From an optimization exercise on the open Yosys and OpenROAD flow, aimed at small area, a short achievable clock period and few clock cycles per item; shortcuts taken in it are not production practice.
Where RTL was checked, it was by simulation tests only, not by an equivalence proof against the original.
The series may have gaps, and a smaller design here may also do less where the tests do not look.
The RTL of runs 8 to 13 was laid out without a check of its function.

### flow/run.sh
#!/bin/bash
bash standard.sh SETUP_SLACK_MARGIN=10.9 finish > standard.log 2>&1
### standard.sh
#!/bin/bash
# synth_recipe.tcl (not shown) runs the flow's synth.tcl, then flattens the netlist and writes it again
# the make line also repeats each setting of config.mk as NAME=value (left out here)
make -C /OpenROAD-flow-scripts/flow DESIGN_CONFIG=/design/flow/config.mk WORK_HOME=/design/flow/orfs CLKGATE_MAP_FILE= SYNTH_SCRIPT=/design/flow/synth_recipe.tcl "${@:-finish}"
### config.mk
export PLATFORM = sky130hd
export DESIGN_NAME = square_root32
export DESIGN_NICKNAME = square_root32
export VERILOG_FILES = /design/flow/design.v
export SDC_FILE = /design/flow/constraint.sdc
export NUM_CORES = 4
export LEC_CHECK = 0
export ABC_AREA = 1
export CAP_MARGIN = 20
export CORE_MARGIN = 2
export CORE_UTILIZATION = 40
export CTS_BUF_LIST = sky130_fd_sc_hd__clkbuf_16
export CTS_CLUSTER_DIAMETER = 80
export CTS_CLUSTER_SIZE = 28
export SLEW_MARGIN = 20
### constraint.sdc
create_clock -name core_clock -period 15.0 [get_ports {iCLOCK}]
set_input_delay 3.0000 -clock core_clock [delete_from_list [all_inputs] [get_ports {iCLOCK}]]
set_output_delay 3.0000 -clock core_clock [all_outputs]
set_load 0.01 [all_outputs]
### design.v
`default_nettype none
module square_root32(
		input wire iCLOCK,
		input wire inRESET,
		input wire iDATA_REQ,
		output wire oDATA_BUSY,
		input wire [31:0] iDATA,
		output wire oDATA_VALID,
		input wire iDATA_BUSY,
		output wire [15:0] oDATA
	);
	reg b_skid_valid;
	reg [15:0] b_skid_data;
	reg b_out_valid;
	reg [15:0] b_out_data;
	wire adv = !b_skid_valid;
	reg b_v1;
	reg b_v2;
	reg b_v3;
	reg b_v4;
	reg b_v5;
	reg b_v6;
	reg b_v7;
	wire [31:0] x0;
	wire [0:0] q1;
	wire [1:0] r1;
	wire [29:0] x1;
	reg [1:0] qn2;
	wire [1:0] q2 = ~qn2;
	reg [2:0] r2;
	reg [27:0] x2;
	wire [2:0] q3;
	wire [3:0] r3;
	wire [25:0] x3;
	wire [3:0] q4;
	wire [4:0] r4;
	wire [23:0] x4;
	reg [4:0] qn5;
	wire [4:0] q5 = ~qn5;
	reg [5:0] r5;
	reg [21:0] x5;
	wire [5:0] q6;
	wire [6:0] r6;
	wire [19:0] x6;
	reg [6:0] qn7;
	wire [6:0] q7 = ~qn7;
	reg [7:0] r7;
	reg [17:0] x7;
	wire [7:0] q8;
	wire [8:0] r8;
	wire [15:0] x8;
	reg [8:0] qn9;
	wire [8:0] q9 = ~qn9;
	reg [9:0] r9;
	reg [13:0] x9;
	wire [9:0] q10;
	wire [10:0] r10;
	wire [11:0] x10;
	reg [10:0] qn11;
	wire [10:0] q11 = ~qn11;
	reg [11:0] r11;
	reg [9:0] x11;
	wire [11:0] q12;
	wire [12:0] r12;
	wire [7:0] x12;
	reg [12:0] qn13;
	wire [12:0] q13 = ~qn13;
	reg [13:0] r13;
	reg [5:0] x13;
	wire [13:0] q14;
	wire [14:0] r14;
	wire [3:0] x14;
	reg [14:0] qn15;
	wire [14:0] q15 = ~qn15;
	reg [15:0] r15;
	reg [1:0] x15;
	wire [15:0] q16;
	assign x0 = iDATA;
	wire ge0 = (x0[31:30] != 2'b00);
	assign q1 = {ge0};
	assign r1 = (ge0 ? (x0[31:30] - 2'd1) : x0[31:30]);
	assign x1 = x0[29:0];
	wire [3:0] t1 = {r1, x1[29:28]};
	wire [4:0] d1 = {1'b0, t1} - {2'b00, q1, 2'b01};
	wire ge1 = !d1[4];
	always @(posedge iCLOCK) begin
		if (adv) begin
			qn2 <= ~{q1, ge1};
			r2 <= (ge1 ? d1[2:0] : t1[2:0]);
			x2 <= x1[27:0];
		end
	end
	wire [4:0] t2 = {r2, x2[27:26]};
	wire [5:0] d2 = {1'b0, t2} - {2'b00, q2, 2'b01};
	wire ge2 = !d2[5];
	assign q3 = {q2, ge2};
	assign r3 = (ge2 ? d2[3:0] : t2[3:0]);
	assign x3 = x2[25:0];
	wire [5:0] t3 = {r3, x3[25:24]};
	wire [6:0] d3 = {1'b0, t3} - {2'b00, q3, 2'b01};
	wire ge3 = !d3[6];
	assign q4 = {q3, ge3};
	assign r4 = (ge3 ? d3[4:0] : t3[4:0]);
	assign x4 = x3[23:0];
	wire [6:0] t4 = {r4, x4[23:22]};
	wire [7:0] d4 = {1'b0, t4} - {2'b00, q4, 2'b01};
	wire ge4 = !d4[7];
	always @(posedge iCLOCK) begin
		if (adv) begin
			qn5 <= ~{q4, ge4};
			r5 <= (ge4 ? d4[5:0] : t4[5:0]);
			x5 <= x4[21:0];
		end
	end
	wire [7:0] t5 = {r5, x5[21:20]};
	wire [8:0] d5 = {1'b0, t5} - {2'b00, q5, 2'b01};
	wire ge5 = !d5[8];
	assign q6 = {q5, ge5};
	assign r6 = (ge5 ? d5[6:0] : t5[6:0]);
	assign x6 = x5[19:0];
	wire [8:0] t6 = {r6, x6[19:18]};
	wire [9:0] d6 = {1'b0, t6} - {2'b00, q6, 2'b01};
	wire ge6 = !d6[9];
	always @(posedge iCLOCK) begin
		if (adv) begin
			qn7 <= ~{q6, ge6};
			r7 <= (ge6 ? d6[7:0] : t6[7:0]);
			x7 <= x6[17:0];
		end
	end
	wire [9:0] t7 = {r7, x7[17:16]};
	wire [10:0] d7 = {1'b0, t7} - {2'b00, q7, 2'b01};
	wire ge7 = !d7[10];
	assign q8 = {q7, ge7};
	assign r8 = (ge7 ? d7[8:0] : t7[8:0]);
	assign x8 = x7[15:0];
	wire [10:0] t8 = {r8, x8[15:14]};
	wire [11:0] d8 = {1'b0, t8} - {2'b00, q8, 2'b01};
	wire ge8 = !d8[11];
	always @(posedge iCLOCK) begin
		if (adv) begin
			qn9 <= ~{q8, ge8};
			r9 <= (ge8 ? d8[9:0] : t8[9:0]);
			x9 <= x8[13:0];
		end
	end
	wire [11:0] t9 = {r9, x9[13:12]};
	wire [12:0] d9 = {1'b0, t9} - {2'b00, q9, 2'b01};
	wire ge9 = !d9[12];
	assign q10 = {q9, ge9};
	assign r10 = (ge9 ? d9[10:0] : t9[10:0]);
	assign x10 = x9[11:0];
	wire [12:0] t10 = {r10, x10[11:10]};
	wire [13:0] d10 = {1'b0, t10} - {2'b00, q10, 2'b01};
	wire ge10 = !d10[13];
	always @(posedge iCLOCK) begin
		if (adv) begin
			qn11 <= ~{q10, ge10};
			r11 <= (ge10 ? d10[11:0] : t10[11:0]);
			x11 <= x10[9:0];
		end
	end
	wire [13:0] t11 = {r11, x11[9:8]};
	wire [14:0] d11 = {1'b0, t11} - {2'b00, q11, 2'b01};
	wire ge11 = !d11[14];
	assign q12 = {q11, ge11};
	assign r12 = (ge11 ? d11[12:0] : t11[12:0]);
	assign x12 = x11[7:0];
	wire [14:0] t12 = {r12, x12[7:6]};
	wire [15:0] d12 = {1'b0, t12} - {2'b00, q12, 2'b01};
	wire ge12 = !d12[15];
	always @(posedge iCLOCK) begin
		if (adv) begin
			qn13 <= ~{q12, ge12};
			r13 <= (ge12 ? d12[13:0] : t12[13:0]);
			x13 <= x12[5:0];
		end
	end
	wire [15:0] t13 = {r13, x13[5:4]};
	wire [16:0] d13 = {1'b0, t13} - {2'b00, q13, 2'b01};
	wire ge13 = !d13[16];
	assign q14 = {q13, ge13};
	assign r14 = (ge13 ? d13[14:0] : t13[14:0]);
	assign x14 = x13[3:0];
	wire [16:0] t14 = {r14, x14[3:2]};
	wire [17:0] d14 = {1'b0, t14} - {2'b00, q14, 2'b01};
	wire ge14 = !d14[17];
	always @(posedge iCLOCK) begin
		if (adv) begin
			qn15 <= ~{q14, ge14};
			r15 <= (ge14 ? d14[15:0] : t14[15:0]);
			x15 <= x14[1:0];
		end
	end
	wire [17:0] t15 = {r15, x15[1:0]};
	wire [18:0] d15 = {1'b0, t15} - {2'b00, q15, 2'b01};
	wire ge15 = !d15[18];
	wire [15:0] res = {q15, ge15};
	always @(posedge iCLOCK or negedge inRESET) begin
		if (!inRESET) b_v1 <= 1'b0;
		else if (adv) b_v1 <= iDATA_REQ;
	end
	always @(posedge iCLOCK or negedge inRESET) begin
		if (!inRESET) b_v2 <= 1'b0;
		else if (adv) b_v2 <= b_v1;
	end
	always @(posedge iCLOCK or negedge inRESET) begin
		if (!inRESET) b_v3 <= 1'b0;
		else if (adv) b_v3 <= b_v2;
	end
	always @(posedge iCLOCK or negedge inRESET) begin
		if (!inRESET) b_v4 <= 1'b0;
		else if (adv) b_v4 <= b_v3;
	end
	always @(posedge iCLOCK or negedge inRESET) begin
		if (!inRESET) b_v5 <= 1'b0;
		else if (adv) b_v5 <= b_v4;
	end
	always @(posedge iCLOCK or negedge inRESET) begin
		if (!inRESET) b_v6 <= 1'b0;
		else if (adv) b_v6 <= b_v5;
	end
	always @(posedge iCLOCK or negedge inRESET) begin
		if (!inRESET) b_v7 <= 1'b0;
		else if (adv) b_v7 <= b_v6;
	end
	wire out_free = !b_out_valid || !iDATA_BUSY;
	always @(posedge iCLOCK or negedge inRESET) begin
		if (!inRESET) begin
			b_out_valid <= 1'b0;
			b_skid_valid <= 1'b0;
		end else if (out_free) begin
			b_out_valid <= b_skid_valid || b_v7;
			b_skid_valid <= 1'b0;
		end else if (!b_skid_valid) begin
			b_skid_valid <= b_v7;
		end
	end
	always @(posedge iCLOCK) begin
		if (out_free) b_out_data <= b_skid_valid ? b_skid_data : res;
		if (!b_skid_valid) b_skid_data <= res;
	end
	assign oDATA_BUSY = b_skid_valid;
	assign oDATA_VALID = b_out_valid;
	assign oDATA = b_out_data;
endmodule
`default_nettype wire
**Run 1: wiring by layer**

(2 px per um) Two of the layers only.
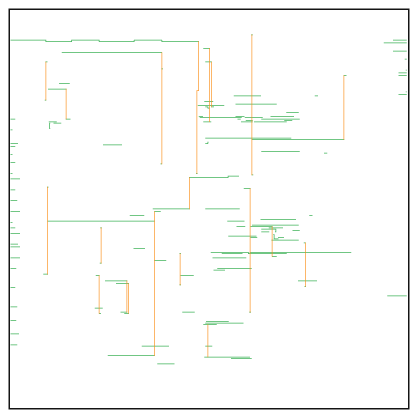
[orange] M4 | wire length: 647 um
[green] M3 | wire length: 1150 um

**Run 1: placement by cell class**

(2 px per um) Fill, decap, tap and diode cells in grey.
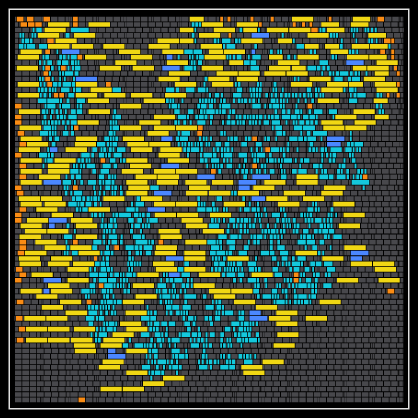
[yellow] sequential cells | cells: 272 | share of their area: 48%
[orange] remaining buffers and delay cells | cells: 85 | share of their area: 4.1%
[cyan] remaining logic cells | cells: 1274 | share of their area: 44%
[blue] clock drivers and dummy loads | cells: 32 | share of their area: 3.9%
Core Rows: 71
sequential share of cell area: 46.0%
final core utilization: 46.1%
final instance area: 0.0173 mm^2

==> results.toml, run 1 <==
[run_status]
status = "complete, no violations"

[worst_setup_path]
worst_setup_path_start_kind = "flip-flop"
crit_family = "flip-flops"
slowest_delay_ns = 0.39
end_kind = "primary output"

[grt]
grt_pass1_vias = 10300
gr-total-overflow = 0

[finish]
antenna_cells = 0
mostFrequentLayoutCells = "377 x nand2_1, 247 x edfxtp_1, 150 x inv_1"

[floorplanning]
start_util_pct = 40.5
coreArea_mm2 = 0.0376

[yosys]
synth_cell_type_count = 50
synth_area_mm2 = 0.0152
seq_area_frac_synth_pct = 52.3
synth_area_leaders = "edfxtp_1 49%, ha_1 11%, nand2_1 9.4%"
netlist_instances = 1559
ys_warn_count = 1

[routing]
drc = 0
vias = 10900

[cts]
clkTransAtPathRegs_ns = 0.09
clockRootBuffer = "clkbuf_16"
cts_tree = "built"
cts_resized = 84
clk_latency_ns = 0.52

[sta]
skew_ns = 0.0146
rsz0062_at_grt = "true"
slew_headroom_pct = 43.3

[flow_run]
cap_violations = 0
Testbench counts for the RTL of run 1, summed over its fixed seeds: cycles 12,064, items 12,000.
**Run 1: critical path on the layout**

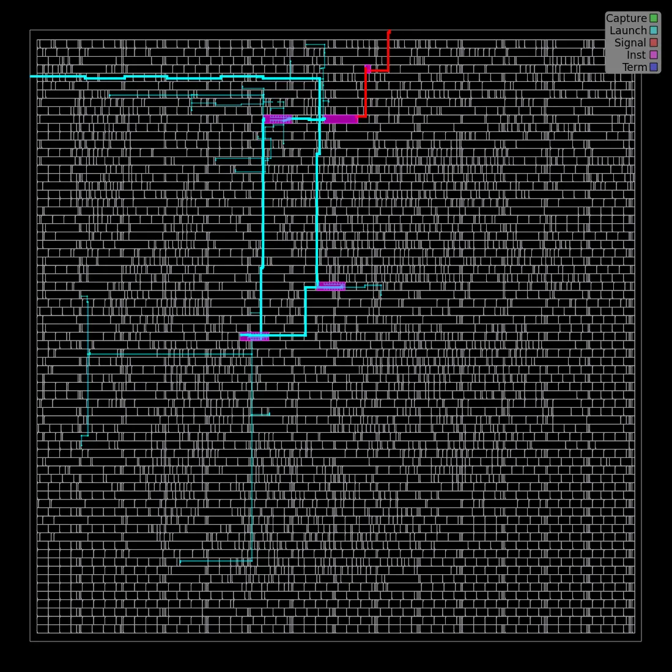
post-route setup slack: 10.94 ns
Setup TNS Final: 0 ns
minimum clock period after layout: 4.06 ns
Post-Layout Cell Count: 2174

**Run 1: congestion heat map**

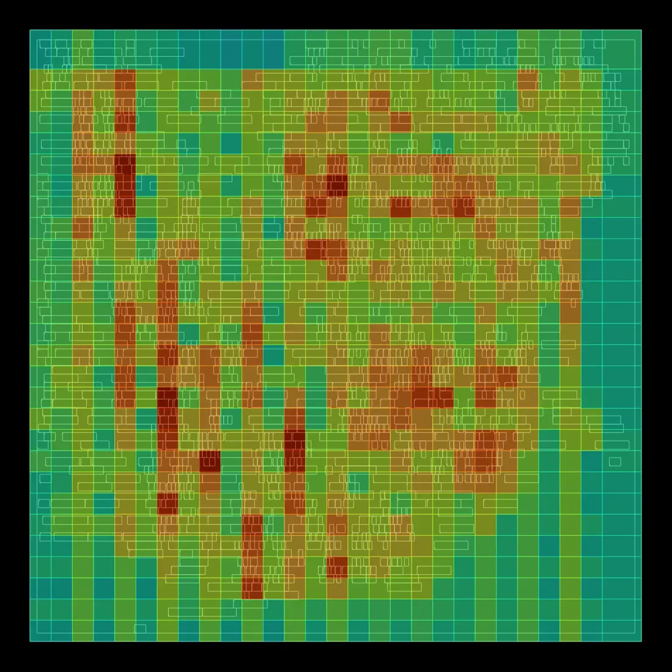
met3 GRT Util: 1.71%
grt met1 use: 21.2%
grt met2 use: 26.7%
gr usage total: 15.6%
mean routed wirelength per cell: 14.4 um

-- run 1: how the worst max path moves through the flow --
stage | to | slack [ns]
after global routing | r5[5] | 10.81
after global placement | r2[0] | 10.61
after floorplan | r2[0] | 11.13
after CTS | oDATA[3] | 10.90
final | oDATA[3] | 10.94
after detailed placement | r2[0] | 10.56
-- run 1: flip-flops by register name, summed over array words and instances (netlist names), 2 cells and up --
signal       cells
qn2              2
qn13            13
r5               6
x13              6
r15             16
qn5              5
qn9              9
x5              22
b_skid_data     16
qn11            11
r13             14
x7              18
r9              10
r11             12
x15              2
r7               8
qn15            15
x11             10
x9              14
qn7              7
r2               3
b_out_data      16
x2              28
-- run 1: synth_stat cells, drive strengths merged --
cell	n
and2	3
buf	13
o211ai	4
nand3b	7
a31oi	4
nor2	74
xor2	46
inv	164
ha	133
dfrtp	9
edfxtp	247
o21a	3
clkbuf	5
a21o	11
a21oi	99
a21boi	3
clkinv	1
nor3	14
o31ai	6
o21bai	17
o22ai	1
nor3b	2
a31o	2
or2	16
a221oi	4
o2111ai	1
dfxtp	16
o221ai	1
nand4	16
a211oi	2
o311ai	1
xnor2	25
o21ai	131
nand2	384
nand3	94
-- run 1: routing by layer --
| metal | GRT usage [%] | vias to the layer above | part of all wire [%] |
|---|---|---|---|
| li1 | - | 5617 | - |
| met1 | 21.2 | 5003 | 47 |
| met2 | 26.7 | 207 | 47 |
| met3 | 1.71 | 46 | 3.7 |
| met4 | 3.90 | 0 | 2.1 |
| met5 | 0 | - | 0 |
-- run 1: area by class of cell --
type,count,area [um^2]
Clock buffer,18,450
Timing Repair inverter,3,20.0
Timing Repair Buffer,85,678
Fill cell,3542,20300
Tap cell,511,639
Multi-Input combinational cell,1106,6700
Clock inverter,14,206
Inverter,165,667
Sequential cell,272,7960
-- run 1: per-stage QoR --
stage                     setup WS [ns]  cell area, um^2  hold slack (ns)  std cells
after floorplan                   11.13            15200            0.400       1559
after global placement            10.61            16300            0.401       2108
after detailed placement          10.56            16300            0.405       2108
after CTS                         10.90            16900            0.426       2147
after global routing              10.81            17300            0.432       2174
final                             10.94            17300            0.417       2174
--- run 2 (diff from run 1) ---
--- a/config.mk
+++ b/config.mk
@@ -11,5 +11,5 @@
 export CORE_UTILIZATION = 40
 export CTS_BUF_LIST = sky130_fd_sc_hd__clkbuf_16
-export CTS_CLUSTER_DIAMETER = 80
-export CTS_CLUSTER_SIZE = 28
+export CTS_CLUSTER_DIAMETER = 90
+export CTS_CLUSTER_SIZE = 34
 export SLEW_MARGIN = 20
**Run 2: cell area per tile**

(2 px per um) 20 x 20 tiles, from black (low) to pale yellow (high), 0 to 100% covered.
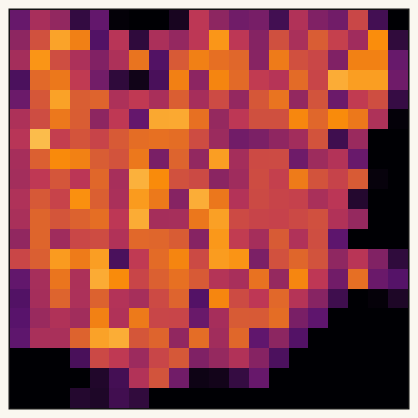
nearly empty tiles: 16%
fullest tile: 86%
emptiest ninth of the die: bottom right

==> results.toml, run 2 <==
[sta]
layout_min_cycle_time_ns = 4.05
slew_headroom_pct = 43.2
fin_ws_ns = 10.95
fin_setup_tns_ns = 0
rsz0062_at_grt = "true"

[finish]
layout_commonest_cell = "nand2_1"
mostFrequentLayoutCells = "377 x nand2_1, 247 x edfxtp_1, 150 x inv_1"
largest_register_ff_count = 28
top_register = "x2"
reg_top3 = "x2 x28, x5 x22, x7 x18"
antenna_cells = 0

[run_status]
status = "complete, no violations"

[yosys]
synth.most_common_cell = "nand2_1"
synth_flop_cell = "edfxtp_1"
synth_cell_type_count = 50
synth_area_mm2 = 0.0152
synth_area_leaders = "edfxtp_1 49%, ha_1 11%, nand2_1 9.4%"
seq_area_frac_synth_pct = 52.3
synth-async-reset-ratio_pct = 3.31
synth_edf_count = 247
synth_common_cells = "381 x nand2_1, 247 x edfxtp_1, 155 x inv_1"
netlist_instances = 1559
ys_warn_count = 1

[worst_setup_path]
end_kind = "primary output"
worst_setup_path_start_kind = "flip-flop"
crit_family = "flip-flops"

[cts]
clkTransAtPathRegs_ns = 0.12
clockRootBuffer = "clkbuf_16"
clk_latency_ns = 0.52
cts_tree = "built"

[grt]
grt_pass1_vias = 10200
gr-total-overflow = 0
grt_use_total_pct = 15.6
antenna_found_initial = 0

[routing]
wl_per_cell_um = 14.4

[floorplanning]
core.rowCount = 71
start_util_pct = 40.5

[flow_run]
cap_violations = 0

[placement]
post-place-ws_ns = 10.56
**Run 2: placement by cell class**

(2 px per um) Fill, decap, tap and diode cells in grey.
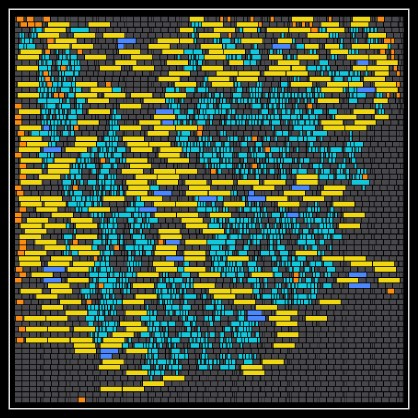
[yellow] sequential cells | cells: 272 | share of their area: 48%
[blue] clock drivers and dummy loads | cells: 26 | share of their area: 3.4%
[orange] remaining buffers and delay cells | cells: 82 | share of their area: 4.0%
[cyan] remaining logic cells | cells: 1274 | share of their area: 45%
Core Area: 0.0376 mm^2
final core utilization: 45.8%
sequential share of cell area: 46.2%
final instance area: 0.0172 mm^2

run 2: cell counts after synthesis:
Identical to the previous run, type by type.
run 2: timing repair:
action	in CTS	in global routing
setup endpoints to repair	42	63
gates cloned	1	4
gates resized for setup	83	65
buffers inserted	6	20
pin swaps	2	10
run 2: area by class of cell:
class | count | area [um^2]
inverter | 165 | 664
fill | 3543 | 20300
clock buffer | 15 | 375
timing repair buffer | 82 | 656
tap | 511 | 639
timing repair inverter | 3 | 20.0
clock inverter | 11 | 191
sequential | 272 | 7960
multi-input combinational | 1106 | 6720
run 2: per-stage QoR:
stage	cell area [um^2]	hold slack (ns)	cells
floorplan	15200	0.400	1559
global placement	16300	0.401	2108
detailed placement	16300	0.405	2108
CTS	16900	0.430	2141
global route	17200	0.438	2165
finish	17200	0.429	2165
run 2: final timing paths:
check	start	cells past startpoint	end	slack [ns]
setup / recovery	b_out_data[3]	1	oDATA[3]	10.95
hold / removal	x2[20]	0	x5[20]	0.43
setup reg to reg	qn2[0]	25	r5[5]	11.09
hold reg to reg	x2[20]	0	x5[20]	0.43
max in group asynchronous	inRESET	1	b_v7	11.95
min in group asynchronous	inRESET	1	b_v1	2.76
run 2: cells by family (layout without fill, tap and decap cells):
kind of cell | Yosys count | count (layout) | synth area share (%)
AND/OR/NAND/NOR | 610 | 612 | 17.2
flip-flops | 272 | 272 | 52.3
AO/OA/AOI/OAI | 290 | 290 | 10.6
XOR/XNOR | 71 | 71 | 4.09
buffers and inverters | 183 | 276 | 4.81
adder cells (fa/ha/maj) | 133 | 133 | 10.9
run 2: per-layer routing:
metal	vias to the layer above	global-route usage (%)	part of all wire (%)	wire, um
met1	4973	21.2	48	14900
li1	5591	-	-	-
met5	-	0	0	0
met3	43	1.71	3.6	1130
met4	0	3.84	2.0	619
met2	204	26.5	47	14600
--- run 3 (diff from run 2) ---
--- a/config.mk
+++ b/config.mk
@@ -7,9 +7,10 @@
 export LEC_CHECK = 0
 export ABC_AREA = 1
+export ABC_CLOCK_PERIOD_IN_PS = 4000
 export CAP_MARGIN = 20
 export CORE_MARGIN = 2
-export CORE_UTILIZATION = 40
+export CORE_UTILIZATION = 55
 export CTS_BUF_LIST = sky130_fd_sc_hd__clkbuf_16
-export CTS_CLUSTER_DIAMETER = 90
-export CTS_CLUSTER_SIZE = 34
+export CTS_CLUSTER_DIAMETER = 80
+export CTS_CLUSTER_SIZE = 28
 export SLEW_MARGIN = 20
**Run 3: congestion heat map**

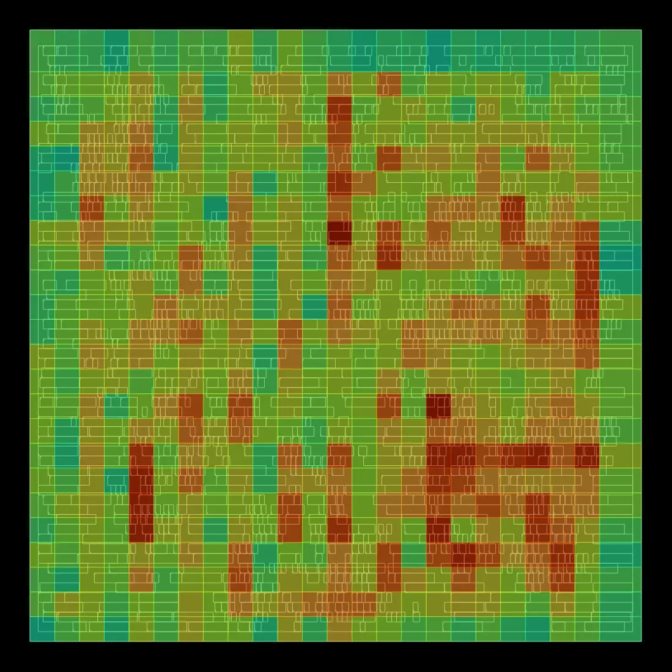
final core utilization: 63.1%
met3 GRT Util: 2.35%
gr usage total: 21.0%
grt met2 use: 35.3%
grt peak-use layer: met2

==> results.toml, run 3 <==
[floorplanning]
core.rowCount = 60
coreArea_mm2 = 0.0270

[yosys]
synth_common_cells = "381 x nand2_1, 247 x edfxtp_1, 155 x inv_1"
netlist_instances = 1559
synth_edf_count = 247
synth_area_mm2 = 0.0152
synth_cell_type_count = 50
synth_flop_cell = "edfxtp_1"
synth_area_leaders = "edfxtp_1 49%, ha_1 11%, nand2_1 9.4%"
seq_area_frac_synth_pct = 52.3

[cts]
clkTransAtPathRegs_ns = 0.10
cts_tree = "built"
clockRootBuffer = "clkbuf_16"

[worst_setup_path]
setup.worst_path.start = "b_out_data[7]"
end_kind = "primary output"
r2r-start = "qn13[4]"
worst_setup_path_start_kind = "flip-flop"
worstReg2RegEnd = "r15[3]"
crit_family = "flip-flops"
regToRegSetupSlack_ns = 11.10

[min_path]
worst_hold_path.endpoint = "x5[5]"
hp-start = "x2[5]"
holdPathStages = 0

[grt]
grt.met1_usage_pct = 29.3
antenna_found_initial = 0
gr-total-overflow = 0
grt_pass1_vias = 10100

[finish]
top_register = "x2"
largest_register_ff_count = 28
reg_top3 = "x2 x28, x5 x22, x7 x18"
antenna_cells = 0
fill_cells = 2246
mostFrequentLayoutCells = "377 x nand2_1, 247 x edfxtp_1, 153 x inv_1"

[routing]
wl_per_cell_um = 15.2

[flow_run]
cap_violations = 0

[placement]
dpl-instance-area_mm2 = 0.0161

[sta]
finalHoldViolations = 0

[run_status]
status = "complete, no violations"
**Run 3: placement by cell class**

(2 px per um) Fill, decap, tap and diode cells in grey.
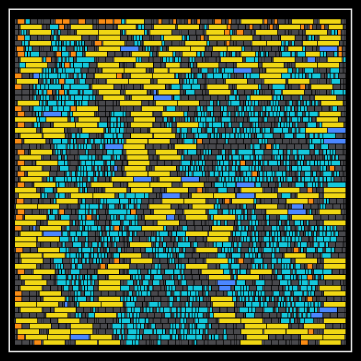
[yellow] sequential cells | cells: 272 | share of their area: 48%
[blue] clock drivers and dummy loads | cells: 28 | share of their area: 3.3%
[cyan] remaining logic cells | cells: 1275 | share of their area: 45%
[orange] remaining buffers and delay cells | cells: 86 | share of their area: 4.1%

run 3: cell count changes in the layout (fill, tap and decap cells not counted), sizes merged:
cell,previous run,this run
clkinv,3,7
buf,47,51
inv,168,166
clkbuf,15,17
bufinv,1,0
run 3: stage by stage:
stage	std cells	setup slack [ns]
6_report	2002	10.94
5_1_grt	2002	10.89
4_1_cts	1972	10.90
3_5_place_dp	1938	10.56
3_3_place_gp	1938	10.62
2_1_floorplan	1559	11.13
run 3: routing by layer:
metal | routed length [um] | vias up | part of all wire [%]
met5 | 0 | - | 0
met4 | 705 | 0 | 2.3
met3 | 1170 | 37 | 3.8
met2 | 14300 | 192 | 47
met1 | 14300 | 5045 | 47
li1 | - | 5624 | -
run 3: cell families after synthesis:
logic type	synth area share, %
flops	52.3
fa+ha+maj	10.9
compound gates	10.6
simple gates	17.2
xor+xnor	4.09
buf+inv	4.81
run 3: worst max path at each step:
stage | depth (start not counted) | to
6_report | 1 | oDATA[7]
5_1_grt | 1 | oDATA[7]
4_1_cts | 1 | oDATA[7]
3_5_place_dp | 24 | r5[1]
3_3_place_gp | 6 | r2[0]
2_1_floorplan | 5 | r2[0]
run 3: what timing repair did:
item | 4_1_cts | 5_1_grt
endpoints found under the setup margin | 53 | 67
gates resized for setup | 86 | 60
cloned | 0 | 6
pin swaps | 3 | 14
setup buffers | 6 | 24
run 3: final cells by class:
| cell class | count | area, um^2 | area share [%] |
|---|---|---|---|
| clock inverters | 11 | 128 | 0.749 |
| flip-flops and latches | 272 | 7960 | 46.7 |
| clock buffers | 17 | 425 | 2.50 |
| multi-input cells | 1106 | 6720 | 39.4 |
| inverters | 165 | 663 | 3.89 |
| repair inverters | 4 | 27.5 | 0.161 |
| repair buffers | 86 | 688 | 4.04 |
| well taps | 341 | 427 | 2.50 |
--- run 4 (diff from run 3) ---
--- a/config.mk
+++ b/config.mk
@@ -7,5 +7,4 @@
 export LEC_CHECK = 0
 export ABC_AREA = 1
-export ABC_CLOCK_PERIOD_IN_PS = 4000
 export CAP_MARGIN = 20
 export CORE_MARGIN = 2
**Run 4: wiring by layer**

(2 px per um) Two of the layers only.
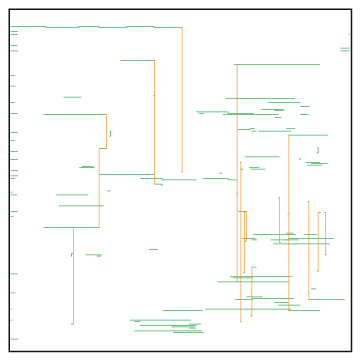
[green] M3 | wire length: 1170 um
[orange] M4 | wire length: 706 um
mean routed wirelength per cell: 15.2 um
vias: 10900
Routed WL: 30400 um

==> results.toml, run 4 <==
[run_status]
status = "complete, no violations"

[yosys]
synth_edf_count = 247
synthAdderAreaFrac_pct = 10.9
synth_flop_cell = "edfxtp_1"
netlist_instances = 1559
synth_cell_type_count = 50
synthSimpleGateAreaFrac_pct = 17.2
synth_area_mm2 = 0.0152
synth_area_leaders = "edfxtp_1 49%, ha_1 11%, nand2_1 9.4%"
synth-xor-area-share_pct = 4.09
synth_top_family_by_area = "simple AND/OR/NAND/NOR gates"
synth-compound-area-share_pct = 10.6

[cts]
clkTransAtPathRegs_ns = 0.10
clockRootBuffer = "clkbuf_16"
cts_tree = "built"

[floorplanning]
coreArea_mm2 = 0.0270
core.rowCount = 60

[placement]
post-place-ws_ns = 10.56

[finish]
top_register = "x2"
reg_top3 = "x2 x28, x5 x22, x7 x18"
largest_register_ff_count = 28

[worst_setup_path]
crit_family = "flip-flops"
end_kind = "primary output"
worst_setup_path_start_kind = "flip-flop"

[grt]
gr-total-overflow = 0

[flow_run]
cap_violations = 0
**Run 4: port wiring**

(3 px per um)
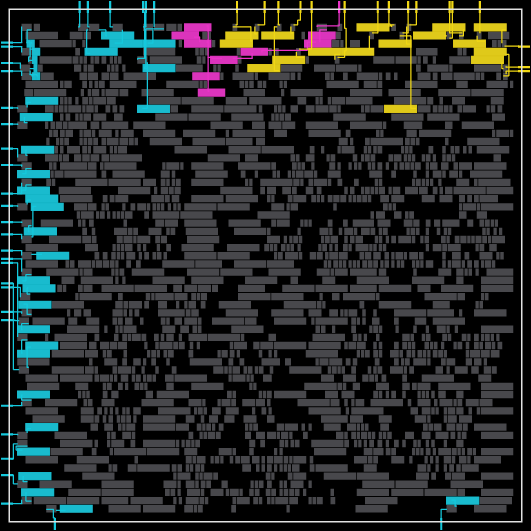
[magenta] inRESET | bits: 1 | direction: input | end cells: 9 | buffers: 1 | wire: 80.2 um
[yellow] oDATA | bits: 16 | direction: output | end cells: 16 | buffers: 16 | wire: 248 um
[cyan] iDATA | bits: 32 | direction: input | end cells: 35 | buffers: 32 | wire: 412 um
# IOs: 54
port bufs: 53

[run 4: cell counts after synthesis]
Identical to the previous run, type by type.
[run 4: cell families after synthesis]
group	after synthesis
fa+ha+maj	133
buf+inv	183
simple gates	610
compound gates	290
flops	272
xor+xnor	71
[run 4: final timing paths]
kind                               start           to  slack (ns)  cells past startpoint
hold / removal                     x2[5]        x5[5]        0.42                      0
setup reg to reg                 qn13[4]       r15[3]       11.10                     20
setup / recovery           b_out_data[7]     oDATA[7]       10.94                      1
min in group asynchronous        inRESET  b_out_valid        2.76                      1
hold reg to reg                    x2[5]        x5[5]        0.42                      0
max in group asynchronous        inRESET         b_v5       11.93                      1
[run 4: layout make-up]
cell class / count / area [um^2]
clock inverters: 11 / 128
well taps: 341 / 427
repair inverters: 4 / 27.5
flip-flops and latches: 272 / 7960
repair buffers: 86 / 688
clock buffers: 17 / 425
multi-input cells: 1106 / 6720
inverters: 165 / 663
fillers: 2246 / 9980
[run 4: stage by stage]
| stage | util, % | instances | cell area (um^2) |
|---|---|---|---|
| after global placement | 59.5 | 1938 | 16100 |
| after detailed placement | 59.5 | 1938 | 16100 |
| after global routing | 63.1 | 2002 | 17000 |
| final | 63.1 | 2002 | 17000 |
| after CTS | 61.5 | 1972 | 16600 |
| after floorplan | - | 1559 | 15200 |
[run 4: per-layer routing]
metal / wire [um] / track usage [%] / vias to the layer above
met3: 1170 / 2.35 / 37
met1: 14300 / 29.3 / 5045
met2: 14300 / 35.3 / 192
li1: - / - / 5624
met4: 705 / 5.39 / 0
met5: 0 / 0 / -
[run 4: repair_timing]
action                     in CTS  in global routing
setup endpoints to repair      53                 67
cloned                          0                  6
gates resized for setup        86                 60
pin swaps                       3                 14
buffers inserted                6                 24
--- run 5 (diff from run 4) ---
==> flow/run.sh (replaced) <==
#!/bin/bash
bash standard.sh SETUP_SLACK_MARGIN=11.1 finish > standard.log 2>&1
**Run 5: wiring by layer**

(2 px per um) Two of the layers only.
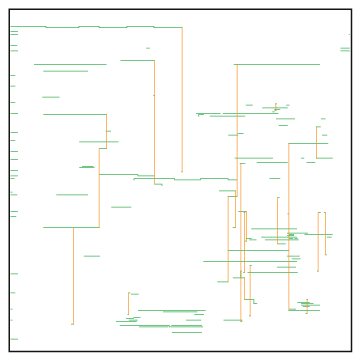
[green] M3 | wire length: 1190 um
[orange] M4 | wire length: 719 um

==> results.toml, run 5 <==
[routing]
wirelength_um = 31500
wl_per_cell_um = 15.4
vias = 11200

[worst_setup_path]
setup.worst_path.start = "b_out_data[7]"
crit_family = "flip-flops"
crit_cells = 1
worst_setup_path_start_kind = "flip-flop"
regToRegSetupSlack_ns = 11.28
end_kind = "primary output"
rr_worst_depth = 23
endpoint = "oDATA[7]"

[min_path]
worst_hold_path.endpoint = "x5[5]"
hp-start = "x2[5]"

[finish]
finalInstanceArea_mm2 = 0.0177
fill_cells = 2168
top_register = "x2"
multiInputGateArea_mm2 = 0.00705
reg_top3 = "x2 x28, x5 x22, x7 x18"
register_area_mm2 = 0.00796
largest_register_ff_count = 28

[cts]
clkTransAtPathRegs_ns = 0.10
cts_tree = "built"

[yosys]
synth_area_leaders = "edfxtp_1 49%, ha_1 11%, nand2_1 9.4%"
synth_area_mm2 = 0.0152
synth_flop_cell = "edfxtp_1"
synth_cell_type_count = 50
netlist_instances = 1559
synth_edf_count = 247

[placement]
dpl-instance-area_mm2 = 0.0161

[run_status]
status = "complete, no violations"

[floorplanning]
ios = 54
core.rowCount = 60

[flow_run]
cap_violations = 0

[grt]
gr-total-overflow = 0
**Run 5: critical path on the layout**

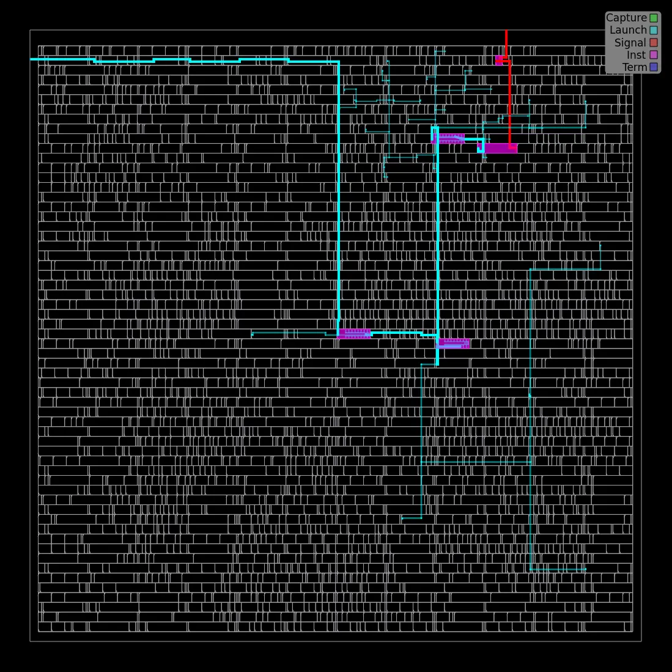
minimum clock period after layout: 4.06 ns
final core utilization: 65.5%
post-route setup slack: 10.94 ns
Post-Layout Cell Count: 2043

-- run 5: cell counts after synthesis --
Identical to the previous run, type by type.
-- run 5: final cells by class --
class | count | area share [%]
clock inverter | 11 | 0.721
multi-input combinational | 1107 | 39.8
clock buffer | 17 | 2.40
timing repair inverter | 4 | 0.170
inverter | 165 | 3.89
timing repair buffer | 126 | 5.65
tap | 341 | 2.41
sequential | 272 | 45.0
-- run 5: logic make-up (layout without fill, tap and decap cells) --
group,after synthesis,in the layout,share of synthesized area (%)
and+or+nand+nor,610,613,17.2
AOI/OAI and AO/OA,290,290,10.6
DFF,272,272,52.3
buffers and inverters,183,323,4.81
adders and majority gates,133,133,10.9
xor gates and xnor gates,71,71,4.09
-- run 5: worst reg2reg max path, cell delays in order (launching register included) --
cell      delay, ns
edfxtp_1       0.45
ha_4           0.31
inv_1          0.04
nor2_2         0.13
nand3_2        0.12
nand3_4        0.12
inv_8          0.05
ha_4           0.27
inv_1          0.04
nand4_1        0.07
nand2_1        0.09
nor2_2         0.17
nand3_2        0.14
nand2_4        0.13
inv_4          0.05
buf_4          0.13
ha_2           0.17
o21bai_4       0.18
a21oi_2        0.18
o21bai_2       0.09
a21oi_2        0.19
nand3_4        0.15
o21ai_0        0.12
nand2_1        0.10
-- run 5: what timing repair did --
item / 4_1_cts / 5_1_grt
endpoints found under the setup margin: 64 / 89
setup buffers: 18 / 52
cloned: 3 / 4
resized for setup: 109 / 101
pin swaps: 7 / 35
-- run 5: per-stage QoR --
step	instances	worst slack [ns]	utilization [%]
3_3_place_gp	1938	10.62	59.5
6_report	2043	10.94	65.5
3_5_place_dp	1938	10.56	59.5
2_1_floorplan	1559	11.13	-
5_1_grt	2043	10.89	65.5
4_1_cts	1987	10.90	62.3
-- run 5: routing by layer --
metal | up-vias | part of all wire, % | GRT usage [%]
li1 | 5707 | - | -
met1 | 5223 | 46 | 29.8
met2 | 219 | 47 | 35.8
met3 | 48 | 3.8 | 2.37
met4 | 0 | 2.3 | 5.31
met5 | - | 0 | 0
--- run 6 (diff from run 5) ---
==> flow/run.sh (replaced) <==
#!/bin/bash
bash standard.sh SETUP_SLACK_MARGIN=10.8 finish > standard.log 2>&1
**Run 6: placement by cell class**

(2 px per um) Fill, decap, tap and diode cells in grey.
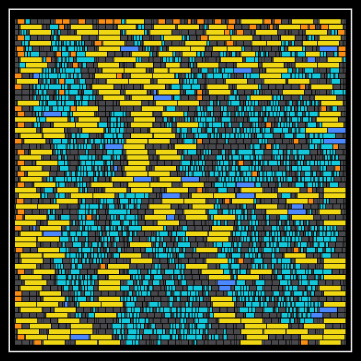
[cyan] remaining logic cells | cells: 1272 | share of their area: 44%
[yellow] sequential cells | cells: 272 | share of their area: 48%
[blue] clock drivers and dummy loads | cells: 28 | share of their area: 3.3%
[orange] remaining buffers and delay cells | cells: 83 | share of their area: 4.5%
final core utilization: 62.9%
final instance area: 0.0170 mm^2

==> results.toml, run 6 <==
[sta]
layout_min_cycle_time_ns = 4.17
finalMaxSlewViolations = 0

[finish]
mostFrequentLayoutCells = "379 x nand2_1, 247 x edfxtp_1, 154 x inv_1"
top_register = "x2"
reg_top3 = "x2 x28, x5 x22, x7 x18"
area.growth.synth_to_final_pct = 11.8
largest_register_ff_count = 28
nets = 1814

[cts]
clkTransAtPathRegs_ns = 0.10
ctsHoldBuffers = 0
cts_max_level = 1
cts_tree = "built"

[floorplanning]
core.rowCount = 60
die_w_um = 170
ios = 54

[grt]
grt.busiest_layer = "met2"
gr-total-overflow = 0
grt.met1_usage_pct = 29.2
grt_start_max_net_pins = 117
grt_use_total_pct = 21.0

[routing]
wl_per_cell_um = 15.2
vias = 10900

[yosys]
synth_cell_type_count = 50
synth_flop_cell = "edfxtp_1"
synth_area_leaders = "edfxtp_1 49%, ha_1 11%, nand2_1 9.4%"
synth.most_common_cell = "nand2_1"
synth_area_mm2 = 0.0152
synth_edf_count = 247
synth_common_cells = "381 x nand2_1, 247 x edfxtp_1, 155 x inv_1"
netlist_instances = 1559
synth-seq-cells = 272

[worst_setup_path]
worst_setup_path_start_kind = "flip-flop"
end_kind = "primary output"
crit_path_cell_trace = "dlygate4sd2_1"
crit_family = "flip-flops"

[flow_run]
cap_violations = 0

[run_status]
status = "complete, no violations"
**Run 6: congestion heat map**

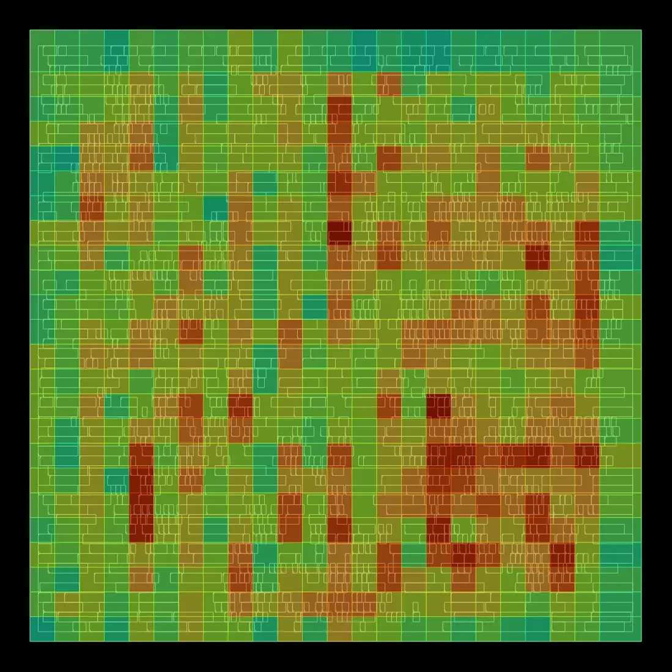
grt met2 use: 35.2%
met3 GRT Util: 2.37%

run 6: cell counts after synthesis:
No cell type changed its count.
run 6: worst paths after layout:
kind                           startpoint          end  slack, ns  cells past startpoint
max in group asynchronous         inRESET         b_v5      11.93                      1
hold / removal                      x2[5]        x5[5]       0.41                      0
setup / recovery           b_out_data[10]    oDATA[10]      10.83                      1
hold reg to reg                     x2[5]        x5[5]       0.41                      0
min in group asynchronous         inRESET  b_out_valid       2.77                      1
setup reg to reg                  qn13[4]      r15[13]      10.98                     22
run 6: cells by family (layout without fill, tap and decap cells):
group / after synthesis / after routing / share of synthesized area [%]
xor+xnor: 71 / 71 / 4.09
simple gates: 610 / 610 / 17.2
fa+ha+maj: 133 / 133 / 10.9
buf+inv: 183 / 279 / 4.81
compound gates: 290 / 290 / 10.6
flops: 272 / 272 / 52.3
run 6: metal layers:
layer / up-vias / part of all wire, %
li1: 5601 / -
met2: 206 / 47
met4: 0 / 2.5
met1: 5025 / 47
met5: - / 0
met3: 40 / 4.0
run 6: repair_timing:
action,CTS,global route
gates resized for setup,30,63
pin swaps,0,8
setup endpoints to repair,37,65
setup buffers,2,25
gates cloned,0,3
run 6: area by class of cell:
cell class | instances | area, um^2 | area share [%]
clock inverter | 11 | 128 | 0.750
timing repair inverter | 3 | 20.0 | 0.118
timing repair buffer | 83 | 744 | 4.38
sequential | 272 | 7960 | 46.8
inverter | 165 | 654 | 3.85
clock buffer | 17 | 425 | 2.50
tap | 341 | 427 | 2.51
multi-input combinational | 1104 | 6650 | 39.1
run 6: metrics by stage:
step	instance area, um^2	instances	hold slack (ns)	util [%]	setup slack [ns]
2_1_floorplan	15200	1559	0.400	-	11.13
3_3_place_gp	16100	1938	0.401	59.5	10.62
3_5_place_dp	16100	1938	0.405	59.5	10.56
4_1_cts	16700	1968	0.423	61.6	10.80
5_1_grt	17000	1996	0.430	62.9	10.76
6_report	17000	1996	0.414	62.9	10.83
--- run 7 (diff from run 6) ---
==> flow/run.sh (replaced) <==
#!/bin/bash
bash standard.sh SETUP_SLACK_MARGIN=10.9 BUFFER_PORTS_ARGS='-buffer_cell sky130_fd_sc_hd__buf_1' finish > standard.log 2>&1
**Run 7: critical path on the layout**

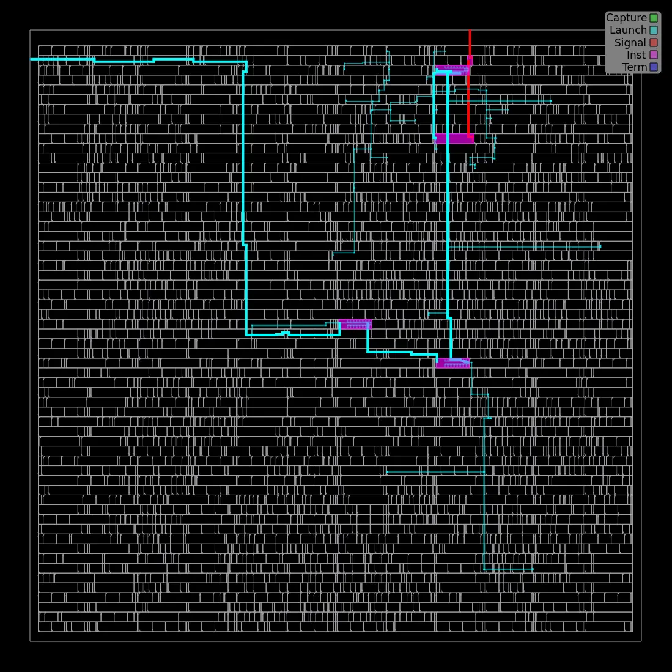
minimum clock period after layout: 4.03 ns
final core utilization: 62.4%
Post-Layout Cell Count: 1997
post-route setup slack: 10.97 ns

==> results.toml, run 7 <==
[yosys]
synth_area_mm2 = 0.0152
yosysTopAreaCell = "edfxtp_1"
synth_common_cells = "381 x nand2_1, 247 x edfxtp_1, 155 x inv_1"
netlist_instances = 1559
synth-xor-area-share_pct = 4.09
synth_edf_count = 247
synthSimpleGateAreaFrac_pct = 17.2
synthAdderAreaFrac_pct = 10.9
synth_area_leaders = "edfxtp_1 49%, ha_1 11%, nand2_1 9.4%"
synthMuxAreaShare_pct = 0
synth-seq-cells = 272
synth_top_family_by_area = "simple AND/OR/NAND/NOR gates"
synth_flop_cell = "edfxtp_1"
synth.most_common_cell = "nand2_1"
synth_cell_type_count = 50
synth-compound-area-share_pct = 10.6

[worst_setup_path]
rr_worst_depth = 25
crit_family = "flip-flops"
crit_cells = 1
crit_path_cell_trace = "buf_1"
worst_setup_path_start_kind = "flip-flop"
slowest_delay_ns = 0.39
end_kind = "primary output"
setup.worst_path.start = "b_out_data[6]"
r2r-start = "qn2[0]"

[floorplanning]
die_w_um = 170
start_util_pct = 56.3
ios = 54
coreArea_mm2 = 0.0270
core.rowCount = 60

[grt]
grt_start_max_net_pins = 162
grt_use_total_pct = 21.5
gr-total-overflow = 0

[cts]
clk_latency_ns = 0.51
cts_tree = "built"
clkTransAtPathRegs_ns = 0.11
ctsHoldBuffers = 0
cts_max_level = 1

[min_path]
holdPathStages = 0
hp-start = "x2[17]"

[finish]
nets = 1815
largest_register_ff_count = 28
area.growth.synth_to_final_pct = 10.7
reg_top3 = "x2 x28, x5 x22, x7 x18"
layout_commonest_cell = "nand2_1"
mostFrequentLayoutCells = "375 x nand2_1, 247 x edfxtp_1, 153 x inv_1"

[flow_run]
cap_violations = 0

[run_status]
status = "complete, no violations"

[routing]
wirelength_um = 31200
wl_per_cell_um = 15.6
vias = 10800

[sta]
finalMaxSlewViolations = 0
slew_headroom_pct = 37.1
**Run 7: wiring by layer**

(2 px per um) Two of the layers only.
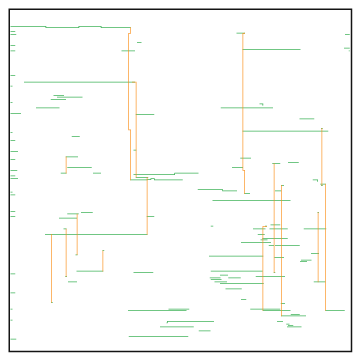
[orange] M4 | wire length: 625 um
[green] M3 | wire length: 1030 um

run 7: cell counts after synthesis:
Identical to the previous run, type by type.
run 7: final timing paths:
kind	end	slack, ns
max	oDATA[6]	10.97
min	x5[17]	0.42
max reg2reg	r5[1]	11.11
min reg2reg	x5[17]	0.42
max in group asynchronous	b_v6	12.22
min in group asynchronous	b_out_valid	2.42
run 7: what timing repair did:
item                                    in CTS  in global routing
buffers inserted                            10                 17
resized for setup                           13                 85
pin swaps                                    3                 13
gates cloned                                 0                  4
endpoints found under the setup margin      27                 63
run 7: logic make-up (layout without fill, tap and decap cells):
group | after synthesis | after routing
buf+inv | 183 | 278
compound gates | 290 | 290
flops | 272 | 272
simple gates | 610 | 612
xor+xnor | 71 | 71
fa+ha+maj | 133 | 133
run 7: metal layers:
| layer | global-route usage [%] | up-vias | wire length [um] |
|---|---|---|---|
| li1 | - | 5605 | - |
| met1 | 30.1 | 5006 | 14800 |
| met2 | 36.3 | 191 | 14700 |
| met3 | 2.44 | 37 | 1030 |
| met4 | 4.57 | 0 | 624 |
| met5 | 0 | - | 0 |
run 7: layout make-up:
| class | count | area [um^2] |
|---|---|---|
| repair inverters | 2 | 12.5 |
| flip-flops and latches | 272 | 7960 |
| clock buffers | 18 | 450 |
| inverters | 165 | 663 |
| fillers | 2277 | 10200 |
| well taps | 341 | 427 |
| repair buffers | 83 | 457 |
| clock inverters | 10 | 109 |
| multi-input cells | 1106 | 6770 |
run 7: per-stage QoR:
step	worst slack [ns]	area, um^2	hold WS (ns)	cells
after floorplan	11.13	15200	0.400	1559
after global placement	10.61	15800	0.400	1937
final	10.97	16900	0.423	1997
after global routing	10.87	16900	0.434	1997
after detailed placement	10.56	15800	0.405	1937
after CTS	10.91	16400	0.425	1975
## Run 8: files that changed since run 7, shown whole
removed: flow/run.sh
removed: standard.sh
==> design.v <==
`default_nettype none
module square_root32_element #(
		parameter P_IN_N = 4,
		parameter P_DFF = 1
	)(
		input wire iCLOCK,
		input wire inRESET,
		input wire iDATA_REQ,
		output wire oDATA_BUSY,
		input wire [P_IN_N/2-1:0] iDATA_P,
		input wire [31:0] iDATA_I,
		output wire oDATA_VALID,
		input wire iDATA_BUSY,
		output wire [P_IN_N/2-1:0] oDATA_P,
		output wire [31:0] oDATA_I
	);
	function [P_IN_N/2-1:0] func_cell_gen;
		input [P_IN_N/2-1:0] func_data_p;
		input [31:0] func_data_i;
		reg [P_IN_N-1:0] func_pri_data;
		begin
			func_pri_data = func_data_p * func_data_p;
			if(func_data_i[31:32-P_IN_N] >= func_pri_data)begin
				func_cell_gen = func_data_p;
			end
			else begin
				func_cell_gen = {func_data_p[P_IN_N/2-1:1], 1'b0};
			end
		end
	endfunction
	generate 
		if(P_DFF)begin
			reg b_buffer_req;
			reg [P_IN_N/2-1:0] b_buffer_p;
			reg [31:0] b_buffer_i;
			always@(posedge iCLOCK or negedge inRESET)begin
				if(!inRESET)begin
					b_buffer_req <= 1'b0;
				end
				else if(iDATA_BUSY)begin
					b_buffer_req <= b_buffer_req;
				end
				else begin
					b_buffer_req <= iDATA_REQ;
				end
			end
			always@(posedge iCLOCK or negedge inRESET)begin
				if(!inRESET)begin
					b_buffer_p <= {P_IN_N/2{1'b0}};
				end
				else if(iDATA_BUSY)begin
					b_buffer_p <= b_buffer_p;
				end
				else begin
					b_buffer_p <= func_cell_gen(iDATA_P, iDATA_I);
				end
			end
			always@(posedge iCLOCK or negedge inRESET)begin
				if(!inRESET)begin
					b_buffer_i <= 32'h0;
				end 
				else if(iDATA_BUSY)begin
					b_buffer_i <= b_buffer_i;
				end
				else begin
					b_buffer_i <= iDATA_I;
				end
			end
			assign oDATA_VALID = b_buffer_req;
			assign oDATA_P = b_buffer_p;
			assign oDATA_I = b_buffer_i;
		end
		else begin
			assign oDATA_VALID = iDATA_REQ;
			assign oDATA_P = func_cell_gen(iDATA_P, iDATA_I);
			assign oDATA_I = iDATA_I;
		end
	endgenerate
	assign oDATA_BUSY = iDATA_BUSY;
endmodule
`default_nettype wire 
`default_nettype none 
module square_root32(
		input wire iCLOCK,
		input wire inRESET,
		input wire iDATA_REQ,
		output wire oDATA_BUSY,
		input wire [31:0] iDATA,
		output wire oDATA_VALID,
		input wire iDATA_BUSY,
		output wire [15:0] oDATA
	);
	localparam P_L_ELEMENTS0_DFF = 0;
	localparam P_L_ELEMENTS1_DFF = 1;
	localparam P_L_ELEMENTS2_DFF = 0;
	localparam P_L_ELEMENTS3_DFF = 1;
	localparam P_L_ELEMENTS4_DFF = 0;
	localparam P_L_ELEMENTS5_DFF = 1;
	localparam P_L_ELEMENTS6_DFF = 0;
	localparam P_L_ELEMENTS7_DFF = 1;
	localparam P_L_ELEMENTS8_DFF = 0;
	localparam P_L_ELEMENTS9_DFF = 1;
	localparam P_L_ELEMENTS10_DFF = 0;
	localparam P_L_ELEMENTS11_DFF = 1;
	localparam P_L_ELEMENTS12_DFF = 0;
	localparam P_L_ELEMENTS13_DFF = 1;
	localparam P_L_ELEMENTS14_DFF = 0;
	localparam P_L_ELEMENTS15_DFF = 1;
	wire [15:0] elements_out_valid;
	wire [15:0] element_out_busy;
	wire [0:0] element_out_p0;
	wire [1:0] element_out_p1;
	wire [2:0] element_out_p2;
	wire [3:0] element_out_p3;
	wire [4:0] element_out_p4;
	wire [5:0] element_out_p5;
	wire [6:0] element_out_p6;
	wire [7:0] element_out_p7;
	wire [8:0] element_out_p8;
	wire [9:0] element_out_p9;
	wire [10:0] element_out_p10;
	wire [11:0] element_out_p11;
	wire [12:0] element_out_p12;
	wire [13:0] element_out_p13;
	wire [14:0] element_out_p14;
	wire [15:0] element_out_p15;
	wire [31:0] element_out_i[0:15];
	square_root32_element #(2, P_L_ELEMENTS0_DFF) SQUARE_ELEMENTS0(
		.iCLOCK(iCLOCK),
		.inRESET(inRESET),
		.iDATA_REQ(iDATA_REQ),
		.oDATA_BUSY(oDATA_BUSY),
		.iDATA_P(1'b1),
		.iDATA_I(iDATA),
		.oDATA_VALID(elements_out_valid[0]),
		.iDATA_BUSY(element_out_busy[0]),
		.oDATA_P(element_out_p0),
		.oDATA_I(element_out_i[0])
	);
	square_root32_element #(4, P_L_ELEMENTS1_DFF) SQUARE_ELEMENTS1(
		.iCLOCK(iCLOCK),
		.inRESET(inRESET),
		.iDATA_REQ(elements_out_valid[0]),
		.oDATA_BUSY(element_out_busy[0]),
		.iDATA_P({element_out_p0, 1'b1}),
		.iDATA_I(element_out_i[0]),
		.oDATA_VALID(elements_out_valid[1]),
		.iDATA_BUSY(element_out_busy[1]),
		.oDATA_P(element_out_p1),
		.oDATA_I(element_out_i[1])
	);
	square_root32_element #(6, P_L_ELEMENTS2_DFF) SQUARE_ELEMENTS2(
		.iCLOCK(iCLOCK),
		.inRESET(inRESET),
		.iDATA_REQ(elements_out_valid[1]),
		.oDATA_BUSY(element_out_busy[1]),
		.iDATA_P({element_out_p1, 1'b1}),
		.iDATA_I(element_out_i[1]),
		.oDATA_VALID(elements_out_valid[2]),
		.iDATA_BUSY(element_out_busy[2]),
		.oDATA_P(element_out_p2),
		.oDATA_I(element_out_i[2])
	);
	square_root32_element #(8, P_L_ELEMENTS3_DFF) SQUARE_ELEMENTS3(
		.iCLOCK(iCLOCK),
		.inRESET(inRESET),
		.iDATA_REQ(elements_out_valid[2]),
		.oDATA_BUSY(element_out_busy[2]),
		.iDATA_P({element_out_p2, 1'b1}),
		.iDATA_I(element_out_i[2]),
		.oDATA_VALID(elements_out_valid[3]),
		.iDATA_BUSY(element_out_busy[3]),
		.oDATA_P(element_out_p3),
		.oDATA_I(element_out_i[3])
	);
	square_root32_element #(10, P_L_ELEMENTS4_DFF) SQUARE_ELEMENTS4(
		.iCLOCK(iCLOCK),
		.inRESET(inRESET),
		.iDATA_REQ(elements_out_valid[3]),
		.oDATA_BUSY(element_out_busy[3]),
		.iDATA_P({element_out_p3, 1'b1}),
		.iDATA_I(element_out_i[3]),
		.oDATA_VALID(elements_out_valid[4]),
		.iDATA_BUSY(element_out_busy[4]),
		.oDATA_P(element_out_p4),
		.oDATA_I(element_out_i[4])
	);
	square_root32_element #(12, P_L_ELEMENTS5_DFF) SQUARE_ELEMENTS5(
		.iCLOCK(iCLOCK),
		.inRESET(inRESET),
		.iDATA_REQ(elements_out_valid[4]),
		.oDATA_BUSY(element_out_busy[4]),
		.iDATA_P({element_out_p4, 1'b1}),
		.iDATA_I(element_out_i[4]),
		.oDATA_VALID(elements_out_valid[5]),
		.iDATA_BUSY(element_out_busy[5]),
		.oDATA_P(element_out_p5),
		.oDATA_I(element_out_i[5])
	);
	square_root32_element #(14, P_L_ELEMENTS6_DFF) SQUARE_ELEMENTS6(
		.iCLOCK(iCLOCK),
		.inRESET(inRESET),
		.iDATA_REQ(elements_out_valid[5]),
		.oDATA_BUSY(element_out_busy[5]),
		.iDATA_P({element_out_p5, 1'b1}),
		.iDATA_I(element_out_i[5]),
		.oDATA_VALID(elements_out_valid[6]),
		.iDATA_BUSY(element_out_busy[6]),
		.oDATA_P(element_out_p6),
		.oDATA_I(element_out_i[6])
	);
	square_root32_element #(16, P_L_ELEMENTS7_DFF) SQUARE_ELEMENTS7(
		.iCLOCK(iCLOCK),
		.inRESET(inRESET),
		.iDATA_REQ(elements_out_valid[6]),
		.oDATA_BUSY(element_out_busy[6]),
		.iDATA_P({element_out_p6, 1'b1}),
		.iDATA_I(element_out_i[6]),
		.oDATA_VALID(elements_out_valid[7]),
		.iDATA_BUSY(element_out_busy[7]),
		.oDATA_P(element_out_p7),
		.oDATA_I(element_out_i[7])
	);
	square_root32_element #(18, P_L_ELEMENTS8_DFF) SQUARE_ELEMENTS8(
		.iCLOCK(iCLOCK),
		.inRESET(inRESET),
		.iDATA_REQ(elements_out_valid[7]),
		.oDATA_BUSY(element_out_busy[7]),
		.iDATA_P({element_out_p7, 1'b1}),
		.iDATA_I(element_out_i[7]),
		.oDATA_VALID(elements_out_valid[8]),
		.iDATA_BUSY(element_out_busy[8]),
		.oDATA_P(element_out_p8),
		.oDATA_I(element_out_i[8])
	);
	square_root32_element #(20, P_L_ELEMENTS9_DFF) SQUARE_ELEMENTS9(
		.iCLOCK(iCLOCK),
		.inRESET(inRESET),
		.iDATA_REQ(elements_out_valid[8]),
		.oDATA_BUSY(element_out_busy[8]),
		.iDATA_P({element_out_p8, 1'b1}),
		.iDATA_I(element_out_i[8]),
		.oDATA_VALID(elements_out_valid[9]),
		.iDATA_BUSY(element_out_busy[9]),
		.oDATA_P(element_out_p9),
		.oDATA_I(element_out_i[9])
	);
	square_root32_element #(22, P_L_ELEMENTS10_DFF) SQUARE_ELEMENTS10(
		.iCLOCK(iCLOCK),
		.inRESET(inRESET),
		.iDATA_REQ(elements_out_valid[9]),
		.oDATA_BUSY(element_out_busy[9]),
		.iDATA_P({element_out_p9, 1'b1}),
		.iDATA_I(element_out_i[9]),
		.oDATA_VALID(elements_out_valid[10]),
		.iDATA_BUSY(element_out_busy[10]),
		.oDATA_P(element_out_p10),
		.oDATA_I(element_out_i[10])
	);
	square_root32_element #(24, P_L_ELEMENTS11_DFF) SQUARE_ELEMENTS11(
		.iCLOCK(iCLOCK),
		.inRESET(inRESET),
		.iDATA_REQ(elements_out_valid[10]),
		.oDATA_BUSY(element_out_busy[10]),
		.iDATA_P({element_out_p10, 1'b1}),
		.iDATA_I(element_out_i[10]),
		.oDATA_VALID(elements_out_valid[11]),
		.iDATA_BUSY(element_out_busy[11]),
		.oDATA_P(element_out_p11),
		.oDATA_I(element_out_i[11])
	);
	square_root32_element #(26, P_L_ELEMENTS12_DFF) SQUARE_ELEMENTS12(
		.iCLOCK(iCLOCK),
		.inRESET(inRESET),
		.iDATA_REQ(elements_out_valid[11]),
		.oDATA_BUSY(element_out_busy[11]),
		.iDATA_P({element_out_p11, 1'b1}),
		.iDATA_I(element_out_i[11]),
		.oDATA_VALID(elements_out_valid[12]),
		.iDATA_BUSY(element_out_busy[12]),
		.oDATA_P(element_out_p12),
		.oDATA_I(element_out_i[12])
	);
	square_root32_element #(28, P_L_ELEMENTS13_DFF) SQUARE_ELEMENTS13(
		.iCLOCK(iCLOCK),
		.inRESET(inRESET),
		.iDATA_REQ(elements_out_valid[12]),
		.oDATA_BUSY(element_out_busy[12]),
		.iDATA_P({element_out_p12, 1'b1}),
		.iDATA_I(element_out_i[12]),
		.oDATA_VALID(elements_out_valid[13]),
		.iDATA_BUSY(element_out_busy[13]),
		.oDATA_P(element_out_p13),
		.oDATA_I(element_out_i[13])
	);
	square_root32_element #(30, P_L_ELEMENTS14_DFF) SQUARE_ELEMENTS14(
		.iCLOCK(iCLOCK),
		.inRESET(inRESET),
		.iDATA_REQ(elements_out_valid[13]),
		.oDATA_BUSY(element_out_busy[13]),
		.iDATA_P({element_out_p13, 1'b1}),
		.iDATA_I(element_out_i[13]),
		.oDATA_VALID(elements_out_valid[14]),
		.iDATA_BUSY(element_out_busy[14]),
		.oDATA_P(element_out_p14),
		.oDATA_I(element_out_i[14])
	);
	square_root32_element #(32, P_L_ELEMENTS15_DFF) SQUARE_ELEMENTS15(
		.iCLOCK(iCLOCK),
		.inRESET(inRESET),
		.iDATA_REQ(elements_out_valid[14]),
		.oDATA_BUSY(element_out_busy[14]),
		.iDATA_P({element_out_p14, 1'b1}),
		.iDATA_I(element_out_i[14]),
		.oDATA_VALID(elements_out_valid[15]),
		.iDATA_BUSY(element_out_busy[15]),
		.oDATA_P(element_out_p15),
		.oDATA_I(element_out_i[15])
	);
	assign oDATA_VALID = elements_out_valid[15];
	assign element_out_busy[15] = iDATA_BUSY;
	assign oDATA = element_out_p15;
endmodule
`default_nettype wire 
==> run.sh <==
#!/bin/bash
# synth_recipe.tcl (not shown) runs the flow's synth.tcl, then flattens the netlist and writes it again
# the make line also repeats each setting of config.mk as NAME=value (left out here)
make -C /OpenROAD-flow-scripts/flow DESIGN_CONFIG=/design/flow/config.mk WORK_HOME=/design/flow/orfs CLKGATE_MAP_FILE= SYNTH_SCRIPT=/design/flow/synth_recipe.tcl finish
==> config.mk <==
export PLATFORM = sky130hd
export DESIGN_NAME = square_root32
export DESIGN_NICKNAME = square_root32
export VERILOG_FILES = /design/flow/design.v
export SDC_FILE = /design/flow/constraint.sdc
export NUM_CORES = 4
export LEC_CHECK = 0
export CAP_MARGIN = 20
export CORE_MARGIN = 2
export CORE_UTILIZATION = 40
export SLEW_MARGIN = 20
**Run 8: wiring by layer**

(1 px per um) Two of the layers only.
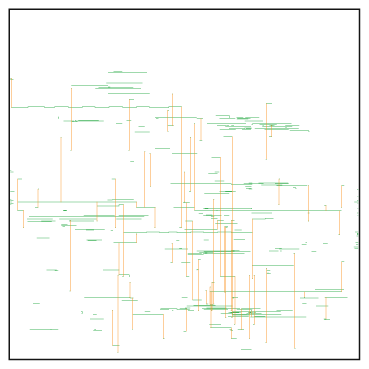
[green] M3 | wire length: 4020 um
[orange] M4 | wire length: 2850 um

==> results.toml, run 8 <==
[run_status]
status = "complete, no violations"

[routing]
top_layer = "met4"

[finish]
layout_commonest_cell = "inv_1"
biggestCellCategory = "multi-input combinational cells"
multi_input_cells = 3438
final.clkbuf_count = 50
stdcell_count = 6452
bufAreaShareNonClock_pct = 2.21
finalInstanceArea_mm2 = 0.0515
area.growth.synth_to_final_pct = 8.42
inverters = 973
nets = 6340

[yosys]
netlist_instances = 4825
synth_area_mm2 = 0.0475
yosysTopAreaCell = "fa_1"

[floorplanning]
die_w_um = 349
ios = 54
coreArea_mm2 = 0.118
core.rowCount = 126

[flow_run]
cap_violations = 0

[worst_setup_path]
end_kind = "flip-flop"
crit_family = "adder cells"

[grt]
grt_use_total_pct = 18.9

[cts]
clk_latency_ns = 0.58
cts_tree = "built"

[sta]
fin_ws_ns = 0.707
**Run 8: port wiring**

(1.5 px per um)
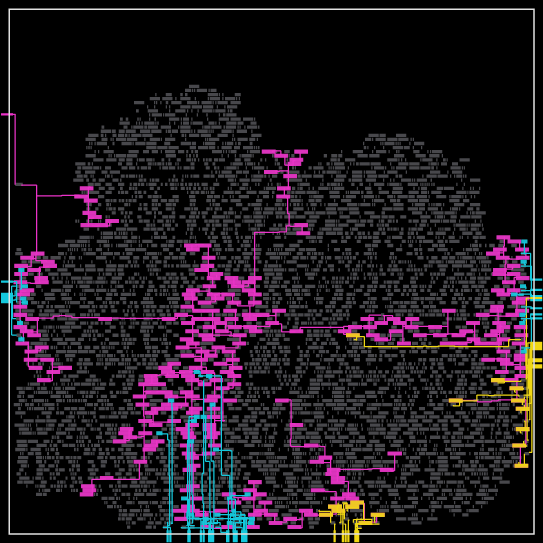
[magenta] inRESET | bits: 1 | direction: input | end cells: 304 | buffers: 4 | wire: 2530 um
[cyan] iDATA | bits: 32 | direction: input | end cells: 36 | buffers: 32 | wire: 1440 um
[yellow] oDATA | bits: 16 | direction: output | end cells: 16 | buffers: 16 | wire: 835 um

==> run 8: changes by cell type in the layout (fill, tap and decap cells not counted), sizes merged, moves of 95 or more <==
cell	change
mux2	+248
a21oi	+95
inv	+793
nor2	+145
xnor2	+125
nand2	-97
fa	+639
ha	+646
dfrtp	+295
edfxtp	-247
a21o	+96
==> run 8: cell families (layout without fill, tap and decap cells) <==
logic type	count (synthesis)	count (layout)	share of synthesized area (%)
flops	304	304	16.0
mux	250	250	5.92
compound gates	678	678	9.25
buf+inv	1083	1173	8.57
simple gates	849	849	8.38
fa+ha+maj	1418	1418	47.4
other cells	0	1	0
xor+xnor	243	243	4.48
==> run 8: repair_timing <==
item,in CTS,in global routing
pin swaps,0,7
setup buffers,0,9
gates resized for setup,2,28
endpoints found under the setup margin,1,1
==> run 8: final timing paths <==
check | slack, ns | to | depth (start not counted) | startpoint
worst min-delay path | 0.48 | SQUARE_ELEMENTS15.genblk1.b_buffer_p[5] | 2 | SQUARE_ELEMENTS15.genblk1.b_buffer_p[5]
worst max-delay path | 0.71 | SQUARE_ELEMENTS15.genblk1.b_buffer_p[0] | 57 | SQUARE_ELEMENTS13.genblk1.b_buffer_p[0]
worst min register to register | 0.48 | SQUARE_ELEMENTS15.genblk1.b_buffer_p[5] | 2 | SQUARE_ELEMENTS15.genblk1.b_buffer_p[5]
worst max register to register | 0.71 | SQUARE_ELEMENTS15.genblk1.b_buffer_p[0] | 57 | SQUARE_ELEMENTS13.genblk1.b_buffer_p[0]
min in group asynchronous | 2.42 | SQUARE_ELEMENTS9.genblk1.b_buffer_p[7] | 1 | inRESET
max in group asynchronous | 10.29 | SQUARE_ELEMENTS15.genblk1.b_buffer_p[6] | 3 | inRESET
==> run 8: layer usage <==
metal | vias up | track usage, %
met2 | 527 | 32.4
met5 | - | 0
met4 | 0 | 4.76
li1 | 15800 | -
met3 | 134 | 1.85
met1 | 16400 | 25.5
## Run 9: large edit since run 8, in outline
design.v: 324 -> 1328 lines; modules unchanged: 0
  square_root32: edited, 241 -> 1326 lines
  removed: square_root32_element
==> flow/run.sh (new file) <==
#!/bin/bash
bash standard.sh SETUP_SLACK_MARGIN=10.9 BUFFER_PORTS_ARGS='-buffer_cell sky130_fd_sc_hd__buf_1' finish > standard.log 2>&1
==> standard.sh (new file) <==
#!/bin/bash
# synth_recipe.tcl (not shown) runs the flow's synth.tcl, then flattens the netlist and writes it again
# the make line also repeats each setting of config.mk as NAME=value (left out here)
make -C /OpenROAD-flow-scripts/flow DESIGN_CONFIG=/design/flow/config.mk WORK_HOME=/design/flow/orfs CLKGATE_MAP_FILE= SYNTH_SCRIPT=/design/flow/synth_recipe.tcl "${@:-finish}"
--- a/config.mk
+++ b/config.mk
@@ -6,6 +6,10 @@
 export NUM_CORES = 4
 export LEC_CHECK = 0
+export ABC_AREA = 1
 export CAP_MARGIN = 20
 export CORE_MARGIN = 2
-export CORE_UTILIZATION = 40
+export CORE_UTILIZATION = 55
+export CTS_BUF_LIST = sky130_fd_sc_hd__clkbuf_16
+export CTS_CLUSTER_DIAMETER = 80
+export CTS_CLUSTER_SIZE = 28
 export SLEW_MARGIN = 20
removed: run.sh
**Run 9: congestion heat map**

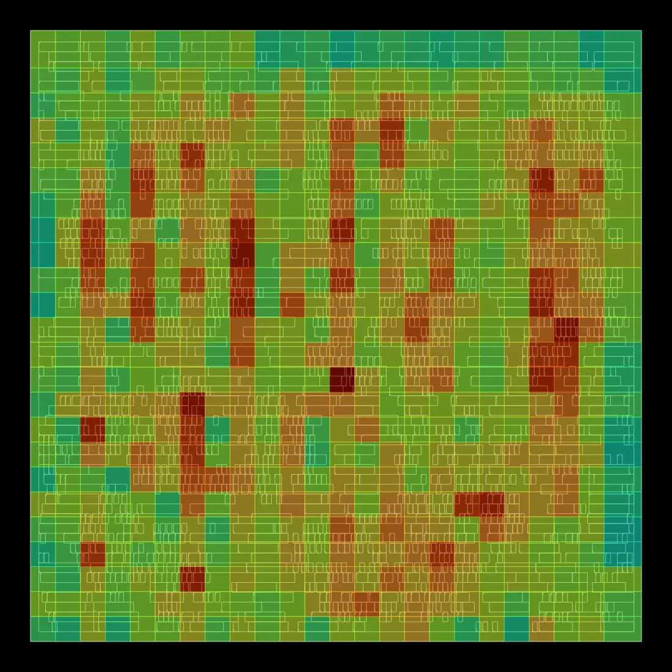
gr usage total: 22.9%
grt met1 use: 33.2%

==> results.toml, run 9 <==
[routing]
wl_per_cell_um = 13.9
first_iter_violations = 971
wirelength_um = 32400

[worst_setup_path]
regToRegSetupSlack_ns = 11.22
setup.worst_path.start = "b_out_data[10]"
crit_family = "flip-flops"
worstReg2RegEnd = "r8[7]"
r2r-start = "x5[20]"
end_kind = "primary output"
rr_worst_depth = 26
worst_setup_path_start_kind = "flip-flop"

[finish]
final_layout_size_suffix_gt1_share_pct = 5.26
top_register = "x2"
nets = 2052
finalInstanceArea_mm2 = 0.0160
area.growth.synth_to_final_pct = 7.09
layout_commonest_cell = "nand2_1"

[yosys]
seq_area_frac_synth_pct = 46.4
synth_area_mm2 = 0.0150
synth_common_cells = "626 x nand2_1, 269 x inv_1, 214 x edfxtp_1"
synth-seq-cells = 238
yosysTopAreaCell = "edfxtp_1"
syn_nets = 1999
netlist_instances = 1935
synth_edf_count = 214

[floorplanning]
core.rowCount = 60
die_w_um = 169
ios = 54
die_area_mm2 = 0.0286

[sta]
worst_pin_slew_ns = 1.00
fin_crit_sh_pct = 26.7
skew_ns = 0.0150

[min_path]
hp-start = "x5[8]"
holdPathStages = 0
worst_hold_path.endpoint = "x8[8]"

[run_status]
status = "complete, no violations"

[cts]
cts-buffers-inserted = 14
cts_tree = "built"
clk_latency_ns = 0.50

[placement]
dpl-instance-area_mm2 = 0.0155
gp_congestion = 0.922

[grt]
antenna_found_initial = 0
gr-total-overflow = 0
grt_start_max_net_pins = 140

[flow_run]
cap_violations = 0
**Run 9: placement by cell class**

(2 px per um) Fill, decap, tap and diode cells in grey.
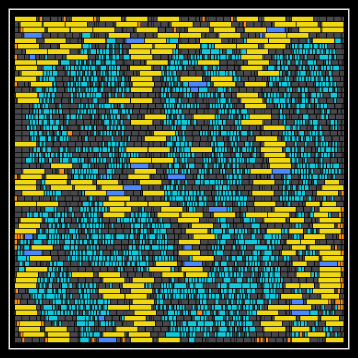
[blue] clock drivers and dummy loads | cells: 24 | share of their area: 2.9%
[cyan] remaining logic cells | cells: 1677 | share of their area: 51%
[yellow] sequential cells | cells: 238 | share of their area: 44%
[orange] remaining buffers and delay cells | cells: 57 | share of their area: 1.5%
Core Area: 0.0269 mm^2
final core utilization: 59.7%

==> run 9: cell count changes after synthesis, moves of 121 or more <==
cell      change
a21oi_1     -141
ha_1        -751
fa_1        -639
nand2_1     +339
dfrtp_1     -296
edfxtp_1    +214
xnor2_1     -121
mux2_2      -248
inv_1       -689
==> run 9: cells by family after synthesis <==
kind of cell | share of synthesized area (%)
adders and majority gates | 2.40
buffers and inverters | 7.84
xor gates and xnor gates | 4.85
and+or+nand+nor | 29.6
muxes | 0.134
DFF | 46.4
AOI/OAI and AO/OA | 8.77
==> run 9: layout make-up <==
type                            count  area, um^2
Fill cell                        2457       10800
Sequential cell                   238        6950
Multi-Input combinational cell   1394        6910
Inverter                          283        1070
Tap cell                          341         427
Clock buffer                       15         375
Timing Repair Buffer               57         229
Clock inverter                      9        82.6
==> run 9: metal layers <==
| metal | vias to the layer above | track usage [%] | routed length, um |
|---|---|---|---|
| met5 | - | 0 | 0 |
| met4 | 0 | 6.13 | 884 |
| met3 | 43 | 2.29 | 1120 |
| met2 | 219 | 37.0 | 14300 |
| met1 | 5363 | 33.2 | 16100 |
| li1 | 6386 | - | - |
==> run 9: stage by stage <==
step | setup WS, ns | std cells
after floorplan | 11.13 | 1935
after global placement | 10.82 | 2312
after detailed placement | 10.70 | 2312
after CTS | 10.94 | 2336
after global routing | 10.90 | 2337
final | 10.99 | 2337
==> run 9: worst max-delay path by stage <==
stage,slack [ns],depth (start not counted),endpoint
6_report,10.99,1,oDATA[10]
5_1_grt,10.90,13,r10[4]
4_1_cts,10.94,26,r8[7]
3_5_place_dp,10.70,18,r14[1]
3_3_place_gp,10.82,18,r14[1]
2_1_floorplan,11.13,5,r2[0]
==> run 9: timing repair <==
item | 4_1_cts | 5_1_grt
hold buffers | 0 | 0
resized for setup | 1 | 11
buffers inserted | 0 | 1
endpoints found under the setup margin | 16 | 49
--- run 10 (diff from run 9) ---
--- a/design.v
+++ b/design.v
@@ -20,5 +20,4 @@
 	reg b_v4;
 	reg b_v5;
-	reg b_v6;
 	wire [31:0] x0;
 	wire [0:0] q1;
@@ -52,15 +51,14 @@
 	wire [9:0] r9;
 	wire [13:0] x9;
-	reg [9:0] qn10;
-	wire [9:0] q10 = ~qn10;
-	reg [10:0] r10;
-	reg [11:0] x10;
-	wire [10:0] q11;
-	wire [11:0] r11;
-	wire [9:0] x11;
-	reg [11:0] qn12;
-	wire [11:0] q12 = ~qn12;
-	reg [12:0] r12;
-	reg [7:0] x12;
+	wire [9:0] q10;
+	wire [10:0] r10;
+	wire [11:0] x10;
+	reg [10:0] qn11;
+	wire [10:0] q11 = ~qn11;
+	reg [11:0] r11;
+	reg [9:0] x11;
+	wire [11:0] q12;
+	wire [12:0] r12;
+	wire [7:0] x12;
 	wire [12:0] q13;
 	wire [13:0] r13;
@@ -558,11 +556,7 @@
 	assign d9[12] = ~h9_33g;
 	wire ge9 = !d9[12];
-	always @(posedge iCLOCK) begin
-		if (adv) begin
-			qn10 <= ~{q9, ge9};
-			r10 <= (ge9 ? d9[10:0] : t9[10:0]);
-			x10 <= x9[11:0];
-		end
-	end
+	assign q10 = {q9, ge9};
+	assign r10 = (ge9 ? d9[10:0] : t9[10:0]);
+	assign x10 = x9[11:0];
 	wire [12:0] t10 = {r10, x10[11:10]};
 	wire [12:0] sn10 = {1'b1, ~q10, 2'b10};
@@ -657,7 +651,11 @@
 	assign d10[13] = ~h10_37g;
 	wire ge10 = !d10[13];
-	assign q11 = {q10, ge10};
-	assign r11 = (ge10 ? d10[11:0] : t10[11:0]);
-	assign x11 = x10[9:0];
+	always @(posedge iCLOCK) begin
+		if (adv) begin
+			qn11 <= ~{q10, ge10};
+			r11 <= (ge10 ? d10[11:0] : t10[11:0]);
+			x11 <= x10[9:0];
+		end
+	end
 	wire [13:0] t11 = {r11, x11[9:8]};
 	wire [13:0] sn11 = {1'b1, ~q11, 2'b10};
@@ -761,11 +759,7 @@
 	assign d11[14] = ~h11_41g;
 	wire ge11 = !d11[14];
-	always @(posedge iCLOCK) begin
-		if (adv) begin
-			qn12 <= ~{q11, ge11};
-			r12 <= (ge11 ? d11[12:0] : t11[12:0]);
-			x12 <= x11[7:0];
-		end
-	end
+	assign q12 = {q11, ge11};
+	assign r12 = (ge11 ? d11[12:0] : t11[12:0]);
+	assign x12 = x11[7:0];
 	wire [14:0] t12 = {r12, x12[7:6]};
 	wire [14:0] sn12 = {1'b1, ~q12, 2'b10};
@@ -1302,8 +1296,4 @@
 		else if (adv) b_v5 <= b_v4;
 	end
-	always @(posedge iCLOCK or negedge inRESET) begin
-		if (!inRESET) b_v6 <= 1'b0;
-		else if (adv) b_v6 <= b_v5;
-	end
 	wire out_free = !b_out_valid || !iDATA_BUSY;
 	always @(posedge iCLOCK or negedge inRESET) begin
@@ -1312,8 +1302,8 @@
 			b_skid_valid <= 1'b0;
 		end else if (out_free) begin
-			b_out_valid <= b_skid_valid || b_v6;
+			b_out_valid <= b_skid_valid || b_v5;
 			b_skid_valid <= 1'b0;
 		end else if (!b_skid_valid) begin
-			b_skid_valid <= b_v6;
+			b_skid_valid <= b_v5;
 		end
 	end
**Run 10: cell area per tile**

(2 px per um) 17 x 17 tiles, from black (low) to pale yellow (high), 0 to 100% covered.
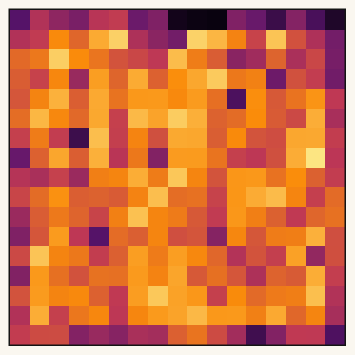
fullest tile: 94%
mean over tiles: 62%
tiles over 75% full: 25%
emptiest ninth of the die: top right

==> results.toml, run 10 <==
[run_status]
status = "complete, no violations"

[grt]
grt.met1_usage_pct = 38.4
gr-total-overflow = 0
globalRouteMet2Util_pct = 43.3
grt_start_max_net_pins = 71
antenna_found_initial = 1
grt_use_total_pct = 26.5
met3_usage_pct = 3.03
grt.busiest_layer = "met2"

[floorplanning]
die_area_mm2 = 0.0280
die_w_um = 167
coreArea_mm2 = 0.0261
ios = 54
core.rowCount = 59

[sta]
worst_pin_slew_ns = 0.876
fin_crit_sh_pct = 27.7
finalHoldViolations = 0
skew_ns = 0.0166
max_clock_freq_mhz = 241
setup_viol = 0

[worst_setup_path]
regToRegSetupSlack_ns = 10.99
worst_setup_path_start_kind = "flip-flop"
worstReg2RegEnd = "r14[8]"
critPathMaxFanout = 2
rr_worst_depth = 29
r2r-start = "qn11[0]"
end_kind = "primary output"
crit_family = "flip-flops"

[min_path]
worst_hold_path.endpoint = "x8[1]"
hp-start = "x5[1]"
holdPathStages = 0

[finish]
area.growth.synth_to_final_pct = 20.5
reg_top3 = "x2 x28, x5 x22"
nets = 2271
layout_commonest_cell = "nand2_1"
top_register = "x2"
fin_util_pct = 67.6
final_layout_size_suffix_gt1_share_pct = 19.5
stdcell_count = 2548

[yosys]
synth_area_mm2 = 0.0147
synth-async-reset-ratio_pct = 3.43
yosysTopAreaCell = "edfxtp_1"
seq_area_frac_synth_pct = 40.5
syn_nets = 2086
netlist_instances = 2020
synth_common_cells = "726 x nand2_1, 267 x inv_1, 181 x edfxtp_1"
synth_edf_count = 181
synth-seq-cells = 204

[cts]
clk_latency_ns = 0.50
cts_tree = "built"
cts-buffers-inserted = 14

[routing]
wirelength_um = 39100
first_iter_violations = 1298
drc = 0
wl_per_cell_um = 15.3

[placement]
numPlacedInstances = 2387
gp_congestion = 0.977

[flow_run]
cap_violations = 0

[power_and_ir_drop]
**Run 10: wiring by layer**

(2 px per um) Two of the layers only.
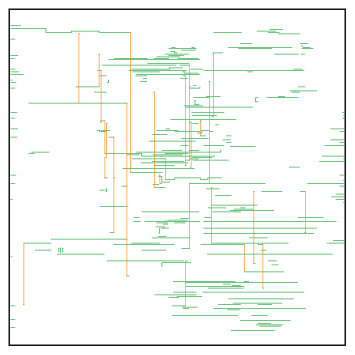
[orange] M4 | wire length: 797 um
[green] M3 | wire length: 2840 um

-- run 10: per-layer routing --
layer | vias up | wire (um)
met4 | 0 | 797
met5 | - | 0
met2 | 458 | 18100
met3 | 56 | 2840
li1 | 6948 | -
met1 | 6221 | 17300
-- run 10: timing repair --
item | 4_1_cts | 5_1_grt
gates resized for setup | 24 | 201
hold buffers | 0 | 0
buffers inserted | 46 | 80
setup endpoints to repair | 40 | 42
gates cloned | 5 | 6
pin swaps | 6 | 61
-- run 10: worst max path at each step --
stage	startpoint	to	slack (ns)	cells past startpoint
after detailed placement	x11[8]	r14[11]	9.82	31
after global routing	qn8[3]	r11[1]	10.81	28
after global placement	x11[8]	r14[13]	9.97	31
after floorplan	iDATA[28]	r2[0]	11.13	5
after CTS	b_skid_valid	oDATA_BUSY	10.84	2
final	b_skid_valid	oDATA_BUSY	10.84	2
-- run 10: final cells by class --
class	instances	area, um^2
Clock buffer	15	375
Timing Repair Buffer	184	1360
Clock inverter	9	135
Multi-Input combinational cell	1514	8340
Inverter	287	1100
Fill cell	2214	8470
Sequential cell	204	5930
Tap cell	335	419
-- run 10: cell families (layout without fill, tap and decap cells) --
kind of cell	count (synthesis)	count (layout)	synth area share, %
xor+xnor	72	72	4.30
flops	204	204	40.5
fa+ha+maj	30	30	2.56
compound gates	196	196	7.95
simple gates	1207	1216	36.1
buf+inv	311	495	8.59
-- run 10: metrics by stage --
| step | instance area, um^2 | setup slack (ns) | hold WS [ns] |
|---|---|---|---|
| floorplan | 14700 | 11.13 | 0.400 |
| global placement | 15100 | 9.97 | 0.401 |
| detailed placement | 15100 | 9.82 | 0.405 |
| CTS | 16200 | 10.84 | 0.424 |
| global route | 17700 | 10.81 | 0.430 |
| finish | 17700 | 10.84 | 0.421 |
-- run 10: worst register-to-register path, delay by kind of cell (launching register included) --
| family | cells | cell delay (ns) |
|---|---|---|
| DFF | 1 | 0.56 |
| AOI/OAI and AO/OA | 2 | 0.36 |
| and+or+nand+nor | 19 | 1.73 |
| buffers and inverters | 8 | 1.12 |
--- run 11 (diff from run 10) ---
--- a/design.v
+++ b/design.v
@@ -34,31 +34,31 @@
 	wire [4:0] r4;
 	wire [23:0] x4;
-	reg [4:0] qn5;
-	wire [4:0] q5 = ~qn5;
-	reg [5:0] r5;
-	reg [21:0] x5;
-	wire [5:0] q6;
-	wire [6:0] r6;
-	wire [19:0] x6;
+	wire [4:0] q5;
+	wire [5:0] r5;
+	wire [21:0] x5;
+	reg [5:0] qn6;
+	wire [5:0] q6 = ~qn6;
+	reg [6:0] r6;
+	reg [19:0] x6;
 	wire [6:0] q7;
 	wire [7:0] r7;
 	wire [17:0] x7;
-	reg [7:0] qn8;
-	wire [7:0] q8 = ~qn8;
-	reg [8:0] r8;
-	reg [15:0] x8;
-	wire [8:0] q9;
-	wire [9:0] r9;
-	wire [13:0] x9;
+	wire [7:0] q8;
+	wire [8:0] r8;
+	wire [15:0] x8;
+	reg [8:0] qn9;
+	wire [8:0] q9 = ~qn9;
+	reg [9:0] r9;
+	reg [13:0] x9;
 	wire [9:0] q10;
 	wire [10:0] r10;
 	wire [11:0] x10;
-	reg [10:0] qn11;
-	wire [10:0] q11 = ~qn11;
-	reg [11:0] r11;
-	reg [9:0] x11;
-	wire [11:0] q12;
-	wire [12:0] r12;
-	wire [7:0] x12;
+	wire [10:0] q11;
+	wire [11:0] r11;
+	wire [9:0] x11;
+	reg [11:0] qn12;
+	wire [11:0] q12 = ~qn12;
+	reg [12:0] r12;
+	reg [7:0] x12;
 	wire [12:0] q13;
 	wire [13:0] r13;
@@ -208,11 +208,7 @@
 	assign d4[7] = ~h4_14g;
 	wire ge4 = !d4[7];
-	always @(posedge iCLOCK) begin
-		if (adv) begin
-			qn5 <= ~{q4, ge4};
-			r5 <= (ge4 ? d4[5:0] : t4[5:0]);
-			x5 <= x4[21:0];
-		end
-	end
+	assign q5 = {q4, ge4};
+	assign r5 = (ge4 ? d4[5:0] : t4[5:0]);
+	assign x5 = x4[21:0];
 	wire [7:0] t5 = {r5, x5[21:20]};
 	wire [7:0] sn5 = {1'b1, ~q5, 2'b10};
@@ -262,7 +258,11 @@
 	assign d5[8] = ~h5_17g;
 	wire ge5 = !d5[8];
-	assign q6 = {q5, ge5};
-	assign r6 = (ge5 ? d5[6:0] : t5[6:0]);
-	assign x6 = x5[19:0];
+	always @(posedge iCLOCK) begin
+		if (adv) begin
+			qn6 <= ~{q5, ge5};
+			r6 <= (ge5 ? d5[6:0] : t5[6:0]);
+			x6 <= x5[19:0];
+		end
+	end
 	wire [8:0] t6 = {r6, x6[19:18]};
 	wire [8:0] sn6 = {1'b1, ~q6, 2'b10};
@@ -389,11 +389,7 @@
 	assign d7[10] = ~h7_25g;
 	wire ge7 = !d7[10];
-	always @(posedge iCLOCK) begin
-		if (adv) begin
-			qn8 <= ~{q7, ge7};
-			r8 <= (ge7 ? d7[8:0] : t7[8:0]);
-			x8 <= x7[15:0];
-		end
-	end
+	assign q8 = {q7, ge7};
+	assign r8 = (ge7 ? d7[8:0] : t7[8:0]);
+	assign x8 = x7[15:0];
 	wire [10:0] t8 = {r8, x8[15:14]};
 	wire [10:0] sn8 = {1'b1, ~q8, 2'b10};
@@ -470,7 +466,11 @@
 	assign d8[11] = ~h8_29g;
 	wire ge8 = !d8[11];
-	assign q9 = {q8, ge8};
-	assign r9 = (ge8 ? d8[9:0] : t8[9:0]);
-	assign x9 = x8[13:0];
+	always @(posedge iCLOCK) begin
+		if (adv) begin
+			qn9 <= ~{q8, ge8};
+			r9 <= (ge8 ? d8[9:0] : t8[9:0]);
+			x9 <= x8[13:0];
+		end
+	end
 	wire [11:0] t9 = {r9, x9[13:12]};
 	wire [11:0] sn9 = {1'b1, ~q9, 2'b10};
@@ -651,11 +651,7 @@
 	assign d10[13] = ~h10_37g;
 	wire ge10 = !d10[13];
-	always @(posedge iCLOCK) begin
-		if (adv) begin
-			qn11 <= ~{q10, ge10};
-			r11 <= (ge10 ? d10[11:0] : t10[11:0]);
-			x11 <= x10[9:0];
-		end
-	end
+	assign q11 = {q10, ge10};
+	assign r11 = (ge10 ? d10[11:0] : t10[11:0]);
+	assign x11 = x10[9:0];
 	wire [13:0] t11 = {r11, x11[9:8]};
 	wire [13:0] sn11 = {1'b1, ~q11, 2'b10};
@@ -759,7 +755,11 @@
 	assign d11[14] = ~h11_41g;
 	wire ge11 = !d11[14];
-	assign q12 = {q11, ge11};
-	assign r12 = (ge11 ? d11[12:0] : t11[12:0]);
-	assign x12 = x11[7:0];
+	always @(posedge iCLOCK) begin
+		if (adv) begin
+			qn12 <= ~{q11, ge11};
+			r12 <= (ge11 ? d11[12:0] : t11[12:0]);
+			x12 <= x11[7:0];
+		end
+	end
 	wire [14:0] t12 = {r12, x12[7:6]};
 	wire [14:0] sn12 = {1'b1, ~q12, 2'b10};
**Run 11: placement by cell class**

(2 px per um) Fill, decap, tap and diode cells in grey.
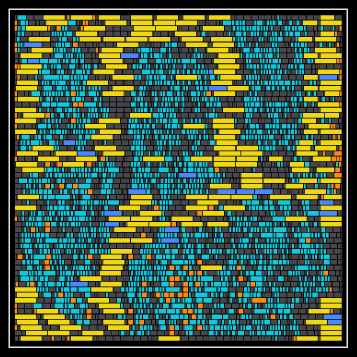
[cyan] remaining logic cells | cells: 1788 | share of their area: 55%
[orange] remaining buffers and delay cells | cells: 133 | share of their area: 5.1%
[yellow] sequential cells | cells: 204 | share of their area: 36%
[blue] clock drivers and dummy loads | cells: 24 | share of their area: 3.1%
sequential share of cell area: 35.5%
Core Area: 0.0267 mm^2
final core utilization: 62.5%
final instance area: 0.0167 mm^2

==> results.toml, run 11 <==
[finish]
final_layout_size_suffix_gt1_share_pct = 14.3
top_register = "x2"
register_area_mm2 = 0.00593
reg_top3 = "x2 x28, x6 x20"
multiInputGateArea_mm2 = 0.00786
layout_commonest_cell = "nand2_1"
nets = 2207
area.growth.synth_to_final_pct = 12.4

[worst_setup_path]
setup.worst_path.start = "b_skid_valid"
end_kind = "primary output"
required_ns = 12.00
r2r-start = "r9[3]"

[yosys]
synth_common_cells = "653 x nand2_1, 273 x inv_1, 181 x edfxtp_1"
synth-async-reset-ratio_pct = 3.43
synthMuxAreaShare_pct = 0
synth-xor-area-share_pct = 4.27
synth_top_family_by_area = "simple AND/OR/NAND/NOR gates"
synth-compound-area-share_pct = 8.47
synth_area_mm2 = 0.0148
synth_edf_count = 181
synthSimpleGateAreaFrac_pct = 35.8
synth-seq-cells = 204
synthAdderAreaFrac_pct = 2.53
syn_nets = 2078
seq_area_frac_synth_pct = 39.9
netlist_instances = 2012

[placement]
gp_congestion = 0.960
numPlacedInstances = 2383
post-place-ws_ns = 10.23

[floorplanning]
die_area_mm2 = 0.0283
die_w_um = 168
core.rowCount = 60

[cts]
clk_latency_ns = 0.50
cts-buffers-inserted = 14
cts_tree = "built"

[routing]
drc = 0
first_iter_violations = 881

[sta]
fin_ws_ns = 10.90
skew_ns = 0.0225
max_clock_freq_mhz = 244
setup_viol = 0
worst_pin_slew_ns = 0.925

[grt]
grt_start_max_net_pins = 75
antenna_found_initial = 0
gr-total-overflow = 0

[run_status]
status = "complete, no violations"

[min_path]
hp-start = "x2[1]"

[flow_run]
cap_violations = 0
**Run 11: congestion heat map**

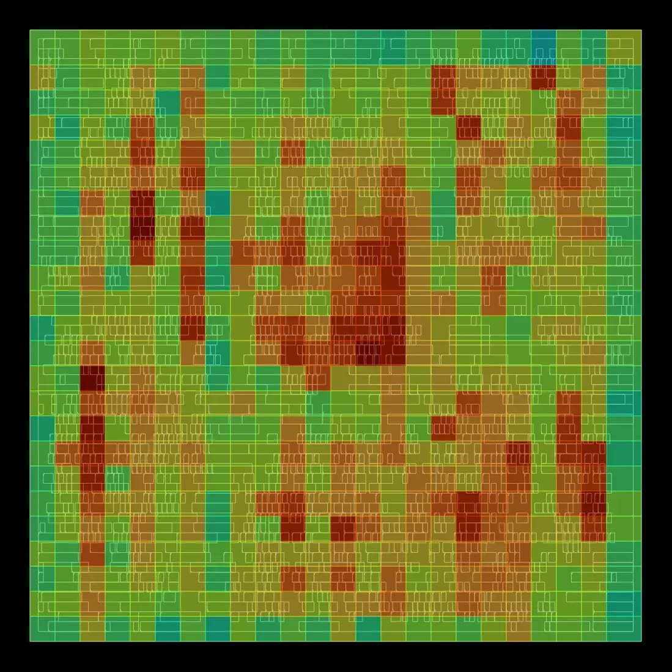
mean routed wirelength per cell: 14.6 um
grt met1 use: 35.3%
met3 GRT Util: 3.50%
grt met2 use: 39.9%
gr usage total: 24.8%

-- run 11: changes by cell type after synthesis, sizes merged, moves of 9 or more --
cell / previous run / this run
nand4: 41 / 50
a21oi: 41 / 50
nand2: 766 / 711
inv: 287 / 298
nor2: 162 / 171
o21ai: 110 / 120
-- run 11: timing repair --
item	in CTS	in global routing
pin swaps	4	13
cloned	2	3
gates resized for setup	13	52
endpoints found under the setup margin	49	52
setup buffers	17	61
-- run 11: final timing paths --
| check | slack (ns) | to | depth (start not counted) |
|---|---|---|---|
| hold reg to reg | 0.41 | x6[1] | 0 |
| setup / recovery | 10.90 | oDATA_BUSY | 1 |
| hold / removal | 0.41 | x6[1] | 0 |
| min in group asynchronous | 2.37 | b_out_valid | 1 |
| setup reg to reg | 11.17 | r12[7] | 28 |
| max in group asynchronous | 12.31 | b_skid_valid | 1 |
-- run 11: metal layers --
metal  share of wire (%)  GRT usage, %  vias to the layer above  routed length (um)
met5                   0             0                        -                   0
met3                 5.5          3.50                       57                2020
met4                 2.3          6.52                        0                 835
met2                  45          39.9                      333               16400
met1                  47          35.3                     5875               17100
li1                    -             -                     6805                   -
-- run 11: metrics by stage --
| stage | utilization (%) | instance area [um^2] | hold WS [ns] |
|---|---|---|---|
| after floorplan | - | 14900 | 0.400 |
| after global placement | 57.2 | 15300 | 0.401 |
| after detailed placement | 57.2 | 15300 | 0.405 |
| after CTS | 59.9 | 16000 | 0.418 |
| after global routing | 62.5 | 16700 | 0.425 |
| final | 62.5 | 16700 | 0.412 |
-- run 11: area by class of cell --
type	instances	area share (%)
clock buffers	15	2.25
clock inverters	9	0.765
inverters	300	6.89
multi-input cells	1488	47.1
flip-flops and latches	204	35.5
well taps	341	2.56
repair buffers	133	4.93
-- run 11: logic make-up (layout without fill, tap and decap cells) --
logic type,count (synthesis),count (layout)
and+or+nand+nor,1170,1175
buffers and inverters,325,457
AOI/OAI and AO/OA,213,213
DFF,204,204
xor gates and xnor gates,70,70
adders and majority gates,30,30
--- run 12 (diff from run 11) ---
--- a/design.v
+++ b/design.v
@@ -24,11 +24,11 @@
 	wire [1:0] r1;
 	wire [29:0] x1;
-	reg [1:0] qn2;
-	wire [1:0] q2 = ~qn2;
-	reg [2:0] r2;
-	reg [27:0] x2;
-	wire [2:0] q3;
-	wire [3:0] r3;
-	wire [25:0] x3;
+	wire [1:0] q2;
+	wire [2:0] r2;
+	wire [27:0] x2;
+	reg [2:0] qn3;
+	wire [2:0] q3 = ~qn3;
+	reg [3:0] r3;
+	reg [25:0] x3;
 	wire [3:0] q4;
 	wire [4:0] r4;
@@ -96,11 +96,7 @@
 	assign d1[4] = ~h1_5g;
 	wire ge1 = !d1[4];
-	always @(posedge iCLOCK) begin
-		if (adv) begin
-			qn2 <= ~{q1, ge1};
-			r2 <= (ge1 ? d1[2:0] : t1[2:0]);
-			x2 <= x1[27:0];
-		end
-	end
+	assign q2 = {q1, ge1};
+	assign r2 = (ge1 ? d1[2:0] : t1[2:0]);
+	assign x2 = x1[27:0];
 	wire [4:0] t2 = {r2, x2[27:26]};
 	wire [4:0] sn2 = {1'b1, ~q2, 2'b10};
@@ -129,7 +125,11 @@
 	assign d2[5] = ~h2_8g;
 	wire ge2 = !d2[5];
-	assign q3 = {q2, ge2};
-	assign r3 = (ge2 ? d2[3:0] : t2[3:0]);
-	assign x3 = x2[25:0];
+	always @(posedge iCLOCK) begin
+		if (adv) begin
+			qn3 <= ~{q2, ge2};
+			r3 <= (ge2 ? d2[3:0] : t2[3:0]);
+			x3 <= x2[25:0];
+		end
+	end
 	wire [5:0] t3 = {r3, x3[25:24]};
 	wire [5:0] sn3 = {1'b1, ~q3, 2'b10};
**Run 12: critical path on the layout**

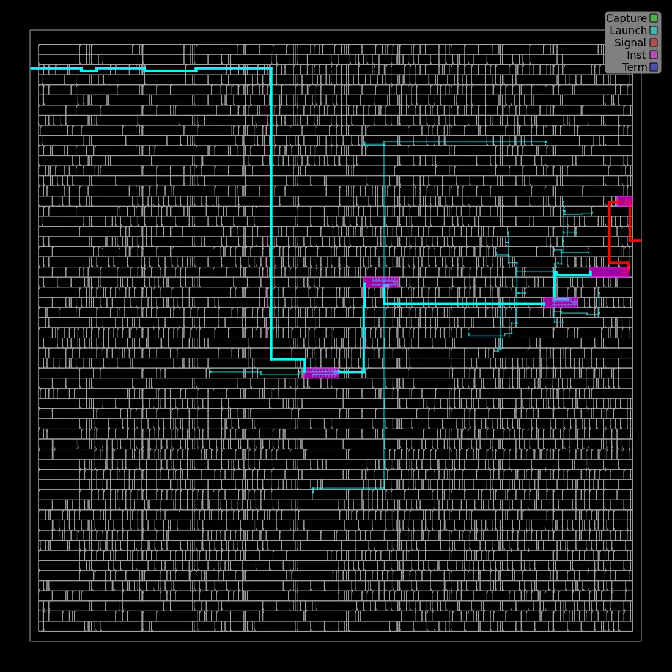
minimum clock period after layout: 4.11 ns
Post-Layout Cell Count: 2392
post-route setup slack: 10.89 ns
final core utilization: 63.3%

==> results.toml, run 12 <==
[sta]
setup_viol = 0
skew_ns = 0.0289
worst_pin_slew_ns = 1.00

[yosys]
synthAdderAreaFrac_pct = 2.57
synth-compound-area-share_pct = 9.29
netlist_instances = 1937
synthSimpleGateAreaFrac_pct = 32.4
synthMuxAreaShare_pct = 0
synth-async-reset-ratio_pct = 3.43
syn_nets = 2002
synth_top_family_by_area = "simple AND/OR/NAND/NOR gates"
synth_edf_count = 181
synth_area_mm2 = 0.0141
synth-xor-area-share_pct = 4.77
synth-seq-cells = 204
synth_common_cells = "667 x nand2_1, 287 x inv_1, 181 x edfxtp_1"

[floorplanning]
die_area_mm2 = 0.0270
coreArea_mm2 = 0.0252
core.rowCount = 58

[finish]
layout_commonest_cell = "nand2_1"
top_register = "x3"
reg_top3 = "x3 x26, x6 x20"
finalInstanceArea_mm2 = 0.0159

[worst_setup_path]
rr_worst_depth = 27
end_kind = "primary output"
regToRegSetupSlack_ns = 11.13
r2r-start = "x9[12]"

[routing]
top_layer = "met4"
wl_per_cell_um = 13.9
wl_met1_um = 16400

[placement]
dpl-instance-area_mm2 = 0.0147
gp_congestion = 0.919

[grt]
met3_usage_pct = 1.99
gr-total-overflow = 0
grt_start_max_net_pins = 82
grt.busiest_layer = "met2"
grt.met1_usage_pct = 35.7
globalRouteMet2Util_pct = 39.5

[min_path]
worst_hold_path.endpoint = "x6[13]"
hp-start = "x3[13]"

[flow_run]
cap_violations = 0

[cts]
cts_tree = "built"
cts-buffers-inserted = 13

[run_status]
status = "complete, no violations"
**Run 12: wiring by layer**

(2 px per um) Two of the layers only.
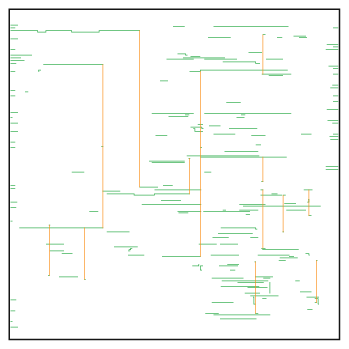
[green] M3 | wire length: 1540 um
[orange] M4 | wire length: 460 um
Routed WL: 33300 um
gr usage total: 24.2%
vias: 12500

[run 12: worst max path at each step]
| stage | slack, ns | start | end | cells after the start |
|---|---|---|---|---|
| 3_5_place_dp | 10.22 | iDATA[29] | r3[1] | 14 |
| 2_1_floorplan | 10.65 | iDATA[29] | r3[2] | 13 |
| 5_1_grt | 10.83 | iDATA[28] | r3[2] | 14 |
| 4_1_cts | 10.75 | b_skid_valid | oDATA_BUSY | 1 |
| 6_report | 10.89 | b_skid_valid | oDATA_BUSY | 1 |
| 3_3_place_gp | 10.26 | iDATA[29] | r3[1] | 14 |
[run 12: cell type report]
type                    instances  area [um^2]  share of cell area, %
clock inverters                 8         97.6                  0.612
multi-input cells            1416         7260                   45.5
clock buffers                  13          325                   2.04
flip-flops and latches        204         5930                   37.2
repair buffers                118          732                   4.59
well taps                     330          413                   2.59
inverters                     303         1190                   7.44
[run 12: timing repair]
action | in CTS | in global routing
hold buffers | 0 | 0
buffers inserted | 17 | 46
pin swaps | 0 | 20
gates resized for setup | 24 | 61
gates cloned | 1 | 5
setup endpoints to repair | 47 | 55
[run 12: worst register-to-register path: cells and delay by family, from the launching register on]
kind	cells	cell delay (ns)
AO/OA/AOI/OAI	3	0.36
adder cells (fa/ha/maj)	2	0.39
flip-flops	1	0.46
AND/OR/NAND/NOR	15	1.71
buffers and inverters	7	0.71
[run 12: through the flow]
step                setup WS [ns]  instances  util, %  hold WS [ns]
detailed placement          10.22       2302     58.3         0.405
CTS                         10.75       2341     60.9         0.419
global route                10.83       2392     63.3         0.416
global placement            10.26       2302     58.3         0.400
finish                      10.89       2392     63.3         0.415
floorplan                   10.65       1937        -         0.400
[run 12: cells by family after synthesis]
kind of cell / after synthesis
adders and majority gates: 29
and+or+nand+nor: 1073
DFF: 204
xor gates and xnor gates: 77
buffers and inverters: 323
AOI/OAI and AO/OA: 231
--- run 13: outline of the changes from run 12 ---
design.v: 1318 -> 1124 lines; modules unchanged: 0
  square_root32: edited, 1316 -> 1122 lines
**Run 13: port wiring**

(3 px per um)
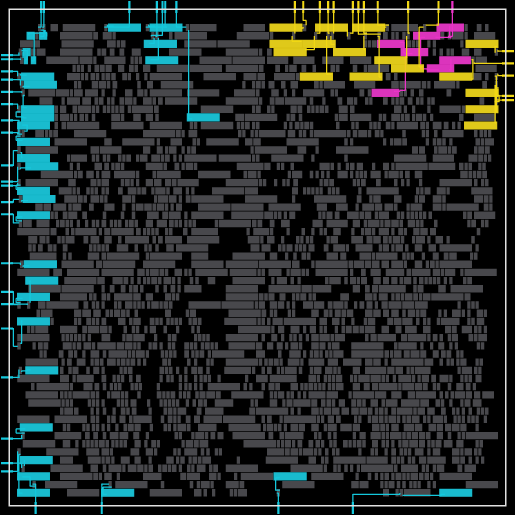
[magenta] inRESET | bits: 1 | direction: input | end cells: 7 | buffers: 1 | wire: 65.6 um
[yellow] oDATA | bits: 16 | direction: output | end cells: 16 | buffers: 16 | wire: 231 um
[cyan] iDATA | bits: 32 | direction: input | end cells: 35 | buffers: 32 | wire: 422 um

==> results.toml, run 13 <==
[grt]
grt_use_total_pct = 26.6
gr-total-overflow = 0
grt_start_max_net_pins = 100

[yosys]
synth_edf_count = 181
netlist_instances = 1887
synth_cell_type_count = 54
synth-seq-cells = 204
synth_area_mm2 = 0.0143
synth-async-reset-ratio_pct = 3.43
synth.avg_cell_area_um2 = 7.55
synth_common_cells = "660 x nand2_1, 266 x inv_1, 181 x edfxtp_1"
syn_nets = 1968

[routing]
vias = 12900
drtPass1Iterations = 5
ant_nets = 0
wirelength_um = 37100
wl_per_cell_um = 15.3

[run_status]
status = "complete, no violations"

[placement]
io_buffers = 53
dpl-instance-area_mm2 = 0.0147
post-place-ws_ns = 10.09
gp_congestion = 0.985
numPlacedInstances = 2249

[sta]
worst_pin_slew_ns = 0.962
setup_viol = 0
max_clock_freq_mhz = 243
finalMaxSlewViolations = 0
skew_ns = 0.0198
layout_min_cycle_time_ns = 4.11
fin_ws_ns = 10.89

[min_path]
hp-start = "x5[6]"
worst_hold_path.endpoint = "x8[6]"

[worst_setup_path]
rr_worst_depth = 30
regToRegSetupSlack_ns = 10.96
r2r-start = "qn11[7]"
worstReg2RegEnd = "r14[5]"
end_kind = "primary output"

[finish]
stdcell_count = 2426
finalInstanceArea_mm2 = 0.0172
layout_commonest_cell = "nand2_1"
top_register = "x2"
reg_top3 = "x2 x28, x5 x22"

[floorplanning]
core.rowCount = 58
die_area_mm2 = 0.0272

[cts]
cts_tree = "built"
cts-buffers-inserted = 15
cts_max_level = 1
ctsHoldBuffers = 0

[flow_run]
cap_violations = 0
**Run 13: cell area per tile**

(2 px per um) 16 x 16 tiles, from black (low) to pale yellow (high), 0 to 100% covered.
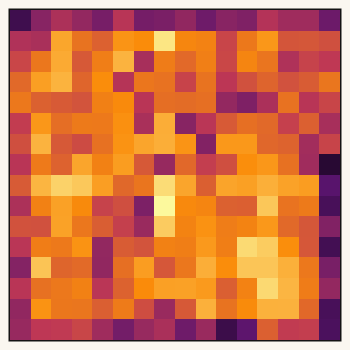
fullest tile: 99%
tiles over 75% full: 24%
mean over tiles: 62%
initial core utilization: 56.3%
final core utilization: 67.9%
Core Area: 0.0253 mm^2

-- run 13: metal layers --
layer	wire length (um)	up-vias	track usage, %
met5	0	-	0
met4	1250	0	9.09
met3	1990	83	2.64
met2	17900	380	45.4
met1	16000	5948	35.4
li1	-	6533	-
-- run 13: stage by stage --
step	hold slack [ns]	util, %
2_1_floorplan	0.400	-
3_3_place_gp	0.400	58.1
3_5_place_dp	0.405	58.1
4_1_cts	0.417	62.5
5_1_grt	0.414	67.9
6_report	0.414	67.9
-- run 13: repair_timing --
action                                  in CTS  in global routing
endpoints found under the setup margin      40                 49
pin swaps                                   12                 64
cloned                                       8                  3
buffers inserted                            46                 95
gates resized for setup                     35                167
-- run 13: kinds of logic after synthesis --
| family | after synthesis | synth area share, % |
|---|---|---|
| and+or+nand+nor | 1072 | 33.5 |
| buffers and inverters | 315 | 8.94 |
| DFF | 204 | 41.6 |
| AOI/OAI and AO/OA | 187 | 7.33 |
| xor gates and xnor gates | 64 | 3.93 |
| adders and majority gates | 45 | 4.74 |
-- run 13: worst max path at each step --
stage / from / to / slack [ns] / cells past startpoint
finish: b_skid_valid / oDATA_BUSY / 10.89 / 1
global route: r11[9] / r14[5] / 10.65 / 30
CTS: b_skid_valid / oDATA_BUSY / 10.86 / 1
detailed placement: qn11[5] / r14[14] / 10.09 / 28
global placement: qn11[8] / r14[14] / 10.20 / 28
floorplan: x5[20] / r8[7] / 11.07 / 26
-- run 13: cell type report --
type	instances	area, um^2
inverters	293	1130
clock inverters	10	154
well taps	330	413
clock buffers	15	375
repair buffers	195	1300
fillers	2119	8140
multi-input cells	1379	7870
flip-flops and latches	204	5930
==> run 14: too many edits to list; what changed since run 13 <==
design.v: 1124 -> 908 lines; modules unchanged: 0
  square_root32: edited, 1122 -> 906 lines
**Run 14: port wiring**

(3 px per um)
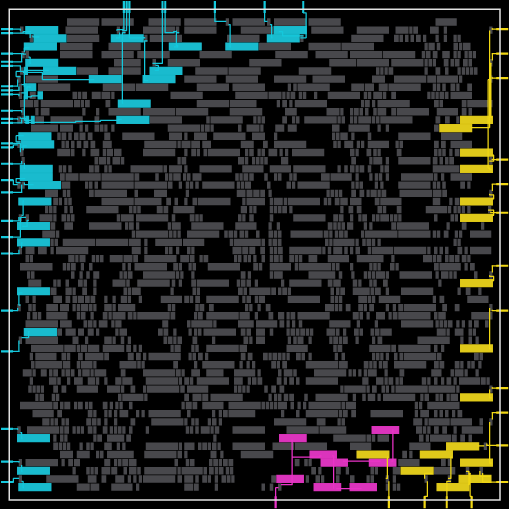
[magenta] inRESET | bits: 1 | direction: input | end cells: 8 | buffers: 1 | wire: 76.2 um
[cyan] iDATA | bits: 32 | direction: input | end cells: 35 | buffers: 32 | wire: 435 um
[yellow] oDATA | bits: 16 | direction: output | end cells: 16 | buffers: 16 | wire: 236 um

==> results.toml, run 14 <==
[run_status]
status = "complete, no violations"

[routing]
vias = 9720
ant_nets = 0
drc = 0
wl_per_cell_um = 12.7
wirelength_um = 24700
drtPass1Iterations = 4

[finish]
largest_register_ff_count = 28
layout_commonest_cell = "nand2_1"
antenna_cells = 0
nets = 1712
reg_top3 = "x2 x28, x5 x22"
top_register = "x2"
final_layout_size_suffix_gt1_share_pct = 6.26

[floorplanning]
start_util_pct = 55.6
core.rowCount = 58
coreArea_mm2 = 0.0250
die_area_mm2 = 0.0266
ios = 54

[sta]
rsz0062_at_grt = "true"
fin_setup_tns_ns = 0
finalMaxSlewViolations = 0
skew_ns = 0.0295
layout_min_cycle_time_ns = 4.04
setup_viol = 0
max_clock_freq_mhz = 248
worst_pin_slew_ns = 0.939

[flow_run]
cap_violations = 0

[yosys]
synth_cell_type_count = 50
syn_nets = 1655
synth.avg_cell_area_um2 = 8.99
synth_area_mm2 = 0.0139
synth_flop_cell = "edfxtp_1"
synth-seq-cells = 238
synth_edf_count = 214
netlist_instances = 1549
synth-async-reset-ratio_pct = 3.36
synth_common_cells = "424 x nand2_1, 252 x inv_1, 214 x edfxtp_1"
synth.top_cell.area_share_pct = 46.1
seq_area_frac_synth_pct = 49.9

[grt]
grt_use_total_pct = 19.0
gr-total-overflow = 0
grt_start_max_net_pins = 141
grt_first_pass_wirelength_um = 41100

[worst_setup_path]
end_kind = "primary output"
cp_num_buf_inv = 1
critPathKind = "reg -> out"

[cts]
ctsHoldBuffers = 0
cts_tree = "built"
cts.sinks = 238
cts_max_level = 1
clockRootBuffer = "clkbuf_16"
cts-buffers-inserted = 15

[placement]
dpl.hpwl_um = 18900
io_buffers = 53
gp_congestion = 0.869
Testbench counts for the RTL of run 14, summed over its fixed seeds: cycles 12,056, items 12,000.
**Run 14: wiring by layer**

(2 px per um) Two of the layers only.
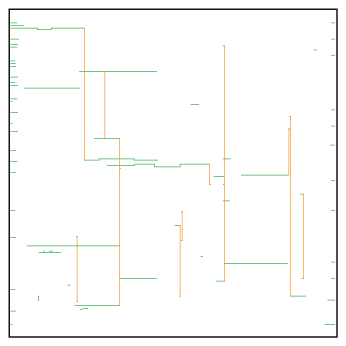
[green] M3 | wire length: 501 um
[orange] M4 | wire length: 548 um

run 14: worst paths after layout:
| path | depth (start not counted) | start | slack [ns] | to |
|---|---|---|---|---|
| min in group asynchronous | 1 | inRESET | 2.42 | b_v2 |
| max in group asynchronous | 1 | inRESET | 12.27 | b_skid_valid |
| max | 1 | b_out_data[2] | 10.96 | oDATA[2] |
| min | 0 | x10[6] | 0.42 | x12[6] |
| max reg2reg | 24 | x5[20] | 11.14 | r8[7] |
| min reg2reg | 0 | x10[6] | 0.42 | x12[6] |
run 14: stage by stage:
step	setup slack [ns]	hold slack (ns)	utilization (%)	area (um^2)	std cells
5_1_grt	10.82	0.410	60.0	15000	1944
6_report	10.96	0.419	60.0	15000	1944
2_1_floorplan	11.13	0.400	-	13900	1549
4_1_cts	10.92	0.411	59.7	14900	1938
3_3_place_gp	10.97	0.400	57.5	14400	1913
3_5_place_dp	10.94	0.405	57.5	14400	1913
run 14: cells by family after synthesis:
| group | after synthesis | synth area share, % |
|---|---|---|
| buffers and inverters | 283 | 8.17 |
| and+or+nand+nor | 689 | 21.3 |
| xor gates and xnor gates | 64 | 4.03 |
| DFF | 238 | 49.9 |
| AOI/OAI and AO/OA | 205 | 8.07 |
| adders and majority gates | 70 | 8.55 |
run 14: layout make-up:
cell class	count	area [um^2]
fillers	2240	10000
flip-flops and latches	238	6950
multi-input cells	1028	5880
inverters	262	997
well taps	330	413
clock buffers	15	375
repair buffers	61	259
clock inverters	10	163
run 14: repair_timing:
item / in CTS / in global routing
gates resized for setup: 0 / 9
buffers inserted: 0 / 6
endpoints found under the setup margin: 0 / 32
endpoints found under the hold margin: 0 / 0
run 14: metal layers:
layer | part of all wire, % | vias to the layer above | global-route usage, %
met3 | 2.0 | 28 | 2.23
li1 | - | 5116 | -
met2 | 57 | 89 | 39.0
met5 | 0 | - | 0
met1 | 39 | 4487 | 20.0
met4 | 2.2 | 0 | 5.07

==> notes/layouts.md <==
Pictures saved along the way, in no particular order.

Congestion heat map.
image #1
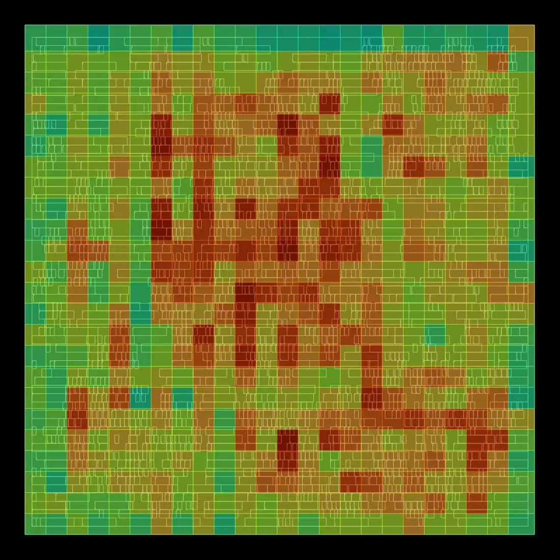
image #2
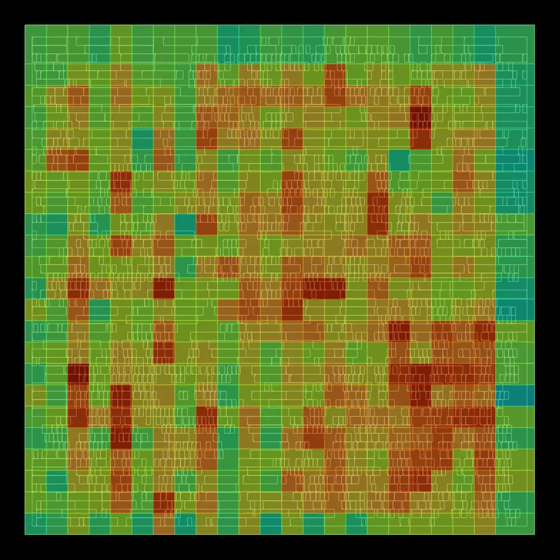
image #3
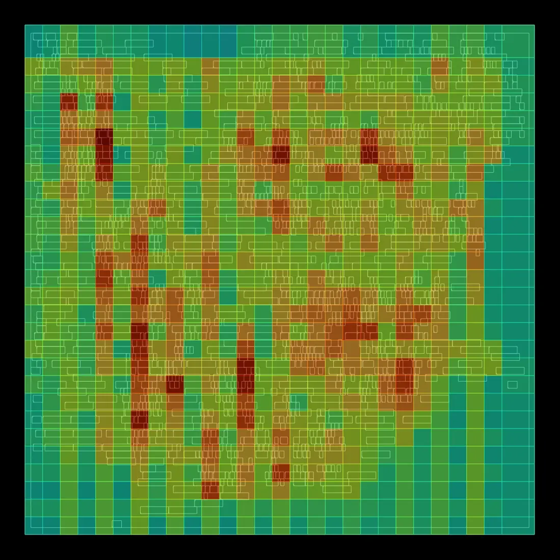
image #4
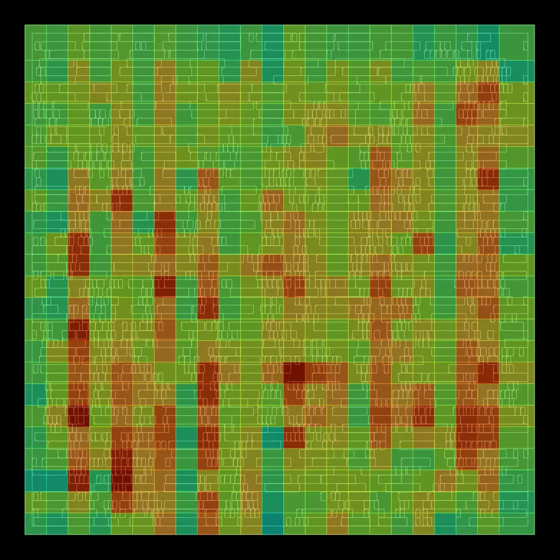
image #5
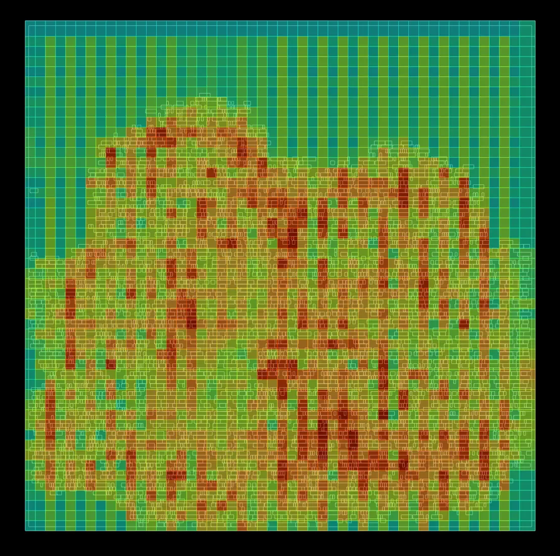
image #6
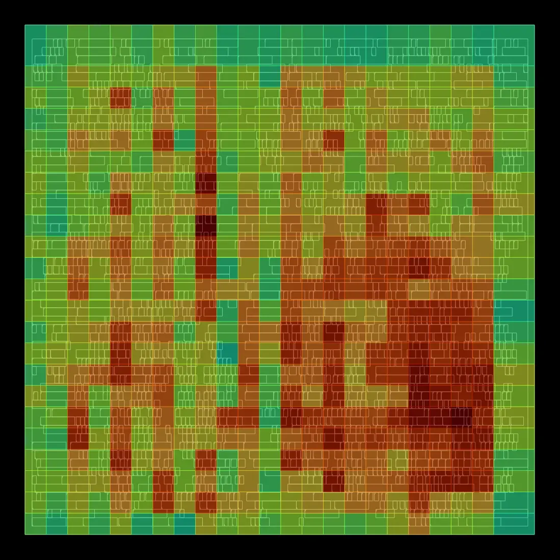
For run 13, see image #6.
For run 8, see image #5.
For run 2, see image #3.
For run 10, see image #1.
For run 14, see image #4.
For run 12, see image #2.


==> notes/layouts.md <==
Pictures saved along the way, in no particular order.

Port wiring.
(3 px per um)
shot_01.png
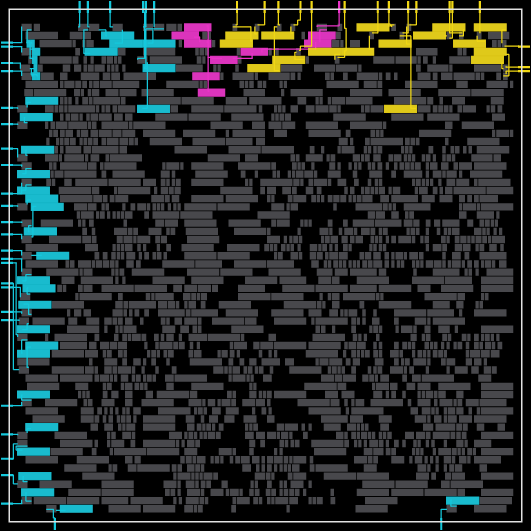
shot_02.png
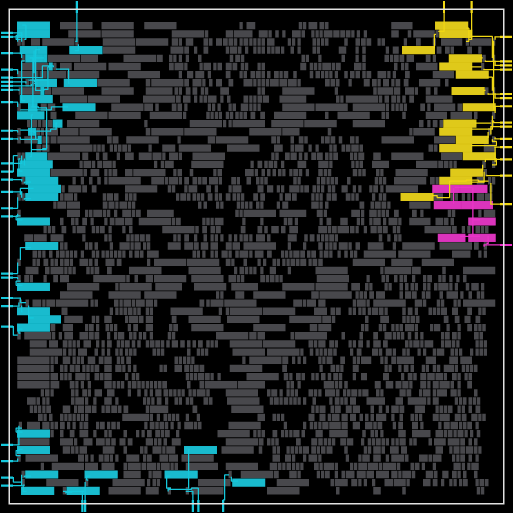
shot_03.png
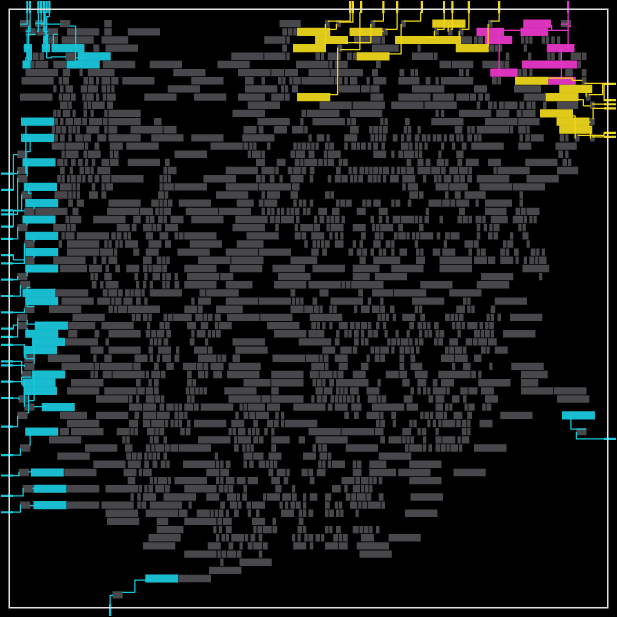
shot_04.png
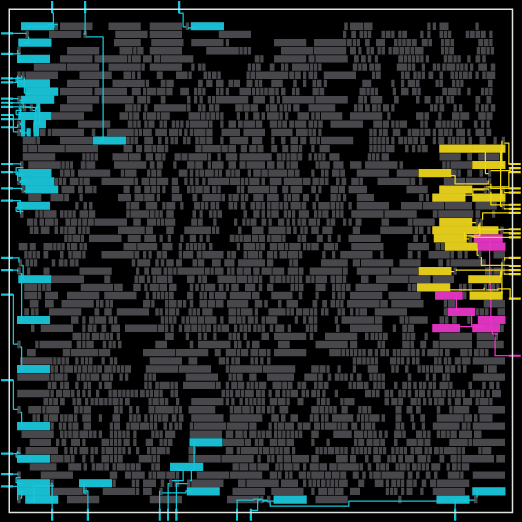
shot_05.png
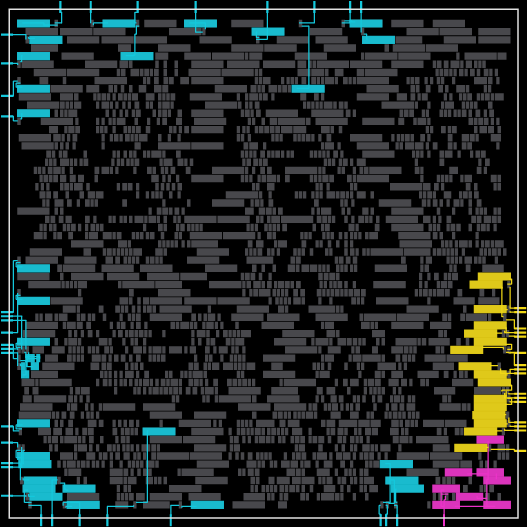
shot_06.png
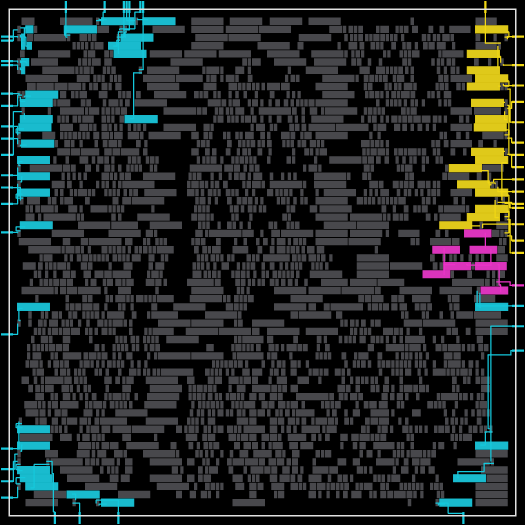
- largest die: shot_03.png
- shot_01.png = run 5
- shot_02.png = run 12
- shot_04.png = run 10
- shot_03.png = run 1
- shot_06.png = run 11
- shot_05.png = run 9

## re-timing with driven ports
How much do the figures lean on ideal ports? The routed layouts below were timed once more, with nothing changed but the port constraints.
Step 1, drivers: a clkbuf_16 drives iCLOCK and a buf_2 each remaining input, both assumed.
Step 2 adds t to the input delays and takes it off the output delays; t is the mean of the earliest and latest rising clock arrival at the registers after step 1. Input paths then give back, and output paths get back, about the clock's delay inside the block.
Three values: ideal ports, drivers, drivers and shift; two values: the first two.
run	t (ns)	slack for setup (ns)	slew at the worst register clock pin (ns)	worst slew at a driven data input, ns	pins driven straight from the clock port
run 1	0.564	10.939 / 10.891 / 10.569	0.10 / 0.10	0.04	1
run 2	0.551	10.946 / 10.897 / 10.581	0.12 / 0.12	0.04	1
run 3	0.558	10.936 / 10.886 / 10.551	0.10 / 0.10	0.04	1
run 4	0.558	10.936 / 10.886 / 10.551	0.10 / 0.10	0.04	1
run 5	0.559	10.935 / 10.885 / 10.635	0.10 / 0.10	0.04	1
run 6	0.558	10.829 / 10.779 / 10.551	0.10 / 0.10	0.04	1
run 7	0.544	10.969 / 10.919 / 10.932	0.11 / 0.11	0.04	1
run 8	0.646	0.707 / 0.707 / 0.707	0.07 / 0.07	0.11	1
run 9	0.538	10.989 / 10.942 / 10.956	0.10 / 0.10	0.03	1
run 10	0.537	10.843 / 10.793 / 10.983	0.11 / 0.11	0.03	1
run 11	0.541	10.902 / 10.849 / 10.953	0.11 / 0.11	0.05	1
run 12	0.520	10.892 / 10.843 / 10.377	0.11 / 0.11	0.06	1
run 13	0.536	10.890 / 10.841 / 10.958	0.10 / 0.10	0.04	1
run 14	0.542	10.964 / 10.918 / 10.949	0.10 / 0.10	0.03	1
After both steps every run listed still meets setup and hold. For run 12, which loses most, drivers alone change the setup slack by -0.049 ns; drivers and shift together by -0.515 ns.
